Source: an optimization exercise on an open RTL-to-GDS flow (aim: small area and a short achievable clock period). Production flows keep margins and buffers that such runs may drop.
Where RTL was checked, it was by simulation tests only, not by an equivalence proof against the original.
The series may have gaps, and a smaller design here may also do less where the tests do not look.
Function not checked in runs 3 to 5: the RTL went through the layout flow alone.
In runs 8 to 12 the design's own scripts or RTL, not TritonCTS, make the clock network.
The clock input has no modelled driver; a real chip could not lean on it and would need a root buffer or a full tree.

[flow/design.v]
	module median_filter
	#(
		 parameter WINDOW_SIZE = 3,  
		 parameter IMAGE_WIDTH = 8,  
		 parameter IMAGE_HEIGHT = 8,  
		 parameter PIXEL_WIDTH = 8   
	)
	(
		 input  clk,          
		 input  rst_n,        
		 input  data_valid,   
		 input  [PIXEL_WIDTH-1:0] data_in,  
		 output reg data_valid_out, 
		 output reg [PIXEL_WIDTH-1:0] data_out  
	);
	localparam WINDOW_AREA = WINDOW_SIZE * WINDOW_SIZE;  
	reg [PIXEL_WIDTH-1:0] line_buffers [0:WINDOW_SIZE-1][0:IMAGE_WIDTH-1];
	reg [3:0] col_count;
	reg [3:0] row_count;
	reg [PIXEL_WIDTH-1:0] window_buffer [0:WINDOW_AREA-1];
	reg stage1_valid;
	wire window_valid;
	reg [PIXEL_WIDTH-1:0] stage1_values [0:WINDOW_AREA-1];
	reg [PIXEL_WIDTH-1:0] sorted [0:WINDOW_AREA-1];
	reg [PIXEL_WIDTH-1:0] temp;
	reg [PIXEL_WIDTH-1:0] sort_result;
	reg sort_valid;
	reg [PIXEL_WIDTH-1:0] median_value;
	reg median_valid;
	integer i, j, k;
	always @(posedge clk or negedge rst_n) begin
		if (!rst_n) begin
			for (i = 0; i < WINDOW_SIZE; i = i + 1)
				for (j = 0; j < IMAGE_WIDTH; j = j + 1)
					 line_buffers[i][j] <= 8'b0;
			col_count <= 4'b0;
			row_count <= 4'b0;
		end
		else if (data_valid) begin
			if (col_count == IMAGE_WIDTH) begin
				for (i = WINDOW_SIZE - 1; i > 0; i = i - 1) begin
					 for (j = 0; j < IMAGE_WIDTH; j = j + 1) begin
						  line_buffers[i][j] <= line_buffers[i - 1][j];
					 end
				end
				for (j = 0; j < IMAGE_WIDTH; j = j + 1) begin
					 line_buffers[0][j] <= 8'b0;
				end
				line_buffers[0][0] <= data_in;
				col_count <= 1; 
				if (row_count == IMAGE_HEIGHT - 1)
					 row_count <= 4'b0;
				else
					 row_count <= row_count + 1;
			end
			else begin
				line_buffers[0][col_count] <= data_in;
				col_count <= col_count + 1;
			end
		end
	end
	assign window_valid = (row_count >= WINDOW_SIZE-1) && 
								 (col_count >= WINDOW_SIZE-1) && 
								 (col_count < IMAGE_WIDTH) &&
								 (row_count < IMAGE_HEIGHT);
	always @(posedge clk or negedge rst_n) begin
		if (!rst_n) begin
			for (i = 0; i < WINDOW_AREA; i = i + 1)
				window_buffer[i] <= 8'b0;
				stage1_valid <= 1'b0;
		end
		else if (data_valid && window_valid) begin
			k = 0;
			for (i = 0; i < WINDOW_SIZE; i = i + 1) begin
				for (j = 0; j < WINDOW_SIZE; j = j + 1) begin
					if (col_count >= j && col_count < IMAGE_WIDTH) begin
					  window_buffer[k] <= line_buffers[i][col_count - j];
					end
					k = k + 1; 
				end
			end
		  stage1_valid <= window_valid;
		end
		else begin
		  stage1_valid <= 1'b0;
		end
	end
	always @(posedge clk or negedge rst_n) begin
		if (!rst_n) begin
			for (i = 0; i < WINDOW_AREA; i = i + 1)
				stage1_values[i] <= 8'b0;
		end
		else if (stage1_valid) begin
			for (i = 0; i < WINDOW_AREA; i = i + 1)
				stage1_values[i] <= window_buffer[i];
		end
	end
	always @(*) begin
		for (i = 0; i < WINDOW_AREA; i = i + 1) begin
			 sorted[i] = stage1_values[i]; 
		end
		for (i = 0; i < WINDOW_AREA - 1; i = i + 1) begin
			for (j = 0; j < WINDOW_AREA - 1 - i; j = j + 1) begin
				if (sorted[j] > sorted[j + 1]) begin
					temp = sorted[j];   
					sorted[j] = sorted[j + 1];
					sorted[j + 1] = temp;
				end
			end
		end
		sort_result = sorted[WINDOW_AREA >> 1];
		sort_valid = stage1_valid;
	end
	always @(posedge clk or negedge rst_n) begin
		if (!rst_n) begin
		  median_value <= 8'b0;
		  median_valid <= 1'b0;
		end
		else begin
		  median_value <= sort_result;
		  median_valid <= sort_valid;
		end
	end
	always @(posedge clk or negedge rst_n) begin
		if (!rst_n) begin
			data_out <= 8'b0;
			data_valid_out <= 1'b0;
		end
		else begin
			data_valid_out <= median_valid;
			data_out <= median_value;
		end
	end
	endmodule
module zero_edge_handler
#(
    parameter WINDOW_SIZE = 3,      
    parameter IMAGE_WIDTH = 8,      
    parameter IMAGE_HEIGHT = 8,     
    parameter PIXEL_WIDTH = 8       
)
(
    input wire clk,                 
    input wire rst_n,               
    input wire filtered_valid,      
    input wire [PIXEL_WIDTH-1:0] filtered_data,  
    output reg data_valid_out,      
    output reg [PIXEL_WIDTH-1:0] data_out,       
    output reg frame_complete       
);
    localparam MARGIN = (WINDOW_SIZE - 1) / 2;
    localparam FILTERED_WIDTH = IMAGE_WIDTH - 2*MARGIN;
    localparam FILTERED_HEIGHT = IMAGE_HEIGHT - 2*MARGIN;
    reg [3:0] out_row, out_col;
    reg [7:0] filtered_count;
    reg [PIXEL_WIDTH-1:0] filtered_buffer [0:FILTERED_WIDTH*FILTERED_HEIGHT];
    localparam COLLECTING = 2'b00;
    localparam OUTPUTTING = 2'b01;
    localparam COMPLETED = 2'b10;
    reg [1:0] state;
    always @(posedge clk or negedge rst_n) begin
        if (!rst_n) begin
            filtered_count <= 0;
            out_row <= 0;
            out_col <= 0;
            data_valid_out <= 0;
            data_out <= 0;
            frame_complete <= 0;
            state <= COLLECTING;
        end
        else begin
            case (state)
                COLLECTING: begin
                    if (filtered_valid) begin
                        filtered_buffer[filtered_count] <= filtered_data;
                        filtered_count <= filtered_count + 1;
                        if (filtered_count == FILTERED_WIDTH*FILTERED_HEIGHT) begin
                            filtered_count <= 0;
                            state <= OUTPUTTING;
                        end
                    end
                end
                OUTPUTTING: begin
                    data_valid_out <= 1;
                    if (out_row < MARGIN || out_row >= IMAGE_HEIGHT-MARGIN || 
                        out_col < MARGIN || out_col >= IMAGE_WIDTH-MARGIN) begin
                        data_out <= {PIXEL_WIDTH{1'b0}};  
                    end
                    else begin
                        data_out <= filtered_buffer[(out_row-MARGIN)*FILTERED_WIDTH + (out_col-(MARGIN-1))];
                    end
                    if (out_col == IMAGE_WIDTH-1) begin
                        out_col <= 0;
                        if (out_row == IMAGE_HEIGHT-1) begin
                            out_row <= 0;
                            state <= COMPLETED;
                        end
                        else begin
                            out_row <= out_row + 1;
                        end
                    end
                    else begin
                        out_col <= out_col + 1;
                    end
                end
                COMPLETED: begin
                    data_valid_out <= 0;
                    frame_complete <= 1;
                    state <= COLLECTING;
                end
            endcase
        end
    end
endmodule
module median_filter_system
#(
    parameter WINDOW_SIZE = 3,
    parameter IMAGE_WIDTH = 8,
    parameter IMAGE_HEIGHT = 8,
    parameter PIXEL_WIDTH = 8
)
(
    input wire clk,
    input wire rst_n,
    input wire data_valid,
    input wire [PIXEL_WIDTH-1:0] data_in,
    output wire data_valid_out,
    output wire [PIXEL_WIDTH-1:0] data_out,
    output wire frame_complete
);
    wire filtered_valid;
    wire [PIXEL_WIDTH-1:0] filtered_data;
    median_filter #(
        .WINDOW_SIZE(WINDOW_SIZE),
        .IMAGE_WIDTH(IMAGE_WIDTH),
        .IMAGE_HEIGHT(IMAGE_HEIGHT),
        .PIXEL_WIDTH(PIXEL_WIDTH)
    ) median_filter_inst (
        .clk(clk),
        .rst_n(rst_n),
        .data_valid(data_valid),
        .data_in(data_in),
        .data_valid_out(filtered_valid),
        .data_out(filtered_data)
    );
    zero_edge_handler #(
        .WINDOW_SIZE(WINDOW_SIZE),
        .IMAGE_WIDTH(IMAGE_WIDTH),
        .IMAGE_HEIGHT(IMAGE_HEIGHT),
        .PIXEL_WIDTH(PIXEL_WIDTH)
    ) edge_handler_inst (
        .clk(clk),
        .rst_n(rst_n),
        .filtered_valid(filtered_valid),
        .filtered_data(filtered_data),
        .data_valid_out(data_valid_out),
        .data_out(data_out),
        .frame_complete(frame_complete)
    );
endmodule
[flow/run.sh]
#!/bin/bash
# synth_recipe.tcl (not shown) runs the flow's synth.tcl, then flattens the netlist and writes it again
# the make line also repeats each setting of config.mk as NAME=value (left out here)
make -C /OpenROAD-flow-scripts/flow DESIGN_CONFIG=/design/flow/config.mk WORK_HOME=/design/flow/orfs CLKGATE_MAP_FILE= SYNTH_SCRIPT=/design/flow/synth_recipe.tcl finish
[flow/config.mk]
export PLATFORM = sky130hd
export DESIGN_NAME = median_filter_system
export DESIGN_NICKNAME = median_filter_system
export VERILOG_FILES = /design/flow/design.v
export SDC_FILE = /design/flow/constraint.sdc
export NUM_CORES = 4
export LEC_CHECK = 0
export CAP_MARGIN = 20
export CORE_MARGIN = 2
export CORE_UTILIZATION = 40
export SLEW_MARGIN = 20
[flow/constraint.sdc]
create_clock -name core_clock -period 24.0 [get_ports {clk}]
set_input_delay 4.8000 -clock core_clock [delete_from_list [all_inputs] [get_ports {clk}]]
set_output_delay 4.8000 -clock core_clock [all_outputs]
set_load 0.01 [all_outputs]
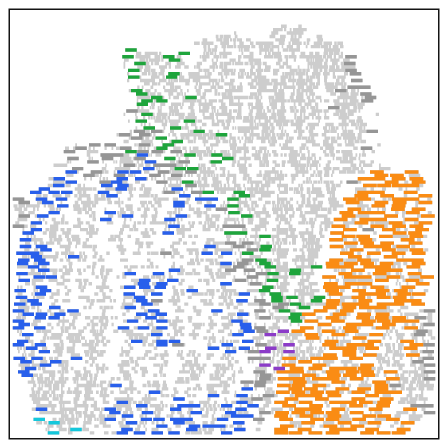
Fig. 1. Sequential cells coloured by netlist name (run 1).
Other sequential cells in the stronger grey, the rest of the logic in the fainter grey.
legend:
  orange:
    signal: edge_handler_inst.filtered_buffer
    sequential_cells: 296
  blue:
    signal: median_filter_inst.line_buffers
    sequential_cells: 192
  purple:
    signal: edge_handler_inst.filtered_count
    sequential_cells: 8
  cyan:
    signal: median_filter_inst.col_count
    sequential_cells: 4
    where: bottom left
  green:
    signal: median_filter_inst.stage1_values
    sequential_cells: 72

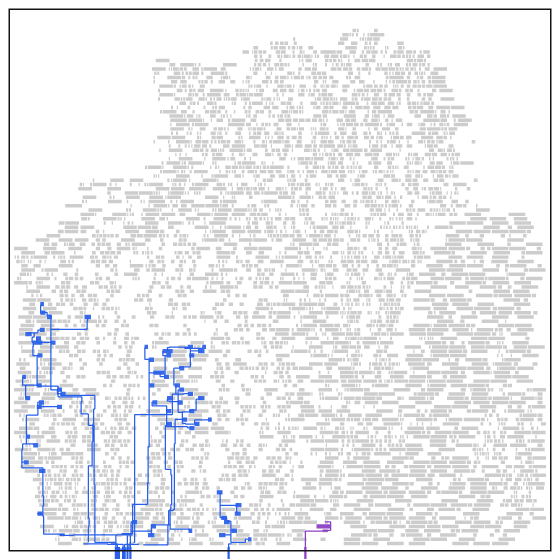
Fig. 2. I/O nets highlighted (run 1).
legend:
  blue:
    port: data_in
    bits: 8
    direction: input
    edge: bottom
    end_cells: 64
    buffers: 8
    wire: 1540 µm
  purple:
    port: frame_complete
    bits: 1
    direction: output
    edge: bottom
    end_cells: 1
    buffers: 1
    wire: 40.2 µm

==> impl_metrics.tcl, run 1 <==
set metrics [dict create \
    maxSlewViolCount 0 \
    crit_start "median_filter_inst.stage1_values[1][1]$_DFFE_PN0P_" \
    critPathSlowestCell "a2111oi_2" \
    first_global_vias 41009 \
    buf_share_pct 3.12 \
    drtAntennaViolNets 0 \
    hold_start "median_filter_inst.median_value[5]$_DFF_PN0_" \
    grt_usage_pct 32.6 \
    cts_tree "yes" \
    root_buffer "clkbuf_16" \
    rr_startpoint "median_filter_inst.stage1_values[1][1]$_DFFE_PN0P_" \
    first_pass_iters 15 \
    critPathLaunchType "register" \
    setup-violations-final 0 \
    core_um2 114000 \
    maxSlewHeadroom_pct 3.41 \
    yosysWarnings 7 \
    post-dp-hpwl_um 123000 \
    drive_above_1_share_pct 13.2 \
    clk_pin_slew_worst_paths_ps 80 \
    cts_max_path_buffers 3 \
    clock_area_share_pct 5.21 \
    regToRegSetupSlack_ps 1390 \
    yosys.cell_types.count 112 \
    route.detailed.drc 0 \
    post-route-util_pct 44.8 \
    synth-seq-cells 687 \
    die_area_um2 118000 \
    num_vias 43158 \
    grt_max_degree 168 \
    start_util_pct 40.3 \
    cap_violations 0 \
    sh_seq_area_pct 36.5 \
    multi_input_area_share_pct 49.7 \
    postCtsSetupBuffers 3 \
    seq_cells 687 \
    synth_nets 5129 \
    insertion_delay_ps 690 \
    gp_congestion 1.00 \
    worst_pin_slew_ps 1450 \
    cts_inserted_buffers 77 \
    skew_ps 32.9 \
    status "finished clean" \
    cp_max_fo 29 \
    avgSynthCellArea_um2 9.45 \
    synthMuxAreaShare_pct 7.24 \
    avgRoutedWirePerCell_um 31.1 \
]
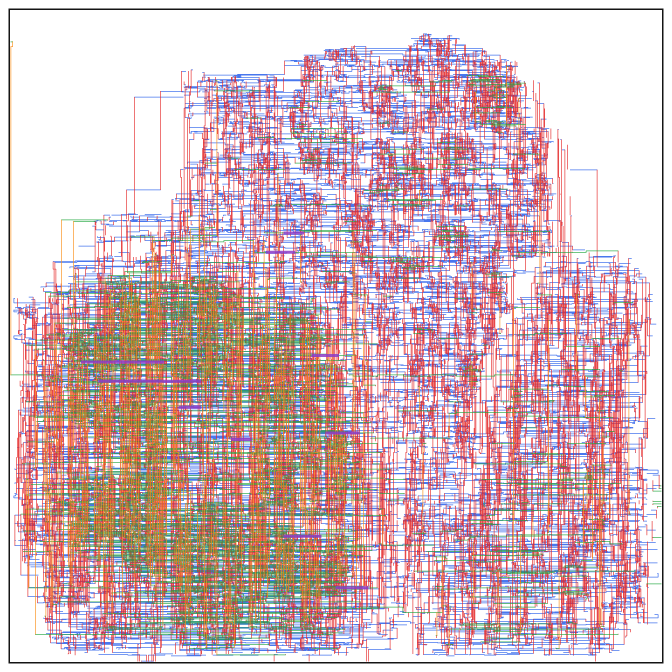
Fig. 3. Routed metal, one colour a layer (run 1).
legend:
  blue:
    layer: met1
    wire_length: 76.4 mm
  orange:
    layer: met4
    wire_length: 14500 µm
  green:
    layer: met3
    wire_length: 23.8 mm
  purple:
    layer: met5
    wire_length: 201 µm
  red:
    layer: met2
    wire_length: 80.7 mm

==> run 1: cell usage in the layout, fill, tap and decap left out, types with 28 or more instances in the layout <==
cell / Yosys / routed
nand2_1: 431 / 428
dfrtp_1: 391 / 389
o21ai_0: 332 / 304
a22oi_1: 296 / 296
edfxtp_1: 296 / 296
a22o_1: 249 / 249
inv_1: 236 / 235
ha_1: 235 / 235
a21oi_1: 234 / 227
nor2_1: 237 / 223
a221oi_1: 203 / 203
buf_4: 3 / 169
mux2_2: 160 / 160
nand4_1: 136 / 136
mux2i_1: 146 / 130
nand3_1: 108 / 107
clkbuf_16: 0 / 77
a21o_1: 59 / 59
and2_1: 65 / 55
a211oi_1: 57 / 52
a222oi_1: 50 / 50
o21ai_1: 25 / 43
nor3_1: 60 / 43
and3_1: 37 / 34
nor2b_1: 33 / 32
nand2b_1: 28 / 28
o22ai_1: 30 / 28
==> run 1: critical path, delay by kind of cell (launching register included) <==
family                   cells  cell delay [ps]
AO/OA/AOI/OAI               53            10240
AND/OR/NAND/NOR             26             3450
adder cells (fa/ha/maj)     12             3380
multiplexers                10             2840
buffers and inverters       18             2240
flip-flops                   1              340
==> run 1: cells by family (layout without fill, tap and decap cells) <==
family	Yosys count	count (layout)
compound gates	1715	1719
simple gates	1200	1200
buf+inv	691	581
flops	687	687
mux	312	312
fa+ha+maj	243	243
xor+xnor	33	33
other cells	0	3
==> run 1: flip-flops by register name, indices dropped and copies added, names as in the netlist, 2 cells and up <==
signal,flops
edge_handler_inst.filtered_buffer,296
median_filter_inst.line_buffers,192
median_filter_inst.stage1_values,72
median_filter_inst.window_buffer,72
edge_handler_inst.data_out,8
edge_handler_inst.filtered_count,8
median_filter_inst.data_out,8
median_filter_inst.median_value,8
edge_handler_inst.out_col,4
edge_handler_inst.out_row,4
median_filter_inst.col_count,4
median_filter_inst.row_count,4
edge_handler_inst.state,2
==> run 1: stage by stage <==
step / area (µm²) / TNS, ps / worst slack [ps] / hold WS, ps
after floorplan: 46100 / 0 / 408 / 331
after global placement: 47800 / -119 / -33.8 / 334
after detailed placement: 47800 / -1600 / -278 / 340
after CTS: 50600 / 0 / 65.8 / 336
after global routing: 51200 / -904 / -188 / 352
final: 51200 / 0 / 1390 / 334
==> run 1: layer usage <==
layer	vias up	routed length [µm]	track usage, %
li1	18358	-	-
met3	1074	23800	12.8
met4	20	14500	17.9
met5	-	200	0.801
met1	20776	76400	41.5
met2	2930	80700	47.1
==> run 1: cell usage after synthesis (8+ instances only) <==
| master | instances | share of area, % |
|---|---|---|
| a2111oi_0 | 13 | 0.25 |
| a211oi_1 | 57 | 0.93 |
| a21o_1 | 59 | 0.96 |
| a21oi_1 | 234 | 2.5 |
| a21oi_2 | 10 | 0.19 |
| a221oi_1 | 203 | 3.9 |
| a222oi_1 | 50 | 1.1 |
| a22o_1 | 249 | 4.7 |
| a22oi_1 | 296 | 4.8 |
| a31oi_1 | 20 | 0.27 |
| a32o_1 | 8 | 0.17 |
| and2_1 | 65 | 0.88 |
| and3_1 | 37 | 0.50 |
| and4_1 | 11 | 0.21 |
| buf_1 | 68 | 0.55 |
| clkbuf_1 | 374 | 3.0 |
| dfrtp_1 | 391 | 21 |
| edfxtp_1 | 296 | 19 |
| ha_1 | 235 | 6.4 |
| inv_1 | 236 | 1.9 |
| mux2_2 | 160 | 3.9 |
| mux2i_1 | 146 | 3.2 |
| nand2_1 | 431 | 3.5 |
| nand2b_1 | 28 | 0.38 |
| nand3_1 | 108 | 1.2 |
| nand4_1 | 136 | 1.8 |
| nor2_1 | 237 | 1.9 |
| nor2b_1 | 33 | 0.45 |
| nor3_1 | 60 | 0.65 |
| o211ai_1 | 11 | 0.18 |
| o21a_1 | 24 | 0.39 |
| o21ai_0 | 332 | 3.6 |
| o21ai_1 | 25 | 0.27 |
| o22ai_1 | 30 | 0.41 |
| o31ai_1 | 8 | 0.13 |
| or2_2 | 8 | 0.11 |
| xnor2_1 | 20 | 0.38 |
| xor2_1 | 13 | 0.25 |
Fig. 4: run 1, worst path highlighted
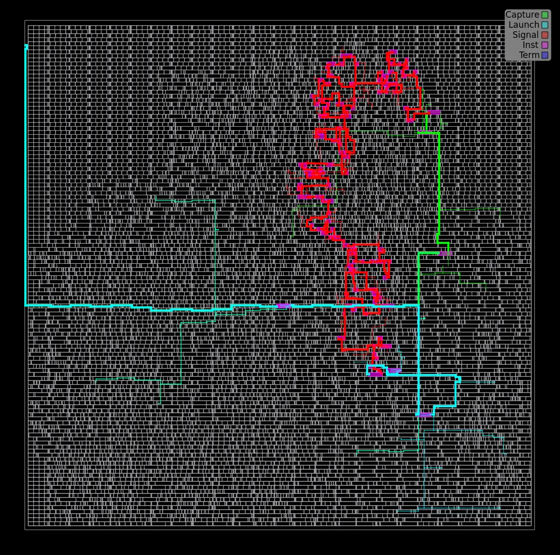

==> run 2: changes to the inputs <==
==> flow/design.v (replaced) <==
module median_filter
(
    input  wire       clk,
    input  wire       rst_n,
    input  wire       data_valid,
    input  wire [7:0] data_in,
    output wire       win,
    output reg  [7:0] win_median
);
    reg       v_r;
    reg [7:0] d_r;
    reg [5:0] pos;
    reg [7:0] lb [1:18];
    integer i, j;
    always @(posedge clk or negedge rst_n) begin
        if (!rst_n) begin
            v_r <= 1'b0;
            pos <= 6'd0;
        end else begin
            v_r <= data_valid;
            if (v_r)
                pos <= pos + 6'd1;
        end
    end
    always @(posedge clk) begin
        d_r <= data_in;
        if (v_r) begin
            lb[1] <= d_r;
            for (i = 2; i <= 18; i = i + 1)
                lb[i] <= lb[i-1];
        end
    end
    assign win = v_r & (pos[2] | pos[1]) & (pos[5] | pos[4]);
    wire [7:0] x [0:7];
    assign x[0] = lb[1];
    assign x[1] = lb[2];
    assign x[2] = lb[8];
    assign x[3] = lb[9];
    assign x[4] = lb[10];
    assign x[5] = lb[16];
    assign x[6] = lb[17];
    assign x[7] = lb[18];
    reg [7:0] bf [0:7];    
    reg [7:0] sel;
    reg [3:0] cnt;
    always @(*) begin
        for (i = 0; i < 8; i = i + 1)
            bf[i] = 8'd0;
        for (i = 0; i < 8; i = i + 1)
            for (j = i + 1; j < 8; j = j + 1) begin
                bf[i][j] = x[j] < x[i];
                bf[j][i] = !(x[j] < x[i]);
            end
        win_median = 8'd0;
        for (i = 0; i < 8; i = i + 1) begin
            cnt = 4'd0;
            for (j = 0; j < 8; j = j + 1)
                cnt = cnt + {3'd0, bf[i][j]};
            sel[i] = (cnt == 4'd3);
            win_median = win_median | ({8{sel[i]}} & x[i]);
        end
    end
endmodule
module zero_edge_handler
(
    input  wire       clk,
    input  wire       rst_n,
    input  wire       win,
    input  wire [7:0] win_median,
    output reg        data_valid_out,
    output reg  [7:0] data_out,
    output reg        frame_complete
);
    reg       play;
    reg [5:0] low;
    reg [7:0] buf_q [0:35];
    integer i;
    wire at_end  = play & (&low) & data_valid_out;
    wire collect = ~play | at_end;
    wire last    = ~play & (low == 6'd36);
    wire push    = win & collect & ~last;
    wire inner   = (low[5:3] != 3'd0) & (low[5:3] != 3'd7) &
                   (low[2:0] != 3'd0) & (low[2:0] != 3'd7);
    wire shift   = push | (play & inner);
    always @(posedge clk or negedge rst_n) begin
        if (!rst_n) begin
            play           <= 1'b0;
            low            <= 6'd0;
            data_valid_out <= 1'b0;
            frame_complete <= 1'b0;
        end else begin
            if (!play) begin
                if (win) begin
                    if (last) begin
                        play <= 1'b1;
                        low  <= 6'd62;
                    end else
                        low <= low + 6'd1;
                end
            end else if (at_end) begin
                play <= 1'b0;
                low  <= {5'd0, win};
            end else
                low <= low + 6'd1;
            data_valid_out <= play & (data_valid_out | (low[5:1] != 5'b11111));
            frame_complete <= frame_complete | (data_valid_out & ~play);
        end
    end
    always @(posedge clk) begin
        if (shift) begin
            buf_q[0] <= win_median;
            for (i = 1; i < 36; i = i + 1)
                buf_q[i] <= buf_q[i-1];
        end
        data_out <= inner ? buf_q[35] : 8'd0;
    end
endmodule
module median_filter_system
#(
    parameter WINDOW_SIZE = 3,
    parameter IMAGE_WIDTH = 8,
    parameter IMAGE_HEIGHT = 8,
    parameter PIXEL_WIDTH = 8
)
(
    input wire clk,
    input wire rst_n,
    input wire data_valid,
    input wire [PIXEL_WIDTH-1:0] data_in,
    output wire data_valid_out,
    output wire [PIXEL_WIDTH-1:0] data_out,
    output wire frame_complete
);
    wire       win;
    wire [7:0] win_median;
    median_filter median_filter_inst (
        .clk(clk),
        .rst_n(rst_n),
        .data_valid(data_valid),
        .data_in(data_in),
        .win(win),
        .win_median(win_median)
    );
    zero_edge_handler edge_handler_inst (
        .clk(clk),
        .rst_n(rst_n),
        .win(win),
        .win_median(win_median),
        .data_valid_out(data_valid_out),
        .data_out(data_out),
        .frame_complete(frame_complete)
    );
endmodule
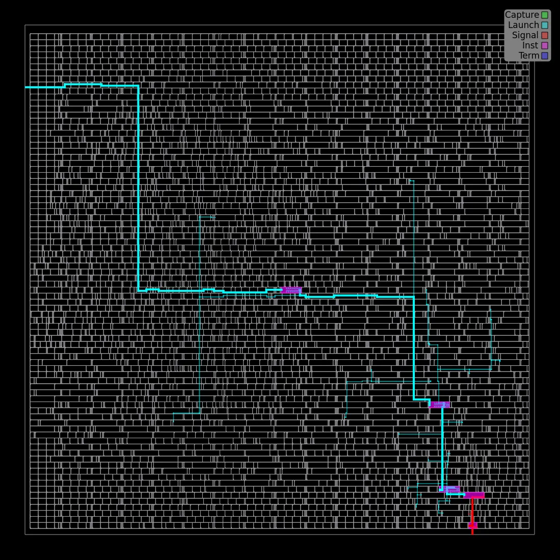
Fig. 5. Worst path highlighted (run 2).
post-route insts no fill: 2028
Setup TNS: 0 ps
minimum clock period: 6300 ps

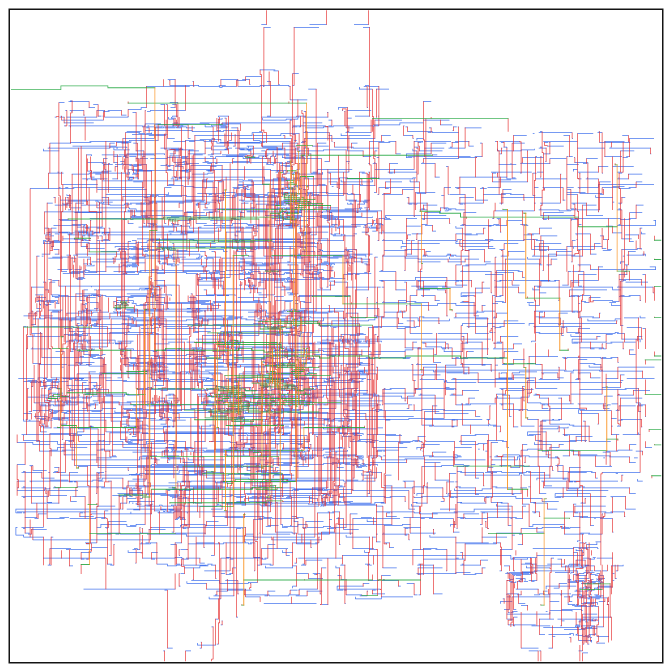
Fig. 6. Routed metal, one colour a layer (run 2).
drt wl/cell: 20.3 µm
GR Util All Layers: 15.9%
total wire length: 41200 µm
DR vias: 10929

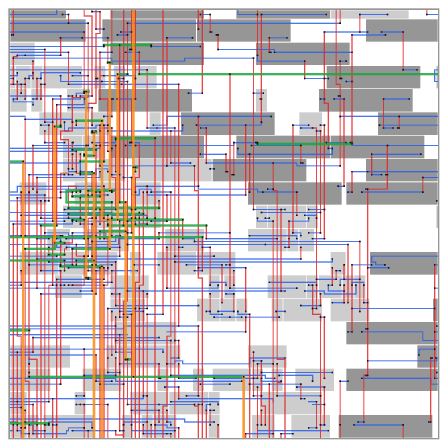
Fig. 7. Close-up of the layout (run 2).
Region (90, 136) to (140, 186) µm. Cells in grey, sequential cells in the stronger grey; small squares are vias.
legend:
  green:
    layer: met3
  orange:
    layer: met4
  red:
    layer: met2
  blue:
    layer: met1
most frequent: edfxtp_1 (22), ha_1 (19), nor2_1 (17)
cells with their middle in the window: 111
sequential cells in the window: 22
netlist names of flops here include: edge_handler_inst.buf_q (15), median_filter_inst.lb (7)

==> run 2 against run 1 <==
Cell count fell by 68%. Critical path type is now register to output pin. Critical path depth fell by 118. Non-clock buffer count fell by 170. Cell area fell by 55%. Highest routed layer is now met4. First-iteration DRC count fell by 84%.
==> impl_metrics.tcl, run 2 <==
set metrics [dict create \
    status "finished clean" \
    final_cell_mix "edfxtp_1 (432), ha_1 (232), inv_1 (78)" \
    post-route-cell-area_um2 23000 \
    synth_nets 1518 \
    cts_max_path_buffers 3 \
    first_pass_iters 6 \
    worst_pin_slew_ps 1200 \
    dpl-instance-area_um2 21400 \
    first_global_vias 10870 \
    post-route-util_pct 45.9 \
    post-dp-hpwl_um 26000 \
    yosys.cell_types.count 47 \
    die_area_um2 52800 \
    cts_inserted_buffers 47 \
    regMostFlops "edge_handler_inst.buf_q" \
    drive_above_1_share_pct 7.60 \
    final_common_cell "edfxtp_1" \
    avgSynthCellArea_um2 16.3 \
    postCtsSetupBuffers 0 \
    route.detailed.drc 0 \
    clk_pin_slew_worst_paths_ps 60 \
    whs_ps 390 \
    cp_max_fo 4 \
    crit_start "edge_handler_inst.data_valid_out$_DFF_PN0_" \
    largestRegisters "edge_handler_inst.buf_q (288), median_filter_inst.lb (144)" \
    core_um2 50200 \
    root_buffer "clkbuf_16" \
    synth-seq-cells 464 \
    critPathBufInv 1 \
    synth.most_common_cell "edfxtp_1" \
    synth_top_cell_by_area "edfxtp_1" \
    hold_start "edge_handler_inst.buf_q[6][3]$_DFFE_PP_" \
    insertion_delay_ps 590 \
    drtAntennaViolNets 0 \
    gp_congestion 0.879 \
]
run 2: final timing paths:
kind,endpoint,slack (ps)
min,edge_handler_inst.buf_q[7][3]$_DFFE_PP_,390
max reg2reg,edge_handler_inst.buf_q[0][5]$_DFFE_PP_,18300
min in group asynchronous,edge_handler_inst.frame_complete$_DFF_PN0_,4650
max in group asynchronous,median_filter_inst.v_r$_DFF_PN0_,18840
min reg2reg,edge_handler_inst.buf_q[7][3]$_DFFE_PP_,390
max,data_valid_out,17700
run 2: final cells by class:
class | instances | area [µm²] | share of cell area, %
clock inverters | 23 | 274 | 1.19
multi-input cells | 699 | 6350 | 27.6
inverters | 78 | 293 | 1.27
clock buffers | 65 | 1310 | 5.67
well taps | 672 | 841 | 3.65
flip-flops and latches | 464 | 13700 | 59.5
repair buffers | 27 | 256 | 1.11
run 2: metrics by stage:
| step | setup slack, ps |
|---|---|
| 2_1_floorplan | 12400 |
| 3_3_place_gp | 18250 |
| 3_5_place_dp | 18160 |
| 4_1_cts | 17650 |
| 5_1_grt | 17630 |
| 6_report | 17700 |
run 2: kinds of logic (layout without fill, tap and decap cells):
logic type	count (synthesis)	count (layout)	synth area share (%)
muxes	1	1	0.0553
AOI/OAI and AO/OA	271	271	9.83
buffers and inverters	88	193	1.77
adders and majority gates	256	256	16.6
and+or+nand+nor	166	166	4.32
xor gates and xnor gates	5	5	0.215
DFF	464	464	67.2
run 2: layer usage:
| metal | track usage (%) | vias to the layer above | routed length (µm) |
|---|---|---|---|
| met5 | 0 | - | 0 |
| met4 | 7.24 | 0 | 1610 |
| met3 | 3.00 | 120 | 2490 |
| met2 | 23.9 | 368 | 17900 |
| met1 | 22.5 | 5362 | 19200 |
| li1 | - | 5079 | - |
Fig. 8: run 2, sequential cells coloured by netlist name
Other sequential cells in the stronger grey, the rest of the logic in the fainter grey.
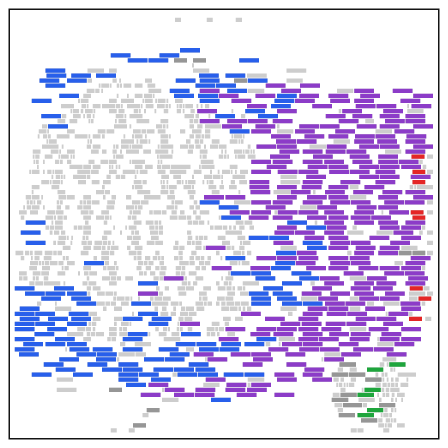

==> run 3: changes to the inputs <==
--- a/flow/design.v
+++ b/flow/design.v
@@ -33,2 +33,45 @@
     assign win = v_r & (pos[2] | pos[1]) & (pos[5] | pos[4]);
+    function lt8(input [7:0] a, input [7:0] b);
+        reg l;
+        integer t;
+        begin
+            l = 1'b0;
+            for (t = 0; t < 8; t = t + 1)
+                l = (~a[t] & b[t]) | ((~a[t] | b[t]) & l);
+            lt8 = l;
+        end
+    endfunction
+    wire k1_2   = lt8(lb[2],  lb[1]);
+    wire k8_9   = lt8(lb[9],  lb[8]);
+    wire k16_17 = lt8(lb[17], lb[16]);
+    wire k8_10  = lt8(lb[10], lb[8]);
+    wire k16_18 = lt8(lb[18], lb[16]);
+    wire k2_8   = lt8(lb[8],  lb[2]);
+    wire k10_16 = lt8(lb[16], lb[10]);
+    wire k1_8   = lt8(lb[8],  lb[1]);
+    wire k9_16  = lt8(lb[16], lb[9]);
+    wire k1_9   = lt8(lb[9],  lb[1]);
+    wire k8_16  = lt8(lb[16], lb[8]);
+    wire k1_10  = lt8(lb[10], lb[1]);
+    wire k8_17  = lt8(lb[17], lb[8]);
+    wire k8_18  = lt8(lb[18], lb[8]);
+    wire k2_16  = lt8(lb[16], lb[2]);
+    wire k1_16  = lt8(lb[16], lb[1]);
+    wire k1_17  = lt8(lb[17], lb[1]);
+    wire k1_18  = lt8(lb[18], lb[1]);
+    reg k9_10, k17_18, k2_9, k10_17, k2_10, k9_17, k10_18, k9_18, k2_17, k2_18;
+    always @(posedge clk) begin
+        if (v_r) begin
+            k9_10  <= k8_9;
+            k17_18 <= k16_17;
+            k2_9   <= k1_8;
+            k10_17 <= k9_16;
+            k2_10  <= k1_9;
+            k9_17  <= k8_16;
+            k10_18 <= k9_17;
+            k9_18  <= k8_17;
+            k2_17  <= k1_16;
+            k2_18  <= k1_17;
+        end
+    end
     wire [7:0] x [0:7];
@@ -42,19 +85,39 @@
     assign x[7] = lb[18];
+    wire [7:0] g [0:7];
+    assign g[0] = {k1_18,  k1_17,  k1_16,  k1_10,  k1_9,  k1_8,  k1_2,  1'b0};
+    assign g[1] = {k2_18,  k2_17,  k2_16,  k2_10,  k2_9,  k2_8,  2'b0};
+    assign g[2] = {k8_18,  k8_17,  k8_16,  k8_10,  k8_9,  3'b0};
+    assign g[3] = {k9_18,  k9_17,  k9_16,  k9_10,  4'b0};
+    assign g[4] = {k10_18, k10_17, k10_16, 5'b0};
+    assign g[5] = {k16_18, k16_17, 6'b0};
+    assign g[6] = {k17_18, 7'b0};
+    assign g[7] = 8'b0;
     reg [7:0] bf [0:7];    
+    reg [6:0] b;
     reg [7:0] sel;
-    reg [3:0] cnt;
+    reg s1, c1, s2, c2, s3, c3;
     always @(*) begin
         for (i = 0; i < 8; i = i + 1)
-            bf[i] = 8'd0;
-        for (i = 0; i < 8; i = i + 1)
-            for (j = i + 1; j < 8; j = j + 1) begin
-                bf[i][j] = x[j] < x[i];
-                bf[j][i] = !(x[j] < x[i]);
-            end
+            for (j = 0; j < 8; j = j + 1)
+                if (j > i)
+                    bf[i][j] = g[i][j];
+                else if (j < i)
+                    bf[i][j] = !g[j][i];
+                else
+                    bf[i][j] = 1'b0;
         win_median = 8'd0;
         for (i = 0; i < 8; i = i + 1) begin
-            cnt = 4'd0;
+            b = 7'd0;
             for (j = 0; j < 8; j = j + 1)
-                cnt = cnt + {3'd0, bf[i][j]};
-            sel[i] = (cnt == 4'd3);
+                if (j < i)
+                    b[j] = bf[i][j];
+                else if (j > i)
+                    b[j-1] = bf[i][j];
+            s1 = b[0] ^ b[1] ^ b[2];
+            c1 = (b[0] & b[1]) | (b[0] & b[2]) | (b[1] & b[2]);
+            s2 = b[3] ^ b[4] ^ b[5];
+            c2 = (b[3] & b[4]) | (b[3] & b[5]) | (b[4] & b[5]);
+            s3 = s1 ^ s2 ^ b[6];
+            c3 = (s1 & s2) | (s1 & b[6]) | (s2 & b[6]);
+            sel[i] = s3 & (c1 ^ c2 ^ c3) & ~(c1 & c2 & c3);
             win_median = win_median | ({8{sel[i]}} & x[i]);
--- a/flow/config.mk
+++ b/flow/config.mk
@@ -9,3 +9,4 @@
 export CORE_MARGIN = 2
-export CORE_UTILIZATION = 40
+export CORE_UTILIZATION = 70
+export CTS_BUF_LIST = sky130_fd_sc_hd__clkbuf_4 sky130_fd_sc_hd__clkbuf_8
 export SLEW_MARGIN = 20
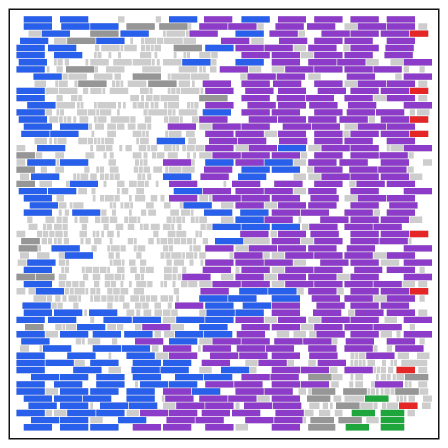
Fig. 9. Sequential cells coloured by netlist name (run 3).
Other sequential cells in the stronger grey, the rest of the logic in the fainter grey.
legend:
  blue:
    signal: median_filter_inst.lb
    sequential_cells: 144
  green:
    signal: edge_handler_inst.low
    sequential_cells: 6
    where: bottom right
  red:
    signal: edge_handler_inst.data_out
    sequential_cells: 8
  purple:
    signal: edge_handler_inst.buf_q
    sequential_cells: 288
not coloured: 28

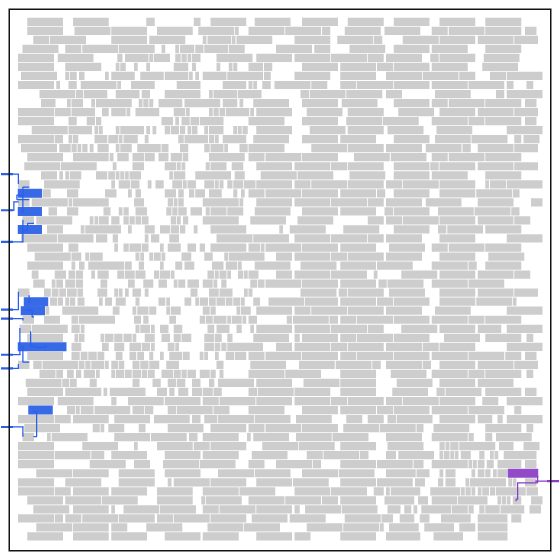
Fig. 10. I/O nets highlighted (run 3).
legend:
  purple:
    port: frame_complete
    bits: 1
    direction: output
    edge: right
    end_cells: 1
    buffers: 1
    wire: 18.0 µm
  blue:
    port: data_in
    bits: 8
    direction: input
    edge: left
    end_cells: 8
    buffers: 8
    wire: 105 µm

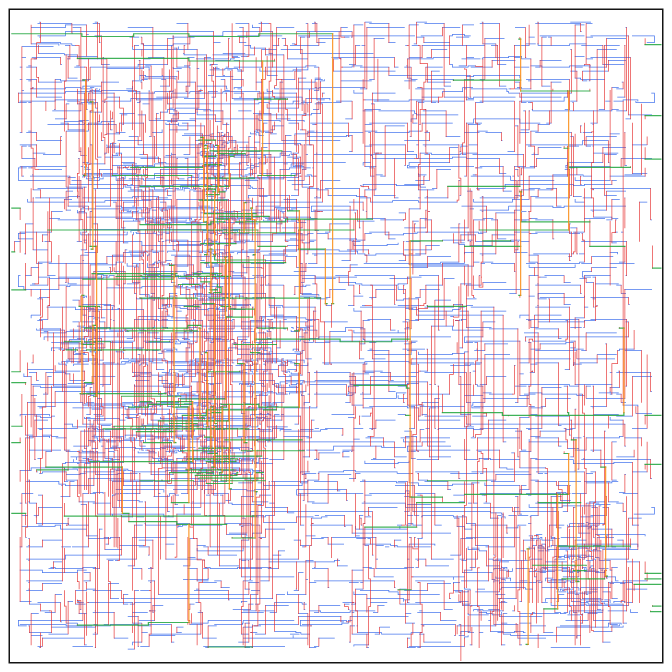
Fig. 11. Routed metal, one colour a layer (run 3).
legend:
  green:
    layer: met3
    wire_length: 1840 µm
  red:
    layer: met2
    wire_length: 13900 µm
  orange:
    layer: met4
    wire_length: 1080 µm
  blue:
    layer: met1
    wire_length: 12500 µm

==> run 3 against run 2 <==
Still clean. Die area down 50%. Sequential share of layout area up 12 points.
==> impl_metrics.tcl, run 3 <==
set metrics [dict create \
    avgRoutedWirePerCell_um 19.9 \
    synth-seq-cells 474 \
    dpl-instance-area_um2 18200 \
    gp_congestion 0.921 \
    synthMuxAreaShare_pct 0.177 \
    yosys.area_share.simple_pct 5.15 \
    root_buffer "clkbuf_8" \
    cp_num_cells 1 \
    synth_top_area_share_pct 75.3 \
    cts_inserted_buffers 71 \
    regMostFlops "edge_handler_inst.buf_q" \
    critPathLaunchType "register" \
    start_util_pct 70.6 \
    grt_usage_pct 23.1 \
    synth_nets 1054 \
    maxSlewHeadroom_pct 30.4 \
    register_area_um2 14000 \
    cp_max_fo 4 \
    synth_top_family_by_area "compound AO/OA/AOI/OAI gates" \
    status "finished clean" \
    final_cell_mix "edfxtp_1 (442), inv_1 (81), clkbuf_8 (79)" \
    place_ws_ps 18210 \
    crit_path_end "data_valid_out" \
    final_common_cell "edfxtp_1" \
    synth_xor_area_share_pct 0.298 \
    tns_ps 0 \
    cts_max_path_buffers 3 \
    critPathBufInv 1 \
    cp_top_family "buffers and inverters" \
    wirelength_um 29200 \
    post-dp-hpwl_um 17200 \
    cts_tree "yes" \
    yosysWarnings 5 \
    maxSlewViolCount 0 \
    die_area_um2 26500 \
    avgSynthCellArea_um2 17.5 \
    first_pass_iters 6 \
    worst_pin_slew_ps 1040 \
    insertion_delay_ps 590 \
    drive_above_1_share_pct 11.7 \
    synthAdderAreaFrac_pct 6.03 \
    synth.most_common_cell "edfxtp_1" \
    route.detailed.drc 0 \
    rr_startpoint "median_filter_inst.lb[16][0]$_DFFE_PP_" \
    setup-violations-final 0 \
    multiInputGateArea_um2 3270 \
]
## run 3: cell types whose count changed after synthesis, sizes merged, moves of 27 or more
cell,change
nor2b,+28
a211oi,-44
a21oi,-27
a21o,-39
o2111ai,-28
maj3,+42
ha,-220
## run 3: worst min path at each step
stage	cells past startpoint	start	to	slack, ps
after floorplan	0	median_filter_inst.d_r[0]$_DFF_P_	median_filter_inst.lb[1][0]$_DFFE_PP_	390
after global placement	0	median_filter_inst.d_r[1]$_DFF_P_	median_filter_inst.lb[1][1]$_DFFE_PP_	390
after detailed placement	0	median_filter_inst.d_r[6]$_DFF_P_	median_filter_inst.lb[1][6]$_DFFE_PP_	390
after CTS	0	edge_handler_inst.buf_q[4][3]$_DFFE_PP_	edge_handler_inst.buf_q[5][3]$_DFFE_PP_	390
after global routing	0	edge_handler_inst.buf_q[4][3]$_DFFE_PP_	edge_handler_inst.buf_q[5][3]$_DFFE_PP_	400
final	0	median_filter_inst.d_r[1]$_DFF_P_	median_filter_inst.lb[1][1]$_DFFE_PP_	390
## run 3: logic make-up (layout without fill, tap and decap cells)
family	after synthesis	after routing
mux	3	3
buf+inv	102	237
xor+xnor	6	6
fa+ha+maj	78	78
compound gates	164	164
flops	474	474
simple gates	180	180
## run 3: metrics by stage
| step | hold slack, ps | util (%) | std cells |
|---|---|---|---|
| floorplan | 386 | - | 1007 |
| global placement | 386 | 72.9 | 1340 |
| detailed placement | 391 | 72.9 | 1340 |
| CTS | 395 | 78.6 | 1471 |
| global route | 403 | 78.8 | 1472 |
| finish | 394 | 78.8 | 1472 |
## run 3: layout make-up
cell class | instances | share of cell area (%)
clock inverters | 25 | 0.662
clock buffers | 106 | 6.56
multi-input cells | 431 | 16.6
flip-flops and latches | 474 | 71.2
inverters | 83 | 1.58
well taps | 330 | 2.10
repair buffers | 23 | 1.30
## run 3: routing by layer
layer	global-route usage (%)	vias up	wire length, µm
met3	4.63	99	1840
met5	0	-	0
li1	-	4029	-
met4	10.3	0	1080
met1	33.1	4317	12500
met2	35.6	328	13900
Fig. 12: run 3, close-up of the layout
Region (56, 89) to (106, 139) µm. Cells in grey, sequential cells in the stronger grey; small squares are vias.
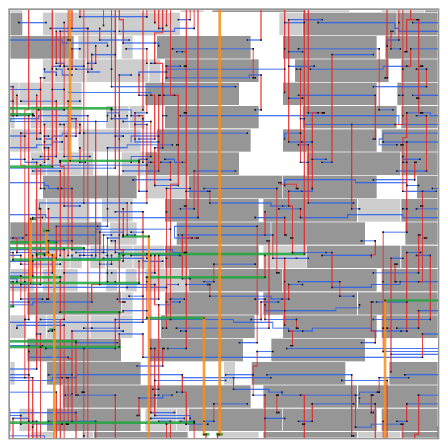

==> run 4: changes to the inputs <==
==> flow/flow/run.sh (new file) <==
#!/bin/bash
# Standard ORFS layout with two changes to how it is made:
#  - port buffers are buf_4 instead of the default delay buffer, so the
#    output ports are driven quickly;
#  - timing repair is asked to over-fix setup by SETUP_SLACK_MARGIN.
# Constraints (clock period, I/O delays, loads) are the design's.
set -euo pipefail
cd "$(dirname "$0")/.."
export BUFFER_PORTS_ARGS="-buffer_cell sky130_fd_sc_hd__buf_4"
export SETUP_SLACK_MARGIN="${OWN_SETUP_MARGIN:-18.2}"
bash standard.sh > standard_flow.log 2>&1
==> flow/standard.sh (new file) <==
#!/bin/bash
# synth_recipe.tcl (not shown) runs the flow's synth.tcl, then flattens the netlist and writes it again
# the make line also repeats each setting of config.mk as NAME=value (left out here)
make -C /OpenROAD-flow-scripts/flow DESIGN_CONFIG=/design/flow/config.mk WORK_HOME=/design/flow/orfs CLKGATE_MAP_FILE= SYNTH_SCRIPT=/design/flow/synth_recipe.tcl "${@:-finish}"
removed: flow/run.sh
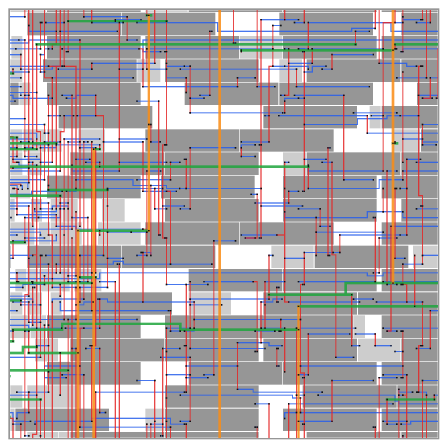
Fig. 13. Close-up of the layout (run 4).
Region (56, 89) to (106, 139) µm. Cells in grey, sequential cells in the stronger grey; small squares are vias.
legend:
  orange:
    layer: met4
  green:
    layer: met3
  red:
    layer: met2
  blue:
    layer: met1
netlist names of flops here include: edge_handler_inst.buf_q (32), median_filter_inst.lb (24)
cells with their middle in the window: 95
sequential cells in the window: 56
most frequent: edfxtp_1 (56), clkbuf_8 (6)

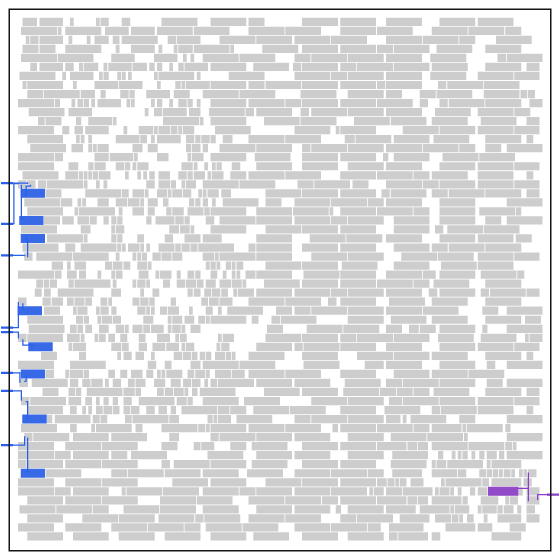
Fig. 14. I/O nets highlighted (run 4).
legend:
  purple:
    port: frame_complete
    bits: 1
    direction: output
    edge: right
    end_cells: 1
    buffers: 1
    wire: 16.7 µm
  blue:
    port: data_in
    bits: 8
    direction: input
    edge: left
    end_cells: 8
    buffers: 8
    wire: 101 µm

==> run 4 against run 3 <==
Still clean on timing, DRC and antenna. Synthesized area unchanged. Hold slack better by 4.8 ps. Sequential cell count unchanged. Synthesized cell count unchanged. Critical path depth unchanged. Fmax up 6.9%. Count of clock-buffer cells in the layout down 6. Non-clock buffer count up 4. Highest routed layer unchanged.
==> impl_metrics.tcl, run 4 <==
set metrics [dict create \
    maxSlewViolCount 0 \
    final_cell_mix "edfxtp_1 (442), inv_1 (81), clkbuf_8 (77)" \
    skew_ps 32.7 \
    cts_max_path_buffers 3 \
    cp_max_fo 2 \
    die_area_um2 26500 \
    drive_above_1_share_pct 14.5 \
    gp_congestion 0.923 \
    core_um2 25000 \
    synth.top_cells.by_area "edfxtp_1 (75%), fa_1 (2.7%), dfrtp_1 (2.3%)" \
    cts_tree "yes" \
    synth_top_area_share_pct 75.3 \
    drtAntennaViolNets 0 \
    grt_max_degree 97 \
    rr_startpoint "median_filter_inst.lb[16][0]$_DFFE_PP_" \
    yosys.cell_types.count 58 \
    num_vias 8869 \
    setup-violations-final 0 \
    start_util_pct 70.6 \
    tns_ps 0 \
    regMostFlops "edge_handler_inst.buf_q" \
    largestRegisters "edge_handler_inst.buf_q (288), median_filter_inst.lb (144)" \
    worst_pin_slew_ps 1070 \
    min_period_ps 5910 \
    cts_inserted_buffers 72 \
    insertion_delay_ps 610 \
    post-dp-hpwl_um 18300 \
    timing.rr.end "edge_handler_inst.buf_q[0][4]$_DFFE_PP_" \
    crit_path_end "frame_complete" \
    cap_violations 0 \
    crit_start "edge_handler_inst.frame_complete$_DFF_PN0_" \
    critPathBufInv 1 \
    yosysWarnings 5 \
    synth_top_cell_by_area "edfxtp_1" \
    avgSynthCellArea_um2 17.5 \
    grt_usage_pct 24.1 \
    final_common_cell "edfxtp_1" \
    status "finished clean" \
    critPathSlowestCell "dfrtp_1" \
    largest_reg_flops 288 \
    synth_common_cells "edfxtp_1 (442), inv_1 (81), nor2_1 (39)" \
    post-route-cell-area_um2 19700 \
    root_buffer "clkbuf_8" \
    whs_ps 399 \
    clk_pin_slew_worst_paths_ps 60 \
    avgRoutedWirePerCell_um 20.9 \
    cp_top_family "flip-flops" \
    first_pass_iters 5 \
]
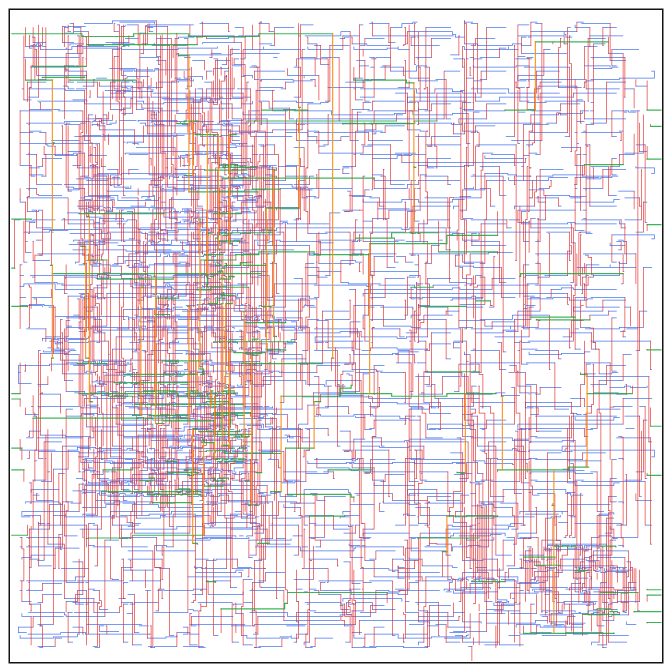
Fig. 15. Routed metal, one colour a layer (run 4).
legend:
  blue:
    layer: met1
    wire_length: 13000 µm
  red:
    layer: met2
    wire_length: 15100 µm
  orange:
    layer: met4
    wire_length: 1060 µm
  green:
    layer: met3
    wire_length: 1660 µm

[run 4: changes by cell type in the layout (fill, tap and decap cells not counted), sizes merged]
cell | previous run | this run
buf | 3 | 27
clkdlybuf4s50 | 20 | 0
clkbuf | 106 | 100
clkinv | 22 | 17
inv | 84 | 88
bufinv | 0 | 1
[run 4: timing repair]
item	CTS	global route
pin swaps	0	0
buffers inserted	1	1
endpoints found under the setup margin	10	10
gates resized for setup	17	0
endpoints found under the hold margin	0	0
[run 4: layout make-up]
class | instances | area, µm²
tap | 330 | 413
sequential | 474 | 14000
multi-input combinational | 431 | 3260
timing repair buffer | 27 | 248
clock inverter | 25 | 198
inverter | 83 | 312
fill | 1328 | 5300
clock buffer | 100 | 1230
[run 4: kinds of logic (layout without fill, tap and decap cells)]
| group | after synthesis | after routing | share of synthesized area (%) |
|---|---|---|---|
| flip-flops | 474 | 474 | 79.4 |
| AND/OR/NAND/NOR | 180 | 180 | 5.15 |
| buffers and inverters | 102 | 235 | 2.19 |
| multiplexers | 3 | 3 | 0.177 |
| AO/OA/AOI/OAI | 164 | 164 | 6.74 |
| XOR/XNOR | 6 | 6 | 0.298 |
| adder cells (fa/ha/maj) | 78 | 78 | 6.03 |
[run 4: how the worst min path moves through the flow]
stage	startpoint	end	slack, ps	cells after the start
5_1_grt	edge_handler_inst.buf_q[26][6]$_DFFE_PP_	edge_handler_inst.buf_q[27][6]$_DFFE_PP_	410	0
4_1_cts	edge_handler_inst.buf_q[8][1]$_DFFE_PP_	edge_handler_inst.buf_q[9][1]$_DFFE_PP_	400	0
2_1_floorplan	median_filter_inst.d_r[0]$_DFF_P_	median_filter_inst.lb[1][0]$_DFFE_PP_	390	0
3_3_place_gp	median_filter_inst.d_r[1]$_DFF_P_	median_filter_inst.lb[1][1]$_DFFE_PP_	390	0
6_report	edge_handler_inst.buf_q[23][6]$_DFFE_PP_	edge_handler_inst.buf_q[24][6]$_DFFE_PP_	400	0
3_5_place_dp	median_filter_inst.d_r[4]$_DFF_P_	median_filter_inst.lb[1][4]$_DFFE_PP_	390	0
[run 4: per-stage QoR]
| step | instances | setup slack, ps |
|---|---|---|
| floorplan | 1007 | 18800 |
| global placement | 1343 | 18680 |
| detailed placement | 1343 | 18670 |
| CTS | 1469 | 18060 |
| global route | 1470 | 18050 |
| finish | 1470 | 18090 |
[run 4: routing by layer]
metal,routed length [µm],share of wire (%),global-route usage (%)
met5,0,0,0
met4,1060,3.5,10.5
met3,1660,5.4,4.71
met2,15100,49,37.8
met1,13000,42,34.1
Fig. 16: run 4, sequential cells coloured by netlist name
Other sequential cells in the stronger grey, the rest of the logic in the fainter grey.
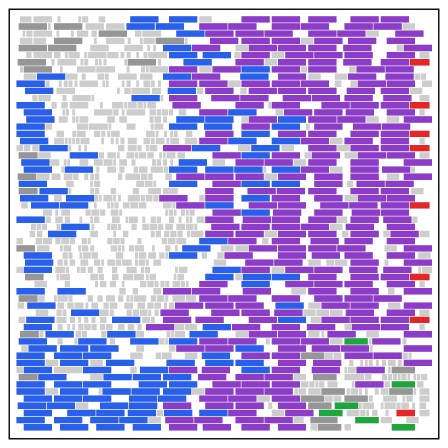

==> run 5: changes to the inputs <==
--- a/flow/config.mk
+++ b/flow/config.mk
@@ -10,3 +10,5 @@
 export CORE_UTILIZATION = 70
-export CTS_BUF_LIST = sky130_fd_sc_hd__clkbuf_4 sky130_fd_sc_hd__clkbuf_8
+export CTS_BUF_LIST = sky130_fd_sc_hd__clkbuf_8 sky130_fd_sc_hd__clkbuf_16
+export CTS_CLUSTER_DIAMETER = 80
+export CTS_CLUSTER_SIZE = 30
 export SLEW_MARGIN = 20
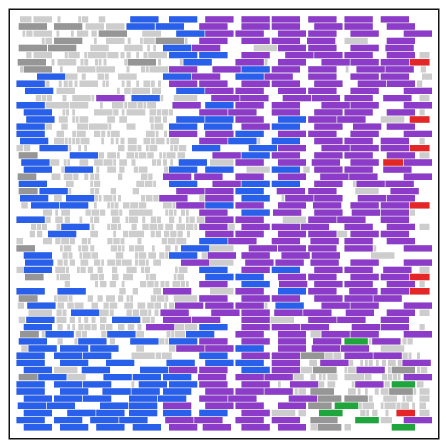
Fig. 17. Sequential cells coloured by netlist name (run 5).
Other sequential cells in the stronger grey, the rest of the logic in the fainter grey.
legend:
  purple:
    signal: edge_handler_inst.buf_q
    sequential_cells: 288
  red:
    signal: edge_handler_inst.data_out
    sequential_cells: 8
  green:
    signal: edge_handler_inst.low
    sequential_cells: 6
    where: bottom right
  blue:
    signal: median_filter_inst.lb
    sequential_cells: 144

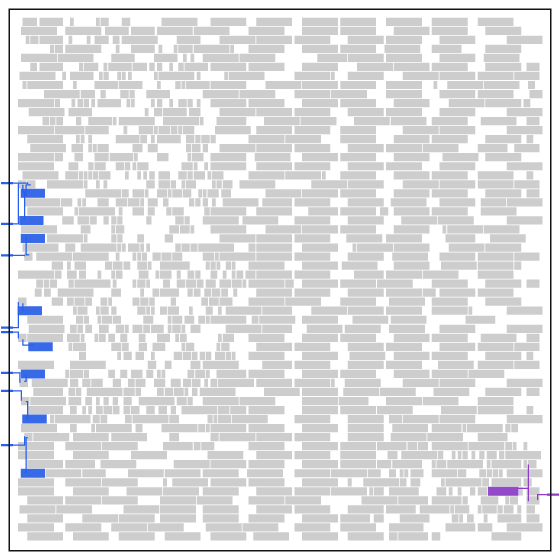
Fig. 18. I/O nets highlighted (run 5).
legend:
  purple:
    port: frame_complete
    bits: 1
    direction: output
    edge: right
    end_cells: 1
    buffers: 1
    wire: 19.1 µm
  blue:
    port: data_in
    bits: 8
    direction: input
    edge: left
    end_cells: 8
    buffers: 8
    wire: 102 µm

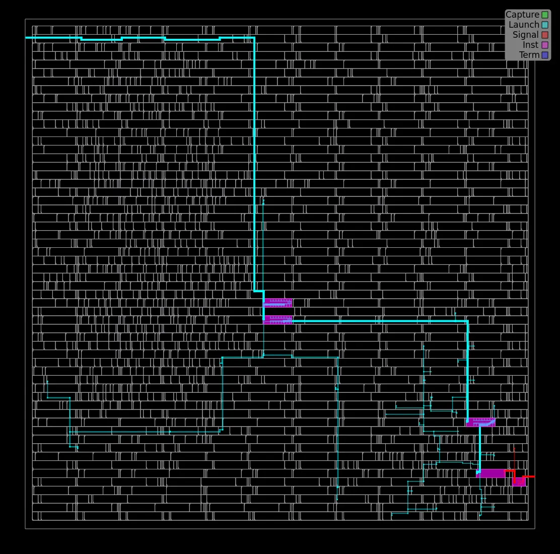
Fig. 19. Worst path highlighted (run 5).
minimum clock period: 5860 ps
post-route insts no fill: 1381
final worst setup slack: 18140 ps
Util after Layout: 75.6%

==> run 5 against run 4 <==
Still clean. First-iteration DRC count down 12%. Sequential share of layout area up 3.1 points. Critical path depth unchanged. Global-route usage down 1.0 points. Setup slack better by 51 ps. Wire length down 2.8%. Sequential cell count unchanged.
==> impl_metrics.tcl, run 5 <==
set metrics [dict create \
    status "finished clean" \
    gp_congestion 0.923 \
    cts_inserted_buffers 20 \
    maxSlewViolCount 0 \
    first_global_vias 8279 \
    die_area_um2 26500 \
    cp_top_family "flip-flops" \
    regMostFlops "edge_handler_inst.buf_q" \
    insertion_delay_ps 530 \
    synth_nets 1054 \
    hold_start "median_filter_inst.lb[5][2]$_DFFE_PP_" \
    route.detailed.drc 0 \
    synth.top_cells.by_area "edfxtp_1 (75%), fa_1 (2.7%), dfrtp_1 (2.3%)" \
    drtAntennaViolNets 0 \
    drive_above_1_share_pct 7.04 \
    maxSlewHeadroom_pct 28.7 \
    synth_top_cell_by_area "edfxtp_1" \
    rr_startpoint "median_filter_inst.lb[16][0]$_DFFE_PP_" \
    critPathLaunchType "register" \
    tns_ps 0 \
    yosys.cell_types.count 58 \
    largest_reg_flops 288 \
    cts_max_path_buffers 3 \
    final_cell_mix "edfxtp_1 (442), inv_1 (92), nor2_1 (39)" \
    cts_tree "yes" \
    avgSynthCellArea_um2 17.5 \
    synth_top_area_share_pct 75.3 \
    post-dp-hpwl_um 18300 \
    clk_pin_slew_worst_paths_ps 110 \
    grt_usage_pct 23.1 \
    synth.most_common_cell "edfxtp_1" \
    critPathSlowestCell "dfrtp_1" \
    num_vias 8481 \
    skew_ps 16.1 \
    first_pass_iters 5 \
    regToRegSetupSlack_ps 19200 \
    cp_max_fo 2 \
    start_util_pct 70.6 \
    timing.rr.end "edge_handler_inst.buf_q[0][4]$_DFFE_PP_" \
    root_buffer "clkbuf_16" \
    largestRegisters "edge_handler_inst.buf_q (288), median_filter_inst.lb (144)" \
    min_to "median_filter_inst.lb[6][2]$_DFFE_PP_" \
    core_um2 25000 \
    avgRoutedWirePerCell_um 21.6 \
    grt_max_degree 97 \
    yosysWarnings 5 \
]
## run 5: logic make-up (layout without fill, tap and decap cells)
family / Yosys count / in the layout / synth area share (%)
and+or+nand+nor: 180 / 180 / 5.15
xor gates and xnor gates: 6 / 6 / 0.298
buffers and inverters: 102 / 146 / 2.19
muxes: 3 / 3 / 0.177
AOI/OAI and AO/OA: 164 / 164 / 6.74
adders and majority gates: 78 / 78 / 6.03
DFF: 474 / 474 / 79.4
## run 5: how the worst max path moves through the flow
stage / startpoint / slack [ps] / end / cells after the start
final: edge_handler_inst.frame_complete$_DFF_PN0_ / 18140 / frame_complete / 1
after global routing: edge_handler_inst.frame_complete$_DFF_PN0_ / 18100 / frame_complete / 1
after CTS: edge_handler_inst.data_valid_out$_DFF_PN0_ / 18120 / data_valid_out / 1
after detailed placement: edge_handler_inst.data_valid_out$_DFF_PN0_ / 18670 / data_valid_out / 1
after global placement: edge_handler_inst.data_valid_out$_DFF_PN0_ / 18680 / data_valid_out / 1
after floorplan: edge_handler_inst.data_valid_out$_DFF_PN0_ / 18800 / data_valid_out / 0
## run 5: area by class of cell
cell class	count	area [µm²]
Clock inverter	14	82.6
Fill cell	1436	6100
Multi-Input combinational cell	431	3260
Tap cell	330	413
Sequential cell	474	14000
Timing Repair Buffer	27	248
Clock buffer	22	539
Inverter	83	312
## run 5: through the flow
step / instance area (µm²) / worst slack (ps) / utilization [%] / std cells / hold WS (ps)
2_1_floorplan: 17600 / 18800 / - / 1007 / 386
3_3_place_gp: 18200 / 18680 / 72.8 / 1343 / 387
3_5_place_dp: 18200 / 18670 / 72.8 / 1343 / 394
4_1_cts: 18800 / 18120 / 75.4 / 1380 / 407
5_1_grt: 18900 / 18100 / 75.6 / 1381 / 416
6_report: 18900 / 18140 / 75.6 / 1381 / 406
## run 5: routing by layer
metal / routed length, µm / vias up / global-route usage [%]
met4: 886 / 0 / 7.52
met5: 0 / - / 0
li1: - / 3882 / -
met3: 1460 / 63 / 2.37
met1: 12800 / 4249 / 33.7
met2: 14800 / 287 / 37.9
## run 5: what timing repair did
action | 4_1_cts | 5_1_grt
setup endpoints to repair | 7 | 10
setup buffers | 1 | 1
resized for setup | 12 | 5
==> run 6: changes to the inputs <==
--- a/flow/design.v
+++ b/flow/design.v
@@ -9,4 +9,2 @@
 );
-    reg       v_r;
-    reg [7:0] d_r;
     reg [5:0] pos;
@@ -15,15 +13,10 @@
     always @(posedge clk or negedge rst_n) begin
-        if (!rst_n) begin
-            v_r <= 1'b0;
+        if (!rst_n)
             pos <= 6'd0;
-        end else begin
-            v_r <= data_valid;
-            if (v_r)
-                pos <= pos + 6'd1;
-        end
+        else if (data_valid)
+            pos <= pos + 6'd1;
     end
     always @(posedge clk) begin
-        d_r <= data_in;
-        if (v_r) begin
-            lb[1] <= d_r;
+        if (data_valid) begin
+            lb[1] <= data_in;
             for (i = 2; i <= 18; i = i + 1)
@@ -32,3 +25,3 @@
     end
-    assign win = v_r & (pos[2] | pos[1]) & (pos[5] | pos[4]);
+    assign win = data_valid & (pos[2] | pos[1]) & (pos[5] | pos[4]);
     function lt8(input [7:0] a, input [7:0] b);
@@ -63,3 +56,3 @@
     always @(posedge clk) begin
-        if (v_r) begin
+        if (data_valid) begin
             k9_10  <= k8_9;
@@ -137,2 +130,4 @@
     reg       play;
+    reg       on;
+    reg       tail;
     reg [5:0] low;
@@ -140,3 +135,5 @@
     integer i;
-    wire at_end  = play & (&low) & data_valid_out;
+    wire lead    = (&low[5:2]) & (low[1] | low[0]);
+    wire showing = play & (on | ~lead);
+    wire at_end  = play & on & (low == 6'd62);
     wire collect = ~play | at_end;
@@ -150,2 +147,4 @@
             play           <= 1'b0;
+            on             <= 1'b0;
+            tail           <= 1'b0;
             low            <= 6'd0;
@@ -158,3 +157,3 @@
                         play <= 1'b1;
-                        low  <= 6'd62;
+                        low  <= 6'd61;
                     end else
@@ -167,4 +166,6 @@
                 low <= low + 6'd1;
-            data_valid_out <= play & (data_valid_out | (low[5:1] != 5'b11111));
-            frame_complete <= frame_complete | (data_valid_out & ~play);
+            on             <= showing & ~at_end;
+            tail           <= at_end;
+            data_valid_out <= showing | tail;
+            frame_complete <= frame_complete | (data_valid_out & ~play & ~tail);
         end
--- a/flow/config.mk
+++ b/flow/config.mk
@@ -9,3 +9,3 @@
 export CORE_MARGIN = 2
-export CORE_UTILIZATION = 70
+export CORE_UTILIZATION = 85
 export CTS_BUF_LIST = sky130_fd_sc_hd__clkbuf_8 sky130_fd_sc_hd__clkbuf_16
==> run 6 against run 5 <==
The flow now stops in 3_5_place_dp. Synthesized area shrank 0.53%. Synthesized cell count decreased by 1.6%.
==> impl_metrics.tcl, run 6 <==
set metrics [dict create \
    numPortBuffers 20 \
    status "aborted with a tool error" \
    die_w_um 148 \
    gp_congestion 1.01 \
    lastStage "3_5_place_dp" \
    syn_area_um2 17500 \
    post-dp-hpwl_um 22900 \
    ys.flop_type "edfxtp_1" \
    avgSynthCellArea_um2 17.7 \
    synth_seq_area_share_pct 79.1 \
    yosysWarnings 5 \
    start_util_pct 86.6 \
    fp.dieH_um 148 \
    error_line "[ERROR DPL-0033] detailed placement checks failed during check placement." \
    synth-seq-cells 467 \
    synth_top_area_share_pct 75.7 \
    synth_nets 1039 \
    yosys.cell_types.count 56 \
    synth.most_common_cell "edfxtp_1" \
    synth.top_cells.by_area "edfxtp_1 (76%), fa_1 (2.7%), maj3_1 (2.5%)" \
    synth_top_cell_by_area "edfxtp_1" \
    synth_common_cells "edfxtp_1 (442), inv_1 (75), maj3_1 (43)" \
    syn_inst 991 \
    std_cell_rows 52 \
    synth-edff-count 442 \
    synthArstFlopShare_pct 3.64 \
    num_io_pins 21 \
]
run 6: cell count changes after synthesis, sizes merged, moves of 6 or more:
cell	delta
inv	-6
maj3	+10
nand2b	-13
dfxtp	-8
nor2b	-8
clkbuf	+6
a211oi	-7
a21oi	+12
a31oi	+6
nand2	-13
run 6: logic make-up after synthesis:
kind of cell,Yosys count,synth area share (%)
flip-flops,467,79.1
multiplexers,2,0.121
buffers and inverters,103,2.24
adder cells (fa/ha/maj),89,6.70
AO/OA/AOI/OAI,185,7.53
XOR/XNOR,5,0.250
AND/OR/NAND/NOR,140,4.10
run 6: worst max-delay path by stage:
stage          startpoint                                       end  slack, ps  cells past startpoint
3_3_place_gp   data_valid  edge_handler_inst.buf_q[25][6]$_DFFE_PP_      16490                      4
2_1_floorplan  data_valid   edge_handler_inst.buf_q[0][0]$_DFFE_PP_      16380                      3
run 6: stage by stage:
stage          instances  hold slack, ps
2_1_floorplan        991             400
3_3_place_gp        1259             400
==> run 7: changes to the inputs <==
==> flow/flow/run.sh (replaced) <==
#!/bin/bash
# Layout flow: the standard ORFS flow (standard.sh) with these changes
# to how the layout is made (constraints are the design's):
#  1. After the standard synthesis, its combinational logic is re-mapped by
#     yosys/ABC with an area-oriented script (flow/remap.*). Flip-flops are
#     kept exactly as the standard synthesis made them.
#  2. Port buffers are buf_4 instead of the default delay buffer.
#  3. Timing repair over-fixes setup by SETUP_SLACK_MARGIN.
# Each tool's output goes to a log file in the work folder.
set -euo pipefail
cd "$(dirname "$0")/.."
W=$PWD
F=$W/flow
RES=$W/orfs/results/${FLOW_PLATFORM:-sky130hd}/median_filter_system/base
export BUFFER_PORTS_ARGS="-buffer_cell sky130_fd_sc_hd__buf_4"
export SETUP_SLACK_MARGIN="${OWN_SETUP_MARGIN:-18.3}"

# 1. standard synthesis netlist
bash standard.sh "$RES/1_2_yosys.v" > flow_synth.log 2>&1
cp "$RES/1_2_yosys.v" "$W/standard_synth.v"

# 2. re-map combinational logic
LIB=$(ls "$FLOW_HOME"/platforms/sky130hd/lib/sky130_fd_sc_hd__tt_025C_1v80.lib)
python3 "$F/gen_models.py" "$LIB" "$W/remap_models.v" > gen_models.log 2>&1
python3 "$F/gen_models.py" "$LIB" "$W/remap_stubs.v" -stubs >> gen_models.log 2>&1
LIB="$LIB" TOP="${FLOW_TOP:-median_filter_system}" \
  REMAP_IN="$W/standard_synth.v" REMAP_OUT="$W/remapped.v" \
  REMAP_MODELS="$W/remap_models.v" REMAP_STUBS="$W/remap_stubs.v" \
  REMAP_ABC="$F/remap.abc" \
  DONT_USE="sky130_fd_sc_hd__probe_p_8 sky130_fd_sc_hd__probec_p_8 sky130_fd_sc_hd__lpflow_* sky130_fd_sc_hd__fa_* sky130_fd_sc_hd__ha_* sky130_fd_sc_hd__fah*" \
  yosys -c "$F/remap.tcl" > remap_yosys.log 2>&1
cp "$W/remapped.v" "$RES/1_2_yosys.v"
touch "$RES/1_2_yosys.v"

# 3. the rest of the standard flow
bash standard.sh > flow_layout.log 2>&1
==> flow/flow/gen_models.py (new file) <==
#!/usr/bin/env python3
"""Write Verilog models of the liberty's combinational cells (name list on argv[2:] or all)."""
import re, sys
lib = open(sys.argv[1]).read()
stub_all = len(sys.argv) > 3 and sys.argv[3] == "-stubs"
want = set()
out = open(sys.argv[2], 'w')
# split into cells by brace matching
pos = 0
for m in re.finditer(r'\n\s*cell\s*\(\s*"?([\w]+)"?\s*\)\s*\{', lib):
    name = m.group(1)
    if want and name not in want:
        continue
    i = m.end(); depth = 1
    while depth:
        c = lib[i]
        if c == '{': depth += 1
        elif c == '}': depth -= 1
        i += 1
    body = lib[m.end():i]
    seq = bool(re.search(r'\n\s*(ff|latch|statetable|ff_bank)\s*\(', body))
    pins = []
    for pm in re.finditer(r'\n\s*pin\s*\(\s*"?(\w+)"?\s*\)\s*\{', body):
        j = pm.end(); d = 1
        while d:
            c = body[j]
            if c == '{': d += 1
            elif c == '}': d -= 1
            j += 1
        pb = body[pm.end():j]
        dm = re.search(r'direction\s*:\s*"?(\w+)"?', pb)
        fm = re.search(r'\n\s*function\s*:\s*"([^"]*)"', pb)
        pins.append((pm.group(1), dm.group(1) if dm else None, fm.group(1) if fm else None))
    seen = set(); up = []
    for p in pins:
        if p[0] not in seen:
            seen.add(p[0]); up.append(p)
    pins = up
    outs = [p for p in pins if p[1] == 'output']
    ins = [p for p in pins if p[1] == 'input']
    ports = [p[0] for p in ins] + [p[0] for p in outs]
    if stub_all or seq or not outs or any(p[2] is None for p in outs):
        out.write("(* blackbox *)\n")
        out.write(f"module {name} ({', '.join(ports)});\n")
        for p in ins:
            out.write(f"  input {p[0]};\n")
        for p in outs:
            out.write(f"  output {p[0]};\n")
        out.write("endmodule\n")
        continue
    out.write(f"module {name} ({', '.join(ports)});\n")
    for p in ins:
        out.write(f"  input {p[0]};\n")
    for p in outs:
        f = p[2].replace('!', '~').replace('+', '|')
        out.write(f"  output {p[0]};\n  assign {p[0]} = {f};\n")
    out.write("endmodule\n")
==> flow/flow/remap.abc (new file) <==
strash
&get -n
&fraig -x
&put
scorr
dc2
strash
&get -n
&dch -f
&nf -R 1000
&put
topo
==> flow/flow/remap.tcl (new file) <==
# Re-map the combinational logic of the standard synthesis netlist with an
# area-oriented ABC script. Flip-flop instances (names, cell types and
# connections to their own nets) are left as the standard synthesis made them.
# env: REMAP_IN REMAP_OUT REMAP_MODELS REMAP_STUBS REMAP_ABC LIB TOP DONT_USE
yosys read_verilog $::env(REMAP_MODELS)
yosys read_verilog $::env(REMAP_IN)
yosys hierarchy -check -top $::env(TOP)
yosys flatten
yosys delete "A:blackbox"
yosys hierarchy -top $::env(TOP)
yosys delete "A:blackbox"
yosys read_verilog $::env(REMAP_STUBS)
yosys hierarchy -check -top $::env(TOP)
yosys opt -purge
yosys techmap
yosys opt -fast -purge
set du {}
foreach c $::env(DONT_USE) { lappend du -dont_use $c }
yosys abc -script $::env(REMAP_ABC) -liberty $::env(LIB) {*}$du
yosys opt_clean -purge
yosys hilomap -singleton -hicell sky130_fd_sc_hd__conb_1 HI -locell sky130_fd_sc_hd__conb_1 LO
yosys insbuf -buf sky130_fd_sc_hd__buf_4 A X
yosys splitnets
yosys opt_clean -purge
yosys check -assert
yosys tee -o $::env(REMAP_OUT).stat stat -liberty $::env(LIB)
yosys select $::env(TOP)
yosys write_verilog -noattr -nohex -nodec -selected $::env(REMAP_OUT)
--- a/flow/config.mk
+++ b/flow/config.mk
@@ -9,6 +9,6 @@
 export CORE_MARGIN = 2
-export CORE_UTILIZATION = 85
+export CORE_UTILIZATION = 70
 export CTS_BUF_LIST = sky130_fd_sc_hd__clkbuf_8 sky130_fd_sc_hd__clkbuf_16
-export CTS_CLUSTER_DIAMETER = 80
-export CTS_CLUSTER_SIZE = 30
+export CTS_CLUSTER_DIAMETER = 70
+export CTS_CLUSTER_SIZE = 25
 export SLEW_MARGIN = 20
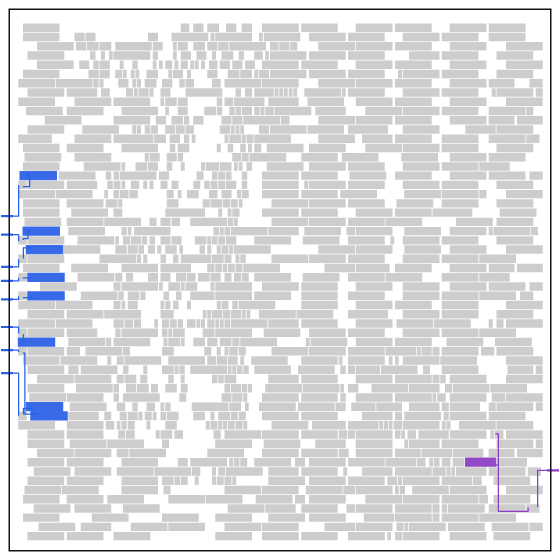
Fig. 20. I/O nets highlighted (run 7).
legend:
  purple:
    port: frame_complete
    bits: 1
    direction: output
    edge: right
    end_cells: 1
    buffers: 1
    wire: 48.5 µm
  blue:
    port: data_in
    bits: 8
    direction: input
    edge: left
    end_cells: 8
    buffers: 8
    wire: 96.6 µm

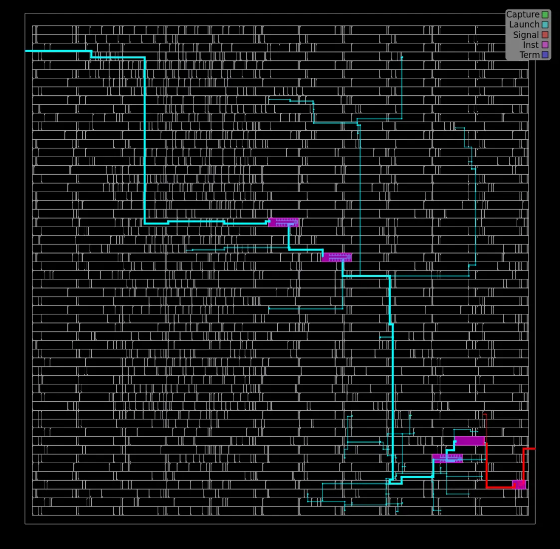
Fig. 21. Worst path highlighted (run 7).
Util after Layout: 78.6%
final worst setup slack: 18090 ps
minimum clock period: 5910 ps
post-route insts no fill: 1340

==> run 7 against run 6 <==
Now clean on timing, DRC and antenna. Synthesized area fell by 4.2%. Synthesized cell count fell by 4.9%.
==> impl_metrics.tcl, run 7 <==
set metrics [dict create \
    fp.dieH_um 159 \
    critPathLaunchType "register" \
    num_vias 8941 \
    grt_usage_pct 26.1 \
    skew_ps 34.9 \
    cts_inserted_buffers 23 \
    yosysWarnings 5 \
    drive_above_1_share_pct 7.84 \
    core_um2 23500 \
    syn_area_um2 16800 \
    grt_max_degree 94 \
    status "finished clean" \
    post-route-cell-area_um2 18500 \
    maxSlewHeadroom_pct 23.9 \
    cp_max_fo 2 \
    worst_pin_slew_ps 1140 \
    clk_pin_slew_worst_paths_ps 110 \
    first_pass_iters 7 \
    setup-violations-final 0 \
    cap_violations 0 \
    gp_congestion 0.896 \
    tns_ps 0 \
    wirelength_um 32500 \
    regMostFlops "edge_handler_inst.buf_q" \
    numPortBuffers 20 \
    post-dp-hpwl_um 16900 \
    synth_nets 953 \
    std_cell_rows 56 \
    first_global_vias 8735 \
    dpl-instance-area_um2 17400 \
    cts_tree "yes" \
    die_area_um2 25300 \
    largestRegisters "edge_handler_inst.buf_q (288), median_filter_inst.lb (144), edge_handler_inst.data_out (8)" \
]
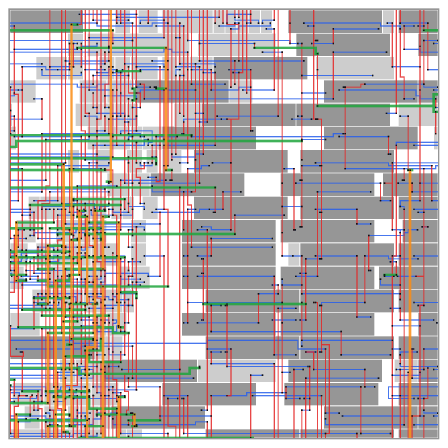
Fig. 22. Close-up of the layout (run 7).
Region (54, 86) to (104, 136) µm. Cells in grey, sequential cells in the stronger grey; small squares are vias.
legend:
  green:
    layer: met3
  blue:
    layer: met1
  red:
    layer: met2
  orange:
    layer: met4
sequential cells in the window: 37
most frequent: edfxtp_1 (37), nand2_1 (16), o22ai_1 (11)
netlist names of flops here include: edge_handler_inst.buf_q (31), median_filter_inst.lb (4)
cells with their middle in the window: 127

-- run 7: metal layers --
metal  track usage, %  up-vias  routed length (µm)
met1             37.0     4417               12700
met4             8.72        0                1330
met3             3.45      123                2380
met2             43.2      512               16000
met5                0        -                   0
li1                 -     3889                   -
-- run 7: worst paths after layout --
kind,start,endpoint,slack (ps),cells past startpoint
max in group asynchronous,rst_n,median_filter_inst.pos[0]$_DFFE_PN0P_,19700,1
min reg2reg,edge_handler_inst.buf_q[3][7]$_DFFE_PP_,edge_handler_inst.buf_q[4][7]$_DFFE_PP_,390,0
max reg2reg,median_filter_inst.lb[16][1]$_DFFE_PP_,edge_handler_inst.buf_q[0][4]$_DFFE_PP_,19010,17
min in group asynchronous,rst_n,median_filter_inst.pos[5]$_DFFE_PN0P_,4080,1
min,edge_handler_inst.buf_q[3][7]$_DFFE_PP_,edge_handler_inst.buf_q[4][7]$_DFFE_PP_,390,0
max,edge_handler_inst.frame_complete$_DFF_PN0_,frame_complete,18090,1
-- run 7: layout make-up --
cell class / instances / area [µm²]
clock buffers: 23 / 576
clock inverters: 16 / 128
fillers: 1269 / 5050
inverters: 58 / 218
multi-input cells: 419 / 2780
flip-flops and latches: 467 / 13900
well taps: 319 / 399
repair buffers: 38 / 524
-- run 7: metrics by stage --
step / hold slack, ps / setup WS, ps
6_report: 392 / 18090
5_1_grt: 406 / 18050
4_1_cts: 413 / 18090
3_5_place_dp: 405 / 16270
3_3_place_gp: 401 / 16420
2_1_floorplan: 400 / 16480
-- run 7: timing repair --
| item | CTS | global route |
|---|---|---|
| buffers inserted | 4 | 1 |
| pin swaps | 1 | 1 |
| cloned | 8 | 0 |
| gates resized for setup | 21 | 4 |
| endpoints found under the setup margin | 396 | 102 |
Fig. 23: run 7, routed metal, one colour a layer
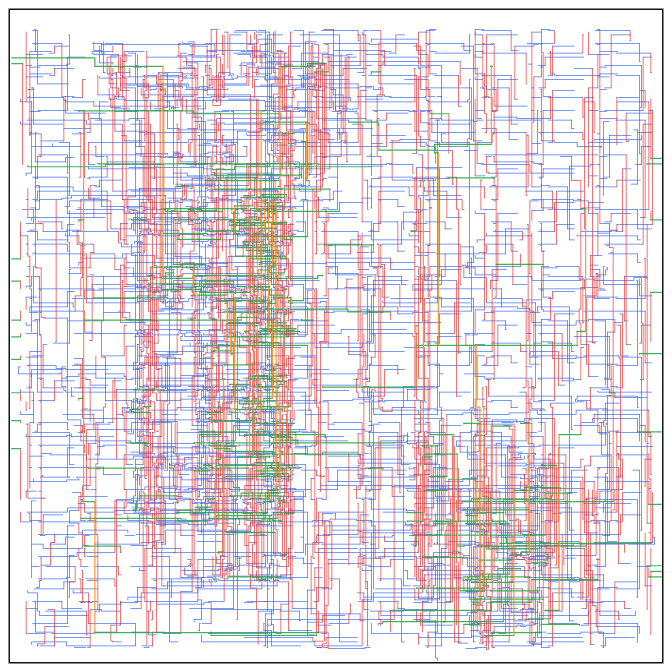

==> run 8: changes to the inputs <==
--- a/flow/design.v
+++ b/flow/design.v
@@ -9,2 +9,4 @@
 );
+    reg       v_r;
+    reg [7:0] d_r;
     reg [5:0] pos;
@@ -13,10 +15,15 @@
     always @(posedge clk or negedge rst_n) begin
-        if (!rst_n)
+        if (!rst_n) begin
+            v_r <= 1'b0;
             pos <= 6'd0;
-        else if (data_valid)
-            pos <= pos + 6'd1;
+        end else begin
+            v_r <= data_valid;
+            if (v_r)
+                pos <= pos + 6'd1;
+        end
     end
     always @(posedge clk) begin
-        if (data_valid) begin
-            lb[1] <= data_in;
+        d_r <= data_in;
+        if (v_r) begin
+            lb[1] <= d_r;
             for (i = 2; i <= 18; i = i + 1)
@@ -25,3 +32,3 @@
     end
-    assign win = data_valid & (pos[2] | pos[1]) & (pos[5] | pos[4]);
+    assign win = v_r & (pos[2] | pos[1]) & (pos[5] | pos[4]);
     function lt8(input [7:0] a, input [7:0] b);
@@ -56,3 +63,3 @@
     always @(posedge clk) begin
-        if (data_valid) begin
+        if (v_r) begin
             k9_10  <= k8_9;
@@ -131,3 +138,2 @@
     reg       on;
-    reg       tail;
     reg [5:0] low;
@@ -135,5 +141,5 @@
     integer i;
-    wire lead    = (&low[5:2]) & (low[1] | low[0]);
+    wire lead    = &low[5:1];
     wire showing = play & (on | ~lead);
-    wire at_end  = play & on & (low == 6'd62);
+    wire at_end  = play & on & (&low);
     wire collect = ~play | at_end;
@@ -148,3 +154,2 @@
             on             <= 1'b0;
-            tail           <= 1'b0;
             low            <= 6'd0;
@@ -157,3 +162,3 @@
                         play <= 1'b1;
-                        low  <= 6'd61;
+                        low  <= 6'd62;
                     end else
@@ -167,5 +172,4 @@
             on             <= showing & ~at_end;
-            tail           <= at_end;
-            data_valid_out <= showing | tail;
-            frame_complete <= frame_complete | (data_valid_out & ~play & ~tail);
+            data_valid_out <= showing;
+            frame_complete <= frame_complete | (data_valid_out & ~play);
         end
--- a/flow/flow/run.sh
+++ b/flow/flow/run.sh
@@ -8,2 +8,5 @@
 #  3. Timing repair over-fixes setup by SETUP_SLACK_MARGIN.
+#  4. The clock tree is a balanced two-level tree (flow/mytree.tcl) in
+#     place of TritonCTS's three-level one: 4 group buffers on the clock
+#     port, 8 leaf buffers on each, 1/32 of the flip-flops on each leaf.
 # Each tool's output goes to a log file in the work folder.
@@ -15,3 +18,4 @@
 export BUFFER_PORTS_ARGS="-buffer_cell sky130_fd_sc_hd__buf_4"
-export SETUP_SLACK_MARGIN="${OWN_SETUP_MARGIN:-18.3}"
+export SETUP_SLACK_MARGIN="${OWN_SETUP_MARGIN:-18.0}"
+export PRE_CTS_TCL="$F/mytree.tcl"
 
==> flow/flow/mytree.tcl (new file) <==
# Two-level clock tree: the clock port drives 4 group buffers (one per
# quadrant of the flip-flops), each drives 4 leaf buffers, each leaf drives
# the flip-flops of its sixteenth. Groups come from recursive median
# bisection of the flip-flop positions, alternating x and y.
proc mytree_split {items axis} {
  set s [lsort -real -index $axis $items]
  set h [expr {[llength $s] / 2}]
  return [list [lrange $s 0 [expr {$h - 1}]] [lrange $s $h end]]
}
proc mytree_centroid {items} {
  set sx 0.0; set sy 0.0
  foreach it $items { set sx [expr {$sx + [lindex $it 1]}]; set sy [expr {$sy + [lindex $it 2]}] }
  set n [llength $items]
  return [list [expr {int($sx / $n)}] [expr {int($sy / $n)}]]
}
proc mytree_build {clk_port_net leaf_master group_master {leaf_depth 2}} {
  set block [ord::get_db_block]
  set db [ord::get_db]
  set net [$block findNet $clk_port_net]
  set sinks {}
  foreach it [$net getITerms] {
    set inst [$it getInst]
    set loc [$inst getLocation]
    lappend sinks [list $it [lindex $loc 0] [lindex $loc 1]]
  }
  # two bisections -> 4 groups; two more -> 4 leaves per group
  set groups {}
  foreach a [mytree_split $sinks 1] { foreach b [mytree_split $a 2] { lappend groups $b } }
  set lm [$db findMaster $leaf_master]
  set gm [$db findMaster $group_master]
  set gi 0; set li 0
  foreach g $groups {
    set leaves [list $g]
    for {set d 0} {$d < $leaf_depth} {incr d} {
      set nl {}
      foreach l $leaves { foreach h [mytree_split $l [expr {1 + ($d % 2)}]] { lappend nl $h } }
      set leaves $nl
    }
    set gbuf [odb::dbInst_create $block $gm "clkbuf_grp_$gi"]
    set gnet [odb::dbNet_create $block "clknet_grp_$gi"]
    $gnet setSigType CLOCK
    [$gbuf findITerm A] connect $net
    [$gbuf findITerm X] connect $gnet
    set lcs {}
    foreach l $leaves {
      set lbuf [odb::dbInst_create $block $lm "clkbuf_leaf_$li"]
      set lnet [odb::dbNet_create $block "clknet_leaf_$li"]
      $lnet setSigType CLOCK
      foreach it $l {
        set iterm [lindex $it 0]
        $iterm disconnect
        $iterm connect $lnet
      }
      [$lbuf findITerm A] connect $gnet
      [$lbuf findITerm X] connect $lnet
      set c [mytree_centroid $l]
      $lbuf setLocation [lindex $c 0] [lindex $c 1]
      $lbuf setPlacementStatus PLACED
      lappend lcs [list x [lindex $c 0] [lindex $c 1]]
      incr li
    }
    set c [mytree_centroid $lcs]
    $gbuf setLocation [lindex $c 0] [lindex $c 1]
    $gbuf setPlacementStatus PLACED
    incr gi
  }
  $net setSigType CLOCK
  global_connect
  puts "mytree: [llength $sinks] sinks, $gi group buffers, $li leaf buffers"
}

# Used as PRE_CTS_TCL: cts.tcl then calls clock_tree_synthesis, which builds
# this tree instead of TritonCTS's; the rest of cts.tcl (placement
# legalization, timing repair) runs as usual.
rename clock_tree_synthesis tritoncts_clock_tree_synthesis
proc clock_tree_synthesis { args } {
  mytree_build clk sky130_fd_sc_hd__clkbuf_8 sky130_fd_sc_hd__clkbuf_16 3
  set_propagated_clock [all_clocks]
}
--- a/flow/config.mk
+++ b/flow/config.mk
@@ -10,5 +10,2 @@
 export CORE_UTILIZATION = 70
-export CTS_BUF_LIST = sky130_fd_sc_hd__clkbuf_8 sky130_fd_sc_hd__clkbuf_16
-export CTS_CLUSTER_DIAMETER = 70
-export CTS_CLUSTER_SIZE = 25
 export SLEW_MARGIN = 20
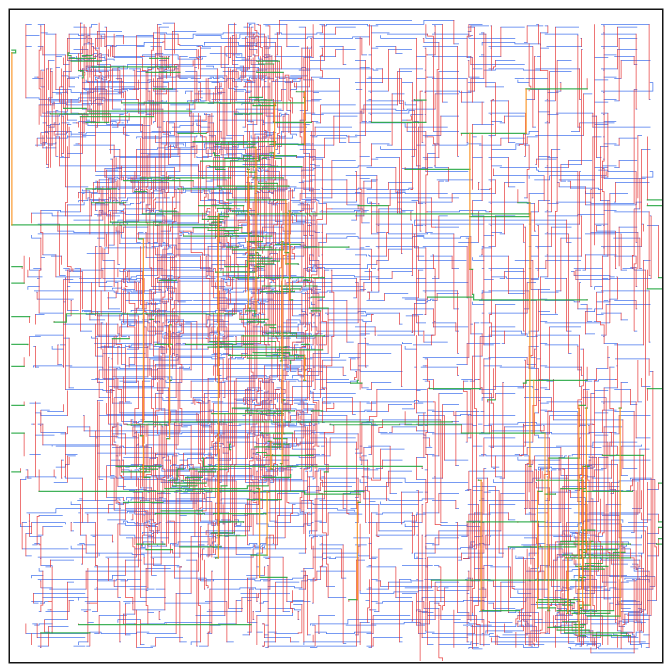
Fig. 24. Routed metal, one colour a layer (run 8).
legend:
  blue:
    layer: met1
    wire_length: 12900 µm
  red:
    layer: met2
    wire_length: 16000 µm
  orange:
    layer: met4
    wire_length: 938 µm
  green:
    layer: met3
    wire_length: 2220 µm

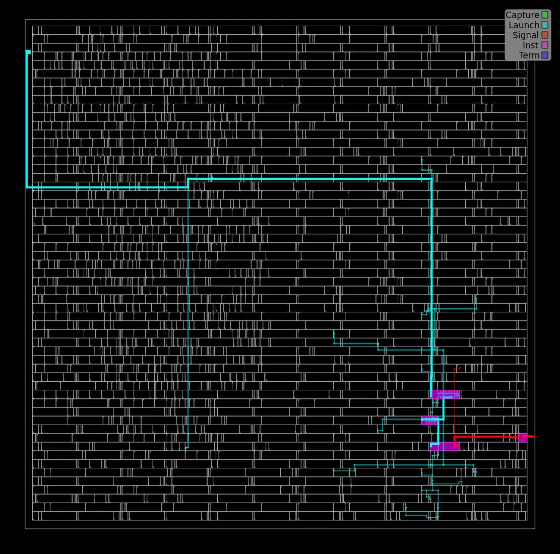
Fig. 25. Worst path highlighted (run 8).
minimum clock period: 5700 ps
final worst setup slack: 18300 ps
post-route insts no fill: 1344
Util after Layout: 75.7%

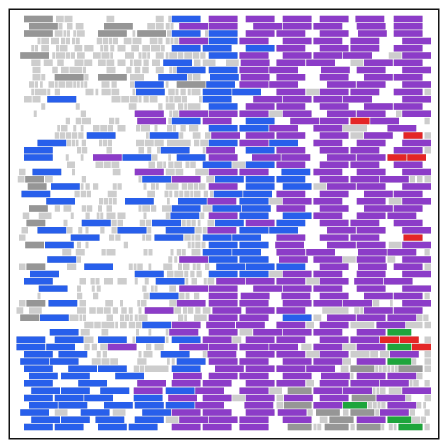
Fig. 26. Sequential cells coloured by netlist name (run 8).
Other sequential cells in the stronger grey, the rest of the logic in the fainter grey.
legend:
  green:
    signal: edge_handler_inst.low
    sequential_cells: 6
    where: bottom right
  purple:
    signal: edge_handler_inst.buf_q
    sequential_cells: 288
  blue:
    signal: median_filter_inst.lb
    sequential_cells: 144
  red:
    signal: edge_handler_inst.data_out
    sequential_cells: 8
not coloured: 29

==> run 8 against run 7 <==
Global-route usage is 1.1 points lower. Clock skew is 2.9 ps lower. Die area is 1.1% higher. Fmax is 3.7% higher. Hold slack better by 11 ps. Register-to-register slack worse by 140 ps. Synthesized cell count is 1.6% higher. Sequential cell count is 8 higher. Critical path type unchanged.
==> impl_metrics.tcl, run 8 <==
set metrics [dict create \
    avgSynthCellArea_um2 17.7 \
    largestRegisters "edge_handler_inst.buf_q (288), median_filter_inst.lb (144)" \
    insertion_delay_ps 350 \
    n_fill_cell 1287 \
    syn_inst 957 \
    skew_ps 32.0 \
    largest_reg_flops 288 \
    maxSlewHeadroom_pct 29.1 \
    post_cts_resized 0 \
    status "finished clean" \
    clk_pin_slew_worst_paths_ps 100 \
    route.detailed.drc 0 \
    final_common_cell "edfxtp_1" \
    postCtsSetupBuffers 0 \
    core_um2 24000 \
    fp.dieH_um 160 \
    num_vias 8799 \
    numPortBuffers 20 \
    die_area_um2 25500 \
    register_area_um2 14000 \
    regMostFlops "edge_handler_inst.buf_q" \
    worst_pin_slew_ps 1060 \
    dpl-instance-area_um2 17600 \
    maxSlewViolCount 0 \
    tns_ps 0 \
    syn_area_um2 17000 \
    num_io_pins 21 \
    cp_top_family "flip-flops" \
    post-route-cell-area_um2 18200 \
    drtAntennaViolNets 0 \
    cap_violations 0 \
]
run 8: worst paths after layout:
check | from | to | slack, ps | cells after the start
max | edge_handler_inst.frame_complete$_DFF_PN0_ | frame_complete | 18300 | 1
min | median_filter_inst.lb[12][2]$_DFFE_PP_ | median_filter_inst.lb[13][2]$_DFFE_PP_ | 400 | 0
max reg2reg | median_filter_inst.lb[8][1]$_DFFE_PP_ | edge_handler_inst.buf_q[0][4]$_DFFE_PP_ | 18870 | 16
min reg2reg | median_filter_inst.lb[12][2]$_DFFE_PP_ | median_filter_inst.lb[13][2]$_DFFE_PP_ | 400 | 0
max in group asynchronous | rst_n | median_filter_inst.v_r$_DFF_PN0_ | 19460 | 1
min in group asynchronous | rst_n | edge_handler_inst.low[0]$_DFFE_PN0P_ | 4320 | 1
run 8: cell type report:
cell class	count	area share, %
Buffer	36	2.97
Inverter	57	1.18
Multi-Input combinational cell	425	15.2
Sequential cell	475	77.1
Tap cell	324	2.23
Timing Repair Buffer	27	1.31
run 8: through the flow:
stage | std cells | worst slack [ps] | hold slack [ps]
6_report | 1344 | 18300 | 403
3_3_place_gp | 1307 | 18710 | 386
4_1_cts | 1343 | 18300 | 411
2_1_floorplan | 957 | 18620 | 386
3_5_place_dp | 1307 | 18670 | 392
5_1_grt | 1344 | 18270 | 419
run 8: per-layer routing:
metal,routed length (µm),GRT usage (%)
met1,12900,35.3
met2,16000,42.6
met3,2220,2.62
met4,938,6.63
met5,0,0
Fig. 27: run 8, close-up of the layout
Region (55, 87) to (105, 137) µm. Cells in grey, sequential cells in the stronger grey; small squares are vias.
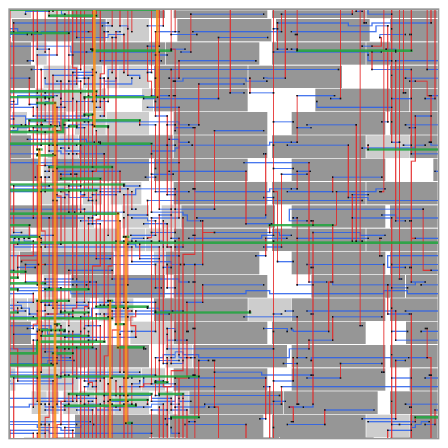

==> run 9: changes to the inputs <==
--- a/flow/config.mk
+++ b/flow/config.mk
@@ -7,5 +7,5 @@
 export LEC_CHECK = 0
-export CAP_MARGIN = 20
+export CAP_MARGIN = 5
 export CORE_MARGIN = 2
 export CORE_UTILIZATION = 70
-export SLEW_MARGIN = 20
+export SLEW_MARGIN = 5
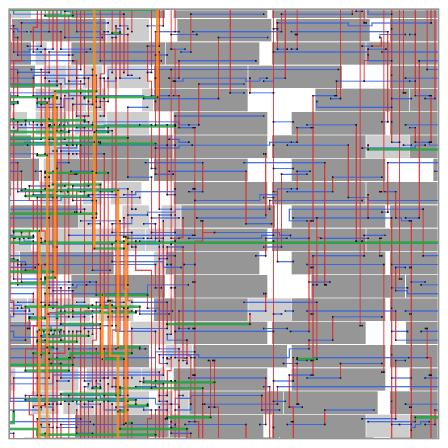
Fig. 28. Close-up of the layout (run 9).
Region (55, 87) to (105, 137) µm. Cells in grey, sequential cells in the stronger grey; small squares are vias.

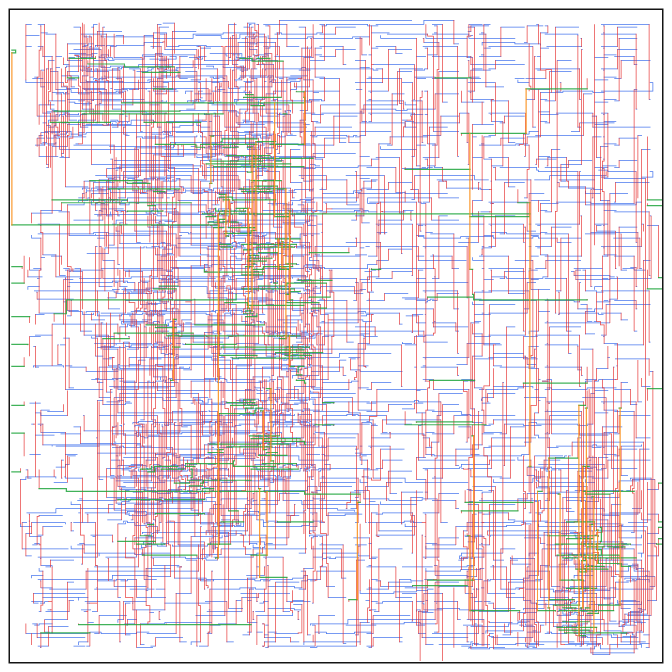
Fig. 29. Routed metal, one colour a layer (run 9).
legend:
  orange:
    layer: met4
    wire_length: 955 µm
  green:
    layer: met3
    wire_length: 2090 µm
  red:
    layer: met2
    wire_length: 15800 µm
  blue:
    layer: met1
    wire_length: 12800 µm

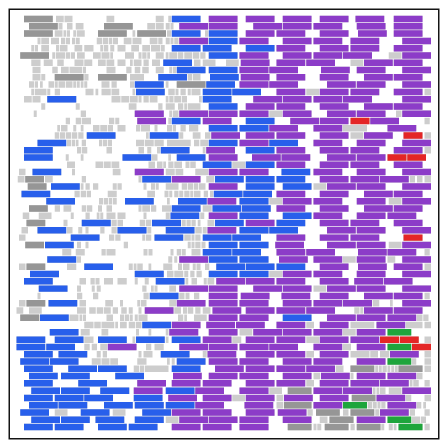
Fig. 30. Sequential cells coloured by netlist name (run 9).
Other sequential cells in the stronger grey, the rest of the logic in the fainter grey.
legend:
  blue:
    signal: median_filter_inst.lb
    sequential_cells: 144
  red:
    signal: edge_handler_inst.data_out
    sequential_cells: 8
  green:
    signal: edge_handler_inst.low
    sequential_cells: 6
    where: bottom right
  purple:
    signal: edge_handler_inst.buf_q
    sequential_cells: 288

==> run 9 against run 8 <==
Synthesized cell count unchanged. Wire length down 1.2%. First-iteration DRC count increased by 0.51%. Register-to-register slack gained 40 ps. Setup slack improved by 0.70 ps. Sequential cell count is the same. Clock skew is 1.6 ps lower.
==> impl_metrics.tcl, run 9 <==
set metrics [dict create \
    cp_top_family "flip-flops" \
    largestRegisters "edge_handler_inst.buf_q (288), median_filter_inst.lb (144)" \
    drtAntennaViolNets 0 \
    largest_reg_flops 288 \
    avgSynthCellArea_um2 17.7 \
    status "finished clean" \
    worst_pin_slew_ps 1220 \
    syn_inst 957 \
    critPathSlowestCell "dfrtp_1" \
    finalNonFillerCells 1343 \
    insertion_delay_ps 340 \
    cap_violations 0 \
    min_period_ps 5700 \
    first_pass_iters 6 \
    fp.dieH_um 160 \
    grt_max_degree 244 \
    regToRegSetupSlack_ps 18910 \
    critPathLaunchType "register" \
    maxSlewViolCount 0 \
    hold_start "median_filter_inst.lb[12][2]$_DFFE_PP_" \
    final_common_cell "edfxtp_1" \
    start_util_pct 70.7 \
    grt_usage_pct 24.9 \
    final_cell_mix "edfxtp_1 (442), clkinv_1 (57), o22ai_1 (55)" \
    regMostFlops "edge_handler_inst.buf_q" \
    syn_area_um2 17000 \
]
run 9: metal layers:
layer | share of wire [%] | vias up | routed length, µm | track usage [%]
li1 | - | 3881 | - | -
met1 | 41 | 4375 | 12800 | 35.3
met2 | 50 | 461 | 15800 | 42.6
met3 | 6.6 | 83 | 2090 | 2.62
met4 | 3.0 | 0 | 954 | 6.63
met5 | 0 | - | 0 | 0
run 9: worst max path at each step:
stage,cells past startpoint,slack [ps],start,to
6_report,1,18300,edge_handler_inst.data_valid_out$_DFF_PN0_,data_valid_out
5_1_grt,1,18280,edge_handler_inst.data_valid_out$_DFF_PN0_,data_valid_out
4_1_cts,1,18300,edge_handler_inst.data_valid_out$_DFF_PN0_,data_valid_out
3_5_place_dp,1,18670,edge_handler_inst.frame_complete$_DFF_PN0_,frame_complete
3_3_place_gp,1,18710,edge_handler_inst.frame_complete$_DFF_PN0_,frame_complete
2_1_floorplan,3,18620,median_filter_inst.v_r$_DFF_PN0_,edge_handler_inst.buf_q[0][0]$_DFFE_PP_
run 9: metrics by stage:
stage / cell area (µm²) / setup WS (ps) / util [%] / hold WS [ps]
floorplan: 17000 / 18620 / - / 386
global placement: 17600 / 18710 / 73.3 / 386
detailed placement: 17600 / 18670 / 73.3 / 392
CTS: 18200 / 18300 / 75.6 / 411
global route: 18200 / 18280 / 75.6 / 419
finish: 18200 / 18300 / 75.6 / 405
run 9: final cells by class:
type,instances,share of cell area [%]
plain buffers,36,2.98
inverters,57,1.18
multi-input cells,425,15.3
flip-flops and latches,475,77.2
well taps,324,2.23
repair buffers,26,1.14
Fig. 31: run 9, worst path highlighted
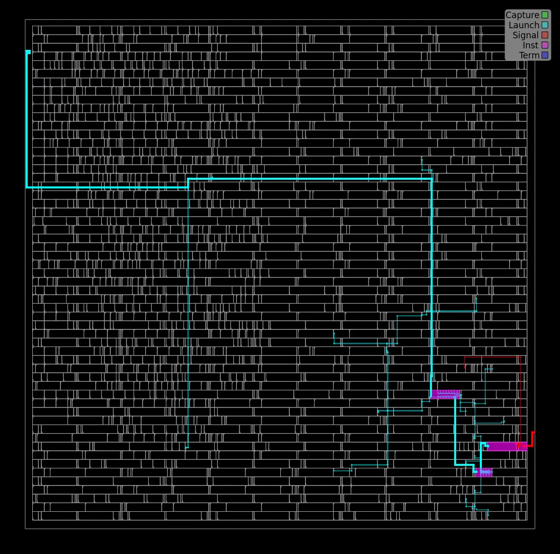

==> run 10: changes to the inputs <==
--- a/flow/config.mk
+++ b/flow/config.mk
@@ -9,3 +9,3 @@
 export CORE_MARGIN = 2
-export CORE_UTILIZATION = 70
+export CORE_UTILIZATION = 80
 export SLEW_MARGIN = 5
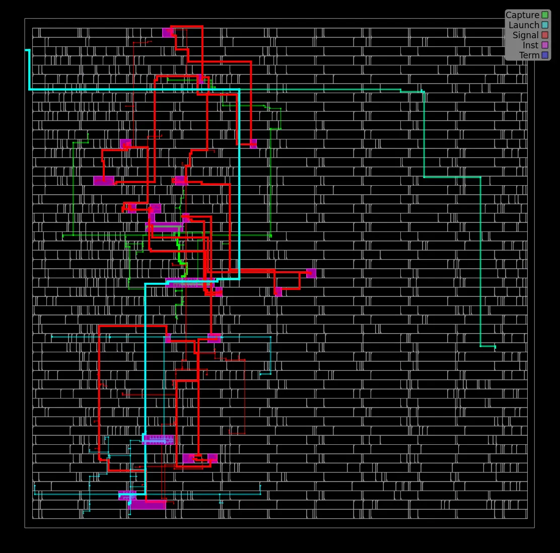
Fig. 32. Worst path highlighted (run 10).
Util after Layout: 86.3%
minimum clock period: 6020 ps
post-route insts no fill: 1295
final worst setup slack: 17980 ps

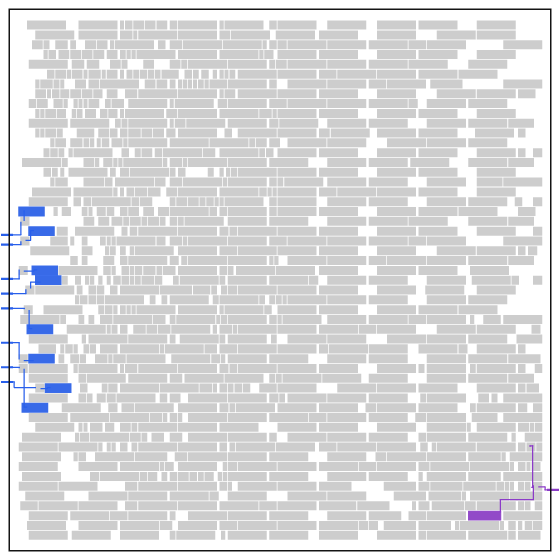
Fig. 33. I/O nets highlighted (run 10).
io pins: 21
# port buffers: 20

==> run 10 against run 9 <==
Highest routed layer unchanged. Utilization increased by 11 points. Register-to-register slack got worse by 930 ps. Wire length increased by 19%. Critical endpoint is now edge_handler_inst.buf_q[0][4]$_DFFE_PP_.
==> impl_metrics.tcl, run 10 <==
set metrics [dict create \
    avgSynthCellArea_um2 17.7 \
    drtAntennaViolNets 0 \
    yosysWarnings 5 \
    worst_pin_slew_ps 1250 \
    setup-violations-final 0 \
    grt_max_degree 103 \
    die_w_um 150 \
    syn_inst 957 \
    std_cell_rows 53 \
    synth_nets 968 \
    status "finished clean" \
    insertion_delay_ps 350 \
    largestRegisters "edge_handler_inst.buf_q (288), median_filter_inst.lb (144)" \
    fp.dieH_um 150 \
    clk_pin_slew_worst_paths_ps 100 \
    first_global_vias 9480 \
    num_vias 9635 \
    core_um2 21000 \
    die_area_um2 22400 \
    regToRegSetupSlack_ps 17980 \
    critPathLaunchType "register" \
    wirelength_um 37700 \
    drive_above_1_share_pct 6.47 \
    route.detailed.drc 0 \
    cap_violations 0 \
    n_fill_cell 773 \
    first_pass_iters 14 \
    regMostFlops "edge_handler_inst.buf_q" \
    syn_area_um2 17000 \
    maxSlewViolCount 0 \
]
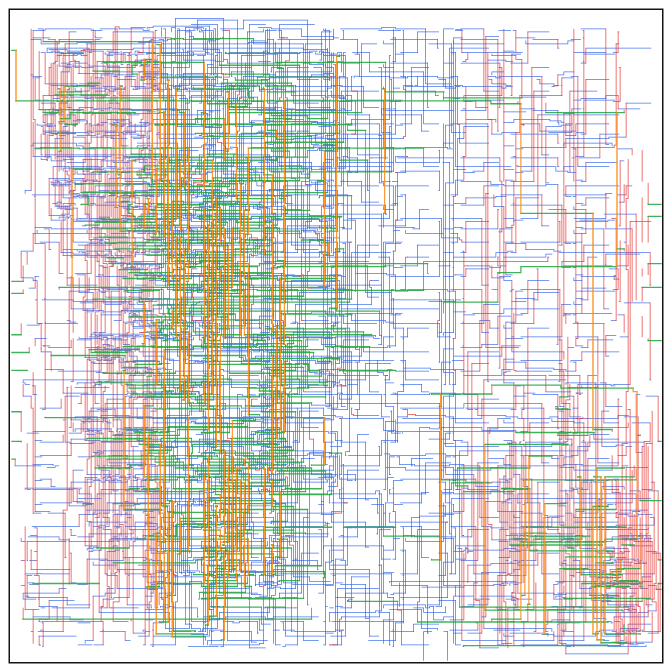
Fig. 34. Routed metal, one colour a layer (run 10).
legend:
  blue:
    layer: met1
    wire_length: 12300 µm
  orange:
    layer: met4
    wire_length: 2540 µm
  green:
    layer: met3
    wire_length: 5290 µm
  red:
    layer: met2
    wire_length: 17600 µm

## run 10: critical path, stage by stage (launching register included)
cell,delay (ps)
edfxtp_1,590
clkinv_1,440
a211oi_1,330
o2bb2ai_1,160
maj3_1,430
o21ai_0,140
o21ai_0,240
a21oi_1,170
a221oi_1,70
o22ai_1,580
xor2_1,230
xnor2_2,410
a21oi_1,190
o311ai_0,160
o21ai_1,450
a222oi_1,770
nand3_1,170
a21o_1,240
## run 10: routing by layer
| metal | up-vias | global-route usage, % | wire (µm) |
|---|---|---|---|
| met1 | 4483 | 46.1 | 12300 |
| met3 | 251 | 9.51 | 5290 |
| met5 | - | 0 | 0 |
| met2 | 1017 | 55.1 | 17600 |
| met4 | 0 | 15.3 | 2540 |
| li1 | 3884 | - | - |
## run 10: final timing paths
| kind | startpoint | to | cells past startpoint |
|---|---|---|---|
| hold / removal | median_filter_inst.d_r[5]$_DFF_P_ | median_filter_inst.lb[1][5]$_DFFE_PP_ | 0 |
| max in group asynchronous | rst_n | median_filter_inst.v_r$_DFF_PN0_ | 1 |
| setup / recovery | median_filter_inst.lb[8][1]$_DFFE_PP_ | edge_handler_inst.buf_q[0][4]$_DFFE_PP_ | 17 |
| setup reg to reg | median_filter_inst.lb[8][1]$_DFFE_PP_ | edge_handler_inst.buf_q[0][4]$_DFFE_PP_ | 17 |
| min in group asynchronous | rst_n | edge_handler_inst.frame_complete$_DFF_PN0_ | 1 |
| hold reg to reg | median_filter_inst.d_r[5]$_DFF_P_ | median_filter_inst.lb[1][5]$_DFFE_PP_ | 0 |
## run 10: layout make-up
class / count / area [µm²] / area share [%]
sequential: 475 / 14000 / 77.5
tap: 275 / 344 / 1.90
buffer: 36 / 541 / 2.99
inverter: 57 / 214 / 1.18
timing repair buffer: 27 / 203 / 1.12
multi-input combinational: 425 / 2770 / 15.3
## run 10: repair_timing
action | in CTS | in global routing
endpoints found under the setup margin | 0 | 5
resized for setup | 0 | 2
hold endpoints to repair | 0 | 0
## run 10: metrics by stage
step | setup slack, ps | hold WS, ps
after floorplan | 18620 | 386
after global placement | 18710 | 391
after detailed placement | 18500 | 389
after CTS | 18090 | 410
after global routing | 18030 | 415
final | 17980 | 411
Fig. 35: run 10, close-up of the layout
Region (50, 80) to (100, 130) µm. Cells in grey, sequential cells in the stronger grey; small squares are vias.
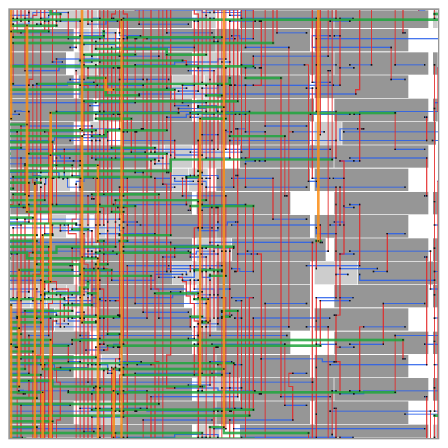

==> run 11: changes to the inputs <==
--- a/flow/design.v
+++ b/flow/design.v
@@ -138,2 +138,3 @@
     reg       on;
+    reg       done;
     reg [5:0] low;
@@ -154,2 +155,3 @@
             on             <= 1'b0;
+            done           <= 1'b0;
             low            <= 6'd0;
@@ -173,3 +175,4 @@
             data_valid_out <= showing;
-            frame_complete <= frame_complete | (data_valid_out & ~play);
+            done           <= done | at_end;
+            frame_complete <= done;
         end
--- a/flow/config.mk
+++ b/flow/config.mk
@@ -9,3 +9,3 @@
 export CORE_MARGIN = 2
-export CORE_UTILIZATION = 80
+export CORE_UTILIZATION = 70
 export SLEW_MARGIN = 5
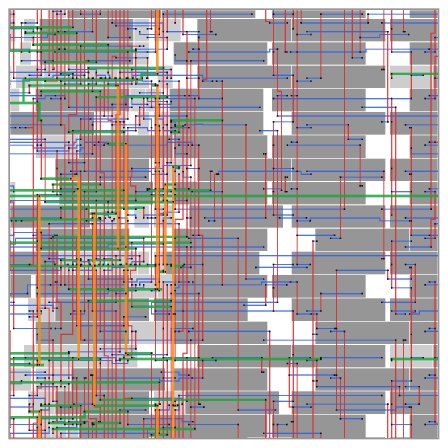
Fig. 36. Close-up of the layout (run 11).
Region (55, 87) to (105, 137) µm. Cells in grey, sequential cells in the stronger grey; small squares are vias.
legend:
  green:
    layer: met3
  blue:
    layer: met1
  orange:
    layer: met4
  red:
    layer: met2
netlist names of flops here include: median_filter_inst.lb (32), edge_handler_inst.buf_q (27)
sequential cells in the window: 59
cells with their middle in the window: 103
most frequent: edfxtp_1 (59), a21oi_1 (7), a222oi_1 (6)

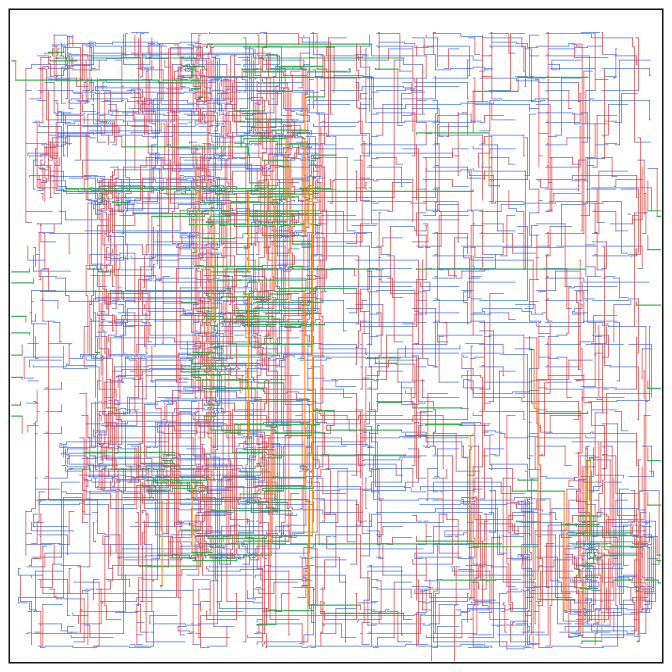
Fig. 37. Routed metal, one colour a layer (run 11).
GR Util All Layers: 25.0%
total wire length: 32000 µm
drt wl/cell: 24.2 µm
DR vias: 8803

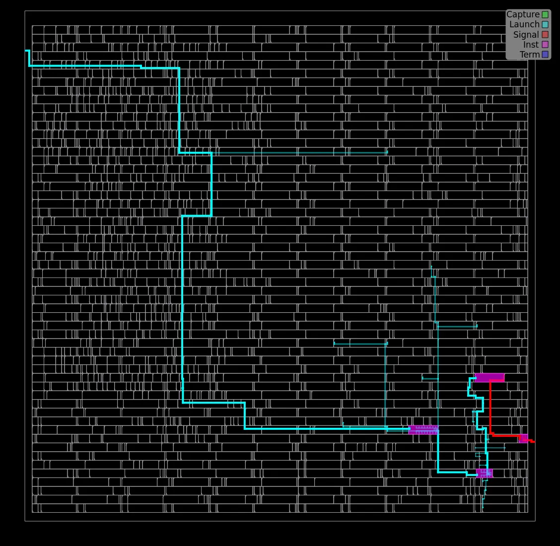
Fig. 38. Worst path highlighted (run 11).
final worst setup slack: 18340 ps
Util after Layout: 76.8%
minimum clock period: 5660 ps
post-route insts no fill: 1323

==> run 11 against run 10 <==
Largest cell class unchanged. Utilization is 9.5 points lower. Synthesized area is 0.15% lower. Global-route usage is 9.6 points lower. Sequential share of layout area is 0.086 points lower. Clock skew is 19 ps higher. Still clean.
==> impl_metrics.tcl, run 11 <==
set metrics [dict create \
    route.detailed.drc 0 \
    largest_reg_flops 288 \
    post_cts_resized 0 \
    skew_ps 48.6 \
    worst_pin_slew_ps 1150 \
    critPathBufInv 1 \
    critPathMaxStageDelay_ps 390 \
    setup-violations-final 0 \
    regMostFlops "edge_handler_inst.buf_q" \
    post-route-cell-area_um2 18100 \
    avgSynthCellArea_um2 18.1 \
    syn_area_um2 17000 \
    post-dp-hpwl_um 20000 \
    critPathSlowestCell "dfrtp_1" \
    r2r_cells 8 \
    status "finished clean" \
    maxSlewViolCount 0 \
    first_global_vias 8546 \
    yosysWarnings 5 \
    drive_above_1_share_pct 6.87 \
    cap_violations 0 \
    gp_congestion 0.942 \
    place_ws_ps 18530 \
    die_area_um2 25500 \
    rr_startpoint "edge_handler_inst.low[3]$_DFFE_PN0P_" \
    synth_nets 949 \
    final_common_cell "edfxtp_1" \
    insertion_delay_ps 350 \
    final_cell_mix "edfxtp_1 (442), clkinv_1 (62), o22ai_1 (52)" \
    start_util_pct 71.8 \
    syn_inst 938 \
    largestRegisters "edge_handler_inst.buf_q (288), median_filter_inst.lb (144)" \
    numPortBuffers 20 \
    drtAntennaViolNets 0 \
    maxSlewHeadroom_pct 23.4 \
    dpl-instance-area_um2 17600 \
    crit_path_end "data_valid_out" \
    n_fill_cell 1259 \
    cp_num_cells 1 \
    num_io_pins 21 \
    clk_pin_slew_worst_paths_ps 80 \
    postCtsSetupBuffers 0 \
    crit_chain "buf_4" \
    grt_max_degree 99 \
    first_pass_iters 6 \
]
## run 11: cell types whose count changed in the layout (fill, tap and decap cells not counted), moves of 4 or more
cell	previous run	this run
nand2_1	46	29
o21ai_0	38	20
a221oi_1	6	15
o2bb2ai_1	5	0
a22oi_1	15	24
nor2_1	24	28
a21o_1	8	0
o221ai_1	5	16
nor3_1	3	13
clkinv_1	57	62
## run 11: how the worst min path moves through the flow
stage	cells after the start	slack (ps)	to	start
3_5_place_dp	0	360	edge_handler_inst.frame_complete$_DFF_PN0_	edge_handler_inst.done$_DFF_PN0_
3_3_place_gp	0	360	edge_handler_inst.frame_complete$_DFF_PN0_	edge_handler_inst.done$_DFF_PN0_
2_1_floorplan	0	350	edge_handler_inst.frame_complete$_DFF_PN0_	edge_handler_inst.done$_DFF_PN0_
4_1_cts	0	370	edge_handler_inst.frame_complete$_DFF_PN0_	edge_handler_inst.done$_DFF_PN0_
5_1_grt	0	380	edge_handler_inst.frame_complete$_DFF_PN0_	edge_handler_inst.done$_DFF_PN0_
6_report	0	380	edge_handler_inst.frame_complete$_DFF_PN0_	edge_handler_inst.done$_DFF_PN0_
## run 11: per-stage QoR
stage	std cells	utilization [%]	hold WS (ps)
6_report	1323	76.8	377
5_1_grt	1323	76.8	384
4_1_cts	1323	76.8	373
3_5_place_dp	1287	74.6	357
3_3_place_gp	1287	74.6	356
2_1_floorplan	938	-	347
## run 11: area by class of cell
cell class | instances | area, µm² | area share [%]
tap | 319 | 399 | 2.20
buffer | 36 | 541 | 2.98
timing repair buffer | 30 | 225 | 1.24
inverter | 62 | 233 | 1.28
sequential | 476 | 14000 | 77.4
multi-input combinational | 400 | 2700 | 14.9
## run 11: per-layer routing
layer	routed length, µm	up-vias	GRT usage [%]	share of wire, %
li1	-	3856	-	-
met1	13100	4367	37.0	41
met2	15600	504	41.8	49
met3	2510	76	2.96	7.8
met4	832	0	5.17	2.6
met5	0	-	0	0
Fig. 39: run 11, I/O nets highlighted
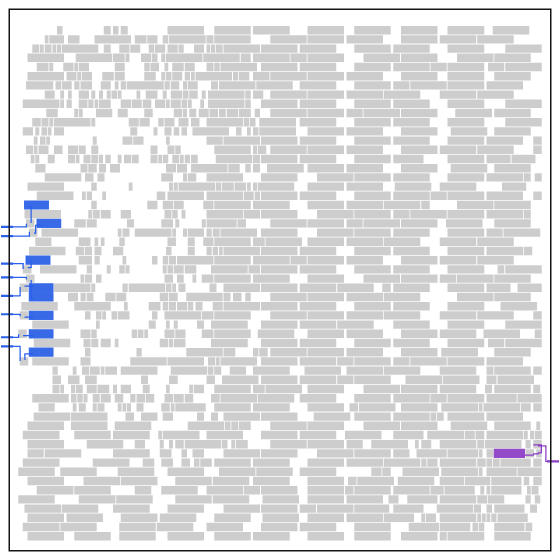

==> run 12: changes to the inputs <==
--- a/flow/flow/run.sh
+++ b/flow/flow/run.sh
@@ -6,3 +6,3 @@
 #     kept exactly as the standard synthesis made them.
-#  2. Port buffers are buf_4 instead of the default delay buffer.
+#  2. Port buffers are buf_2 instead of the default delay buffer.
 #  3. Timing repair over-fixes setup by SETUP_SLACK_MARGIN.
@@ -17,3 +17,3 @@
 RES=$W/orfs/results/${FLOW_PLATFORM:-sky130hd}/median_filter_system/base
-export BUFFER_PORTS_ARGS="-buffer_cell sky130_fd_sc_hd__buf_4"
+export BUFFER_PORTS_ARGS="-buffer_cell sky130_fd_sc_hd__buf_2"
 export SETUP_SLACK_MARGIN="${OWN_SETUP_MARGIN:-18.0}"
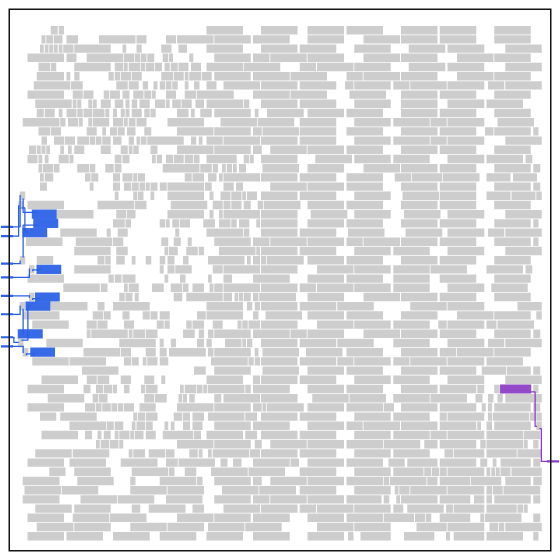
Fig. 40. I/O nets highlighted (run 12).

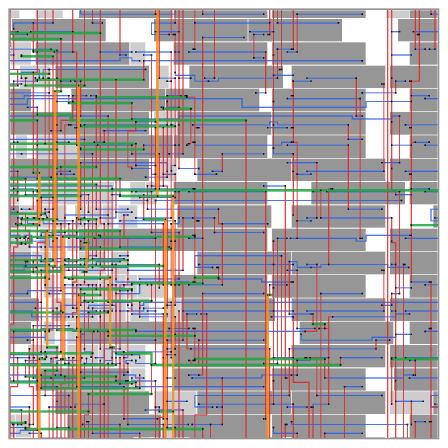
Fig. 41. Close-up of the layout (run 12).
Region (55, 87) to (105, 137) µm. Cells in grey, sequential cells in the stronger grey; small squares are vias.
legend:
  green:
    layer: met3
  red:
    layer: met2
  blue:
    layer: met1
  orange:
    layer: met4
netlist names of flops here include: median_filter_inst.lb (29), edge_handler_inst.buf_q (26)
cells with their middle in the window: 101
sequential cells in the window: 55
most frequent: edfxtp_1 (55), clkinv_1 (11)

==> run 12 against run 11 <==
Still clean on timing, DRC and antenna. Utilization fell by 0.17 points. Wire length down 1.4%. Setup slack got worse by 9.7 ps. Register-to-register slack better by 380 ps. Cell count increased by 0.15%. Sequential share of layout area increased by 0.17 points. Cell area is 0.22% lower. Fmax shrank 0.17%. Synthesized cell count is the same. Critical path depth unchanged.
==> impl_metrics.tcl, run 12 <==
set metrics [dict create \
    syn_area_um2 17000 \
    yosysWarnings 5 \
    tns_ps 0 \
    critPathMaxStageDelay_ps 400 \
    status "finished clean" \
    num_vias 8689 \
    first_pass_iters 6 \
    grt_max_degree 95 \
    die_area_um2 25500 \
    setup-violations-final 0 \
    num_io_pins 21 \
    post-dp-hpwl_um 19300 \
    n_fill_cell 1269 \
    busiest_layer "met2" \
    final_common_cell "edfxtp_1" \
    critPathBufInv 1 \
    gp_congestion 0.903 \
    core_um2 23600 \
    clk_pin_slew_worst_paths_ps 100 \
    crit_start "edge_handler_inst.data_valid_out$_DFF_PN0_" \
    largest_reg_flops 288 \
    hold_start "median_filter_inst.d_r[4]$_DFF_P_" \
    worst_pin_slew_ps 1100 \
    cp_top_family "flip-flops" \
    critPathSlowestCell "dfrtp_1" \
    post-route-cell-area_um2 18100 \
    synth_nets 949 \
    first_global_vias 8555 \
]
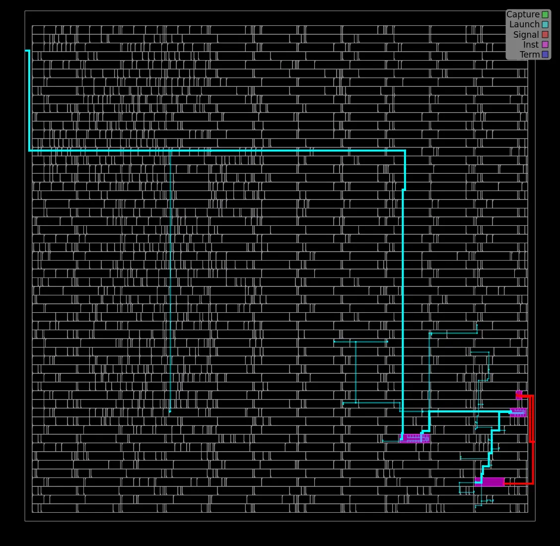
Fig. 42. Worst path highlighted (run 12).
minimum clock period: 5670 ps
final worst setup slack: 18330 ps
Util after Layout: 76.7%
post-route insts no fill: 1325

[run 12: worst paths after layout]
check                           slack [ps]  cells after the start                                    endpoint
worst max-delay path                 18330                      1                              data_valid_out
worst min-delay path                   390                      0       median_filter_inst.lb[1][4]$_DFFE_PP_
worst max register to register       18910                     18     edge_handler_inst.buf_q[0][7]$_DFFE_PP_
worst min register to register         390                      0       median_filter_inst.lb[1][4]$_DFFE_PP_
max in group asynchronous            19270                      1            median_filter_inst.v_r$_DFF_PN0_
min in group asynchronous             4390                      1  edge_handler_inst.data_valid_out$_DFF_PN0_
[run 12: cell type report]
cell class,count,area share (%)
multi-input cells,400,14.9
well taps,319,2.20
inverters,62,1.29
plain buffers,36,2.99
repair buffers,32,1.05
flip-flops and latches,476,77.6
[run 12: stage by stage]
step / std cells / utilization (%) / hold WS, ps
floorplan: 938 / - / 347
global placement: 1289 / 74.4 / 359
detailed placement: 1289 / 74.4 / 389
CTS: 1325 / 76.7 / 399
global route: 1325 / 76.7 / 418
finish: 1325 / 76.7 / 394
[run 12: metal layers]
metal / routed length, µm / vias to the layer above
met1: 12500 / 4305
li1: - / 3858
met4: 850 / 0
met3: 2220 / 79
met5: 0 / -
met2: 16000 / 447

[what the ideal ports hide]
The flow's constraints put no driver on any port. The routed layouts listed below were extracted and timed again, unchanged, in two steps. Step 1 (the two cells are an assumption about what drives the block):
set clk [get_ports {clk}]
set_driving_cell -lib_cell sky130_fd_sc_hd__clkbuf_16 $clk
set_driving_cell -lib_cell sky130_fd_sc_hd__buf_2 [delete_from_list [all_inputs] $clk]
Step 2 moves the port delays by t, midway between the first and last clock arrival at a register: inputs arrive t later, outputs are due t later. That takes back most of the time a late clock gives input paths. Slacks: ideal ports / drivers / drivers and shift; pairs: ideal ports / drivers.
run	t, ns	slack for setup (ns)	latest minus earliest clock arrival (ns)	cell pins on the clock port's net
run 1	0.752	1.394 / 1.394 / 1.394	0.040 / 0.041	1
run 2	0.636	17.702 / 17.644 / 18.240	0.032 / 0.032	1
run 3	0.615	17.676 / 17.634 / 18.249	0.028 / 0.029	1
run 4	0.637	18.086 / 18.043 / 18.680	0.035 / 0.036	1
run 5	0.572	18.137 / 18.087 / 18.659	0.024 / 0.024	1
run 7	0.599	18.089 / 18.042 / 17.625	0.038 / 0.039	1
run 8	0.438	18.302 / 18.193 / 18.631	0.036 / 0.036	4
run 9	0.432	18.302 / 18.195 / 18.627	0.031 / 0.030	4
run 10	0.451	17.981 / 17.981 / 17.981	0.032 / 0.032	4
run 11	0.441	18.338 / 18.225 / 18.527	0.052 / 0.053	4
run 12	0.431	18.328 / 18.221 / 18.653	0.040 / 0.041	4
After both steps every run listed still meets setup and hold. For run 7, which loses most, drivers alone change the setup slack by -0.047 ns; drivers and shift together by -0.464 ns. The worst setup slack also covers recovery checks on asynchronous resets.
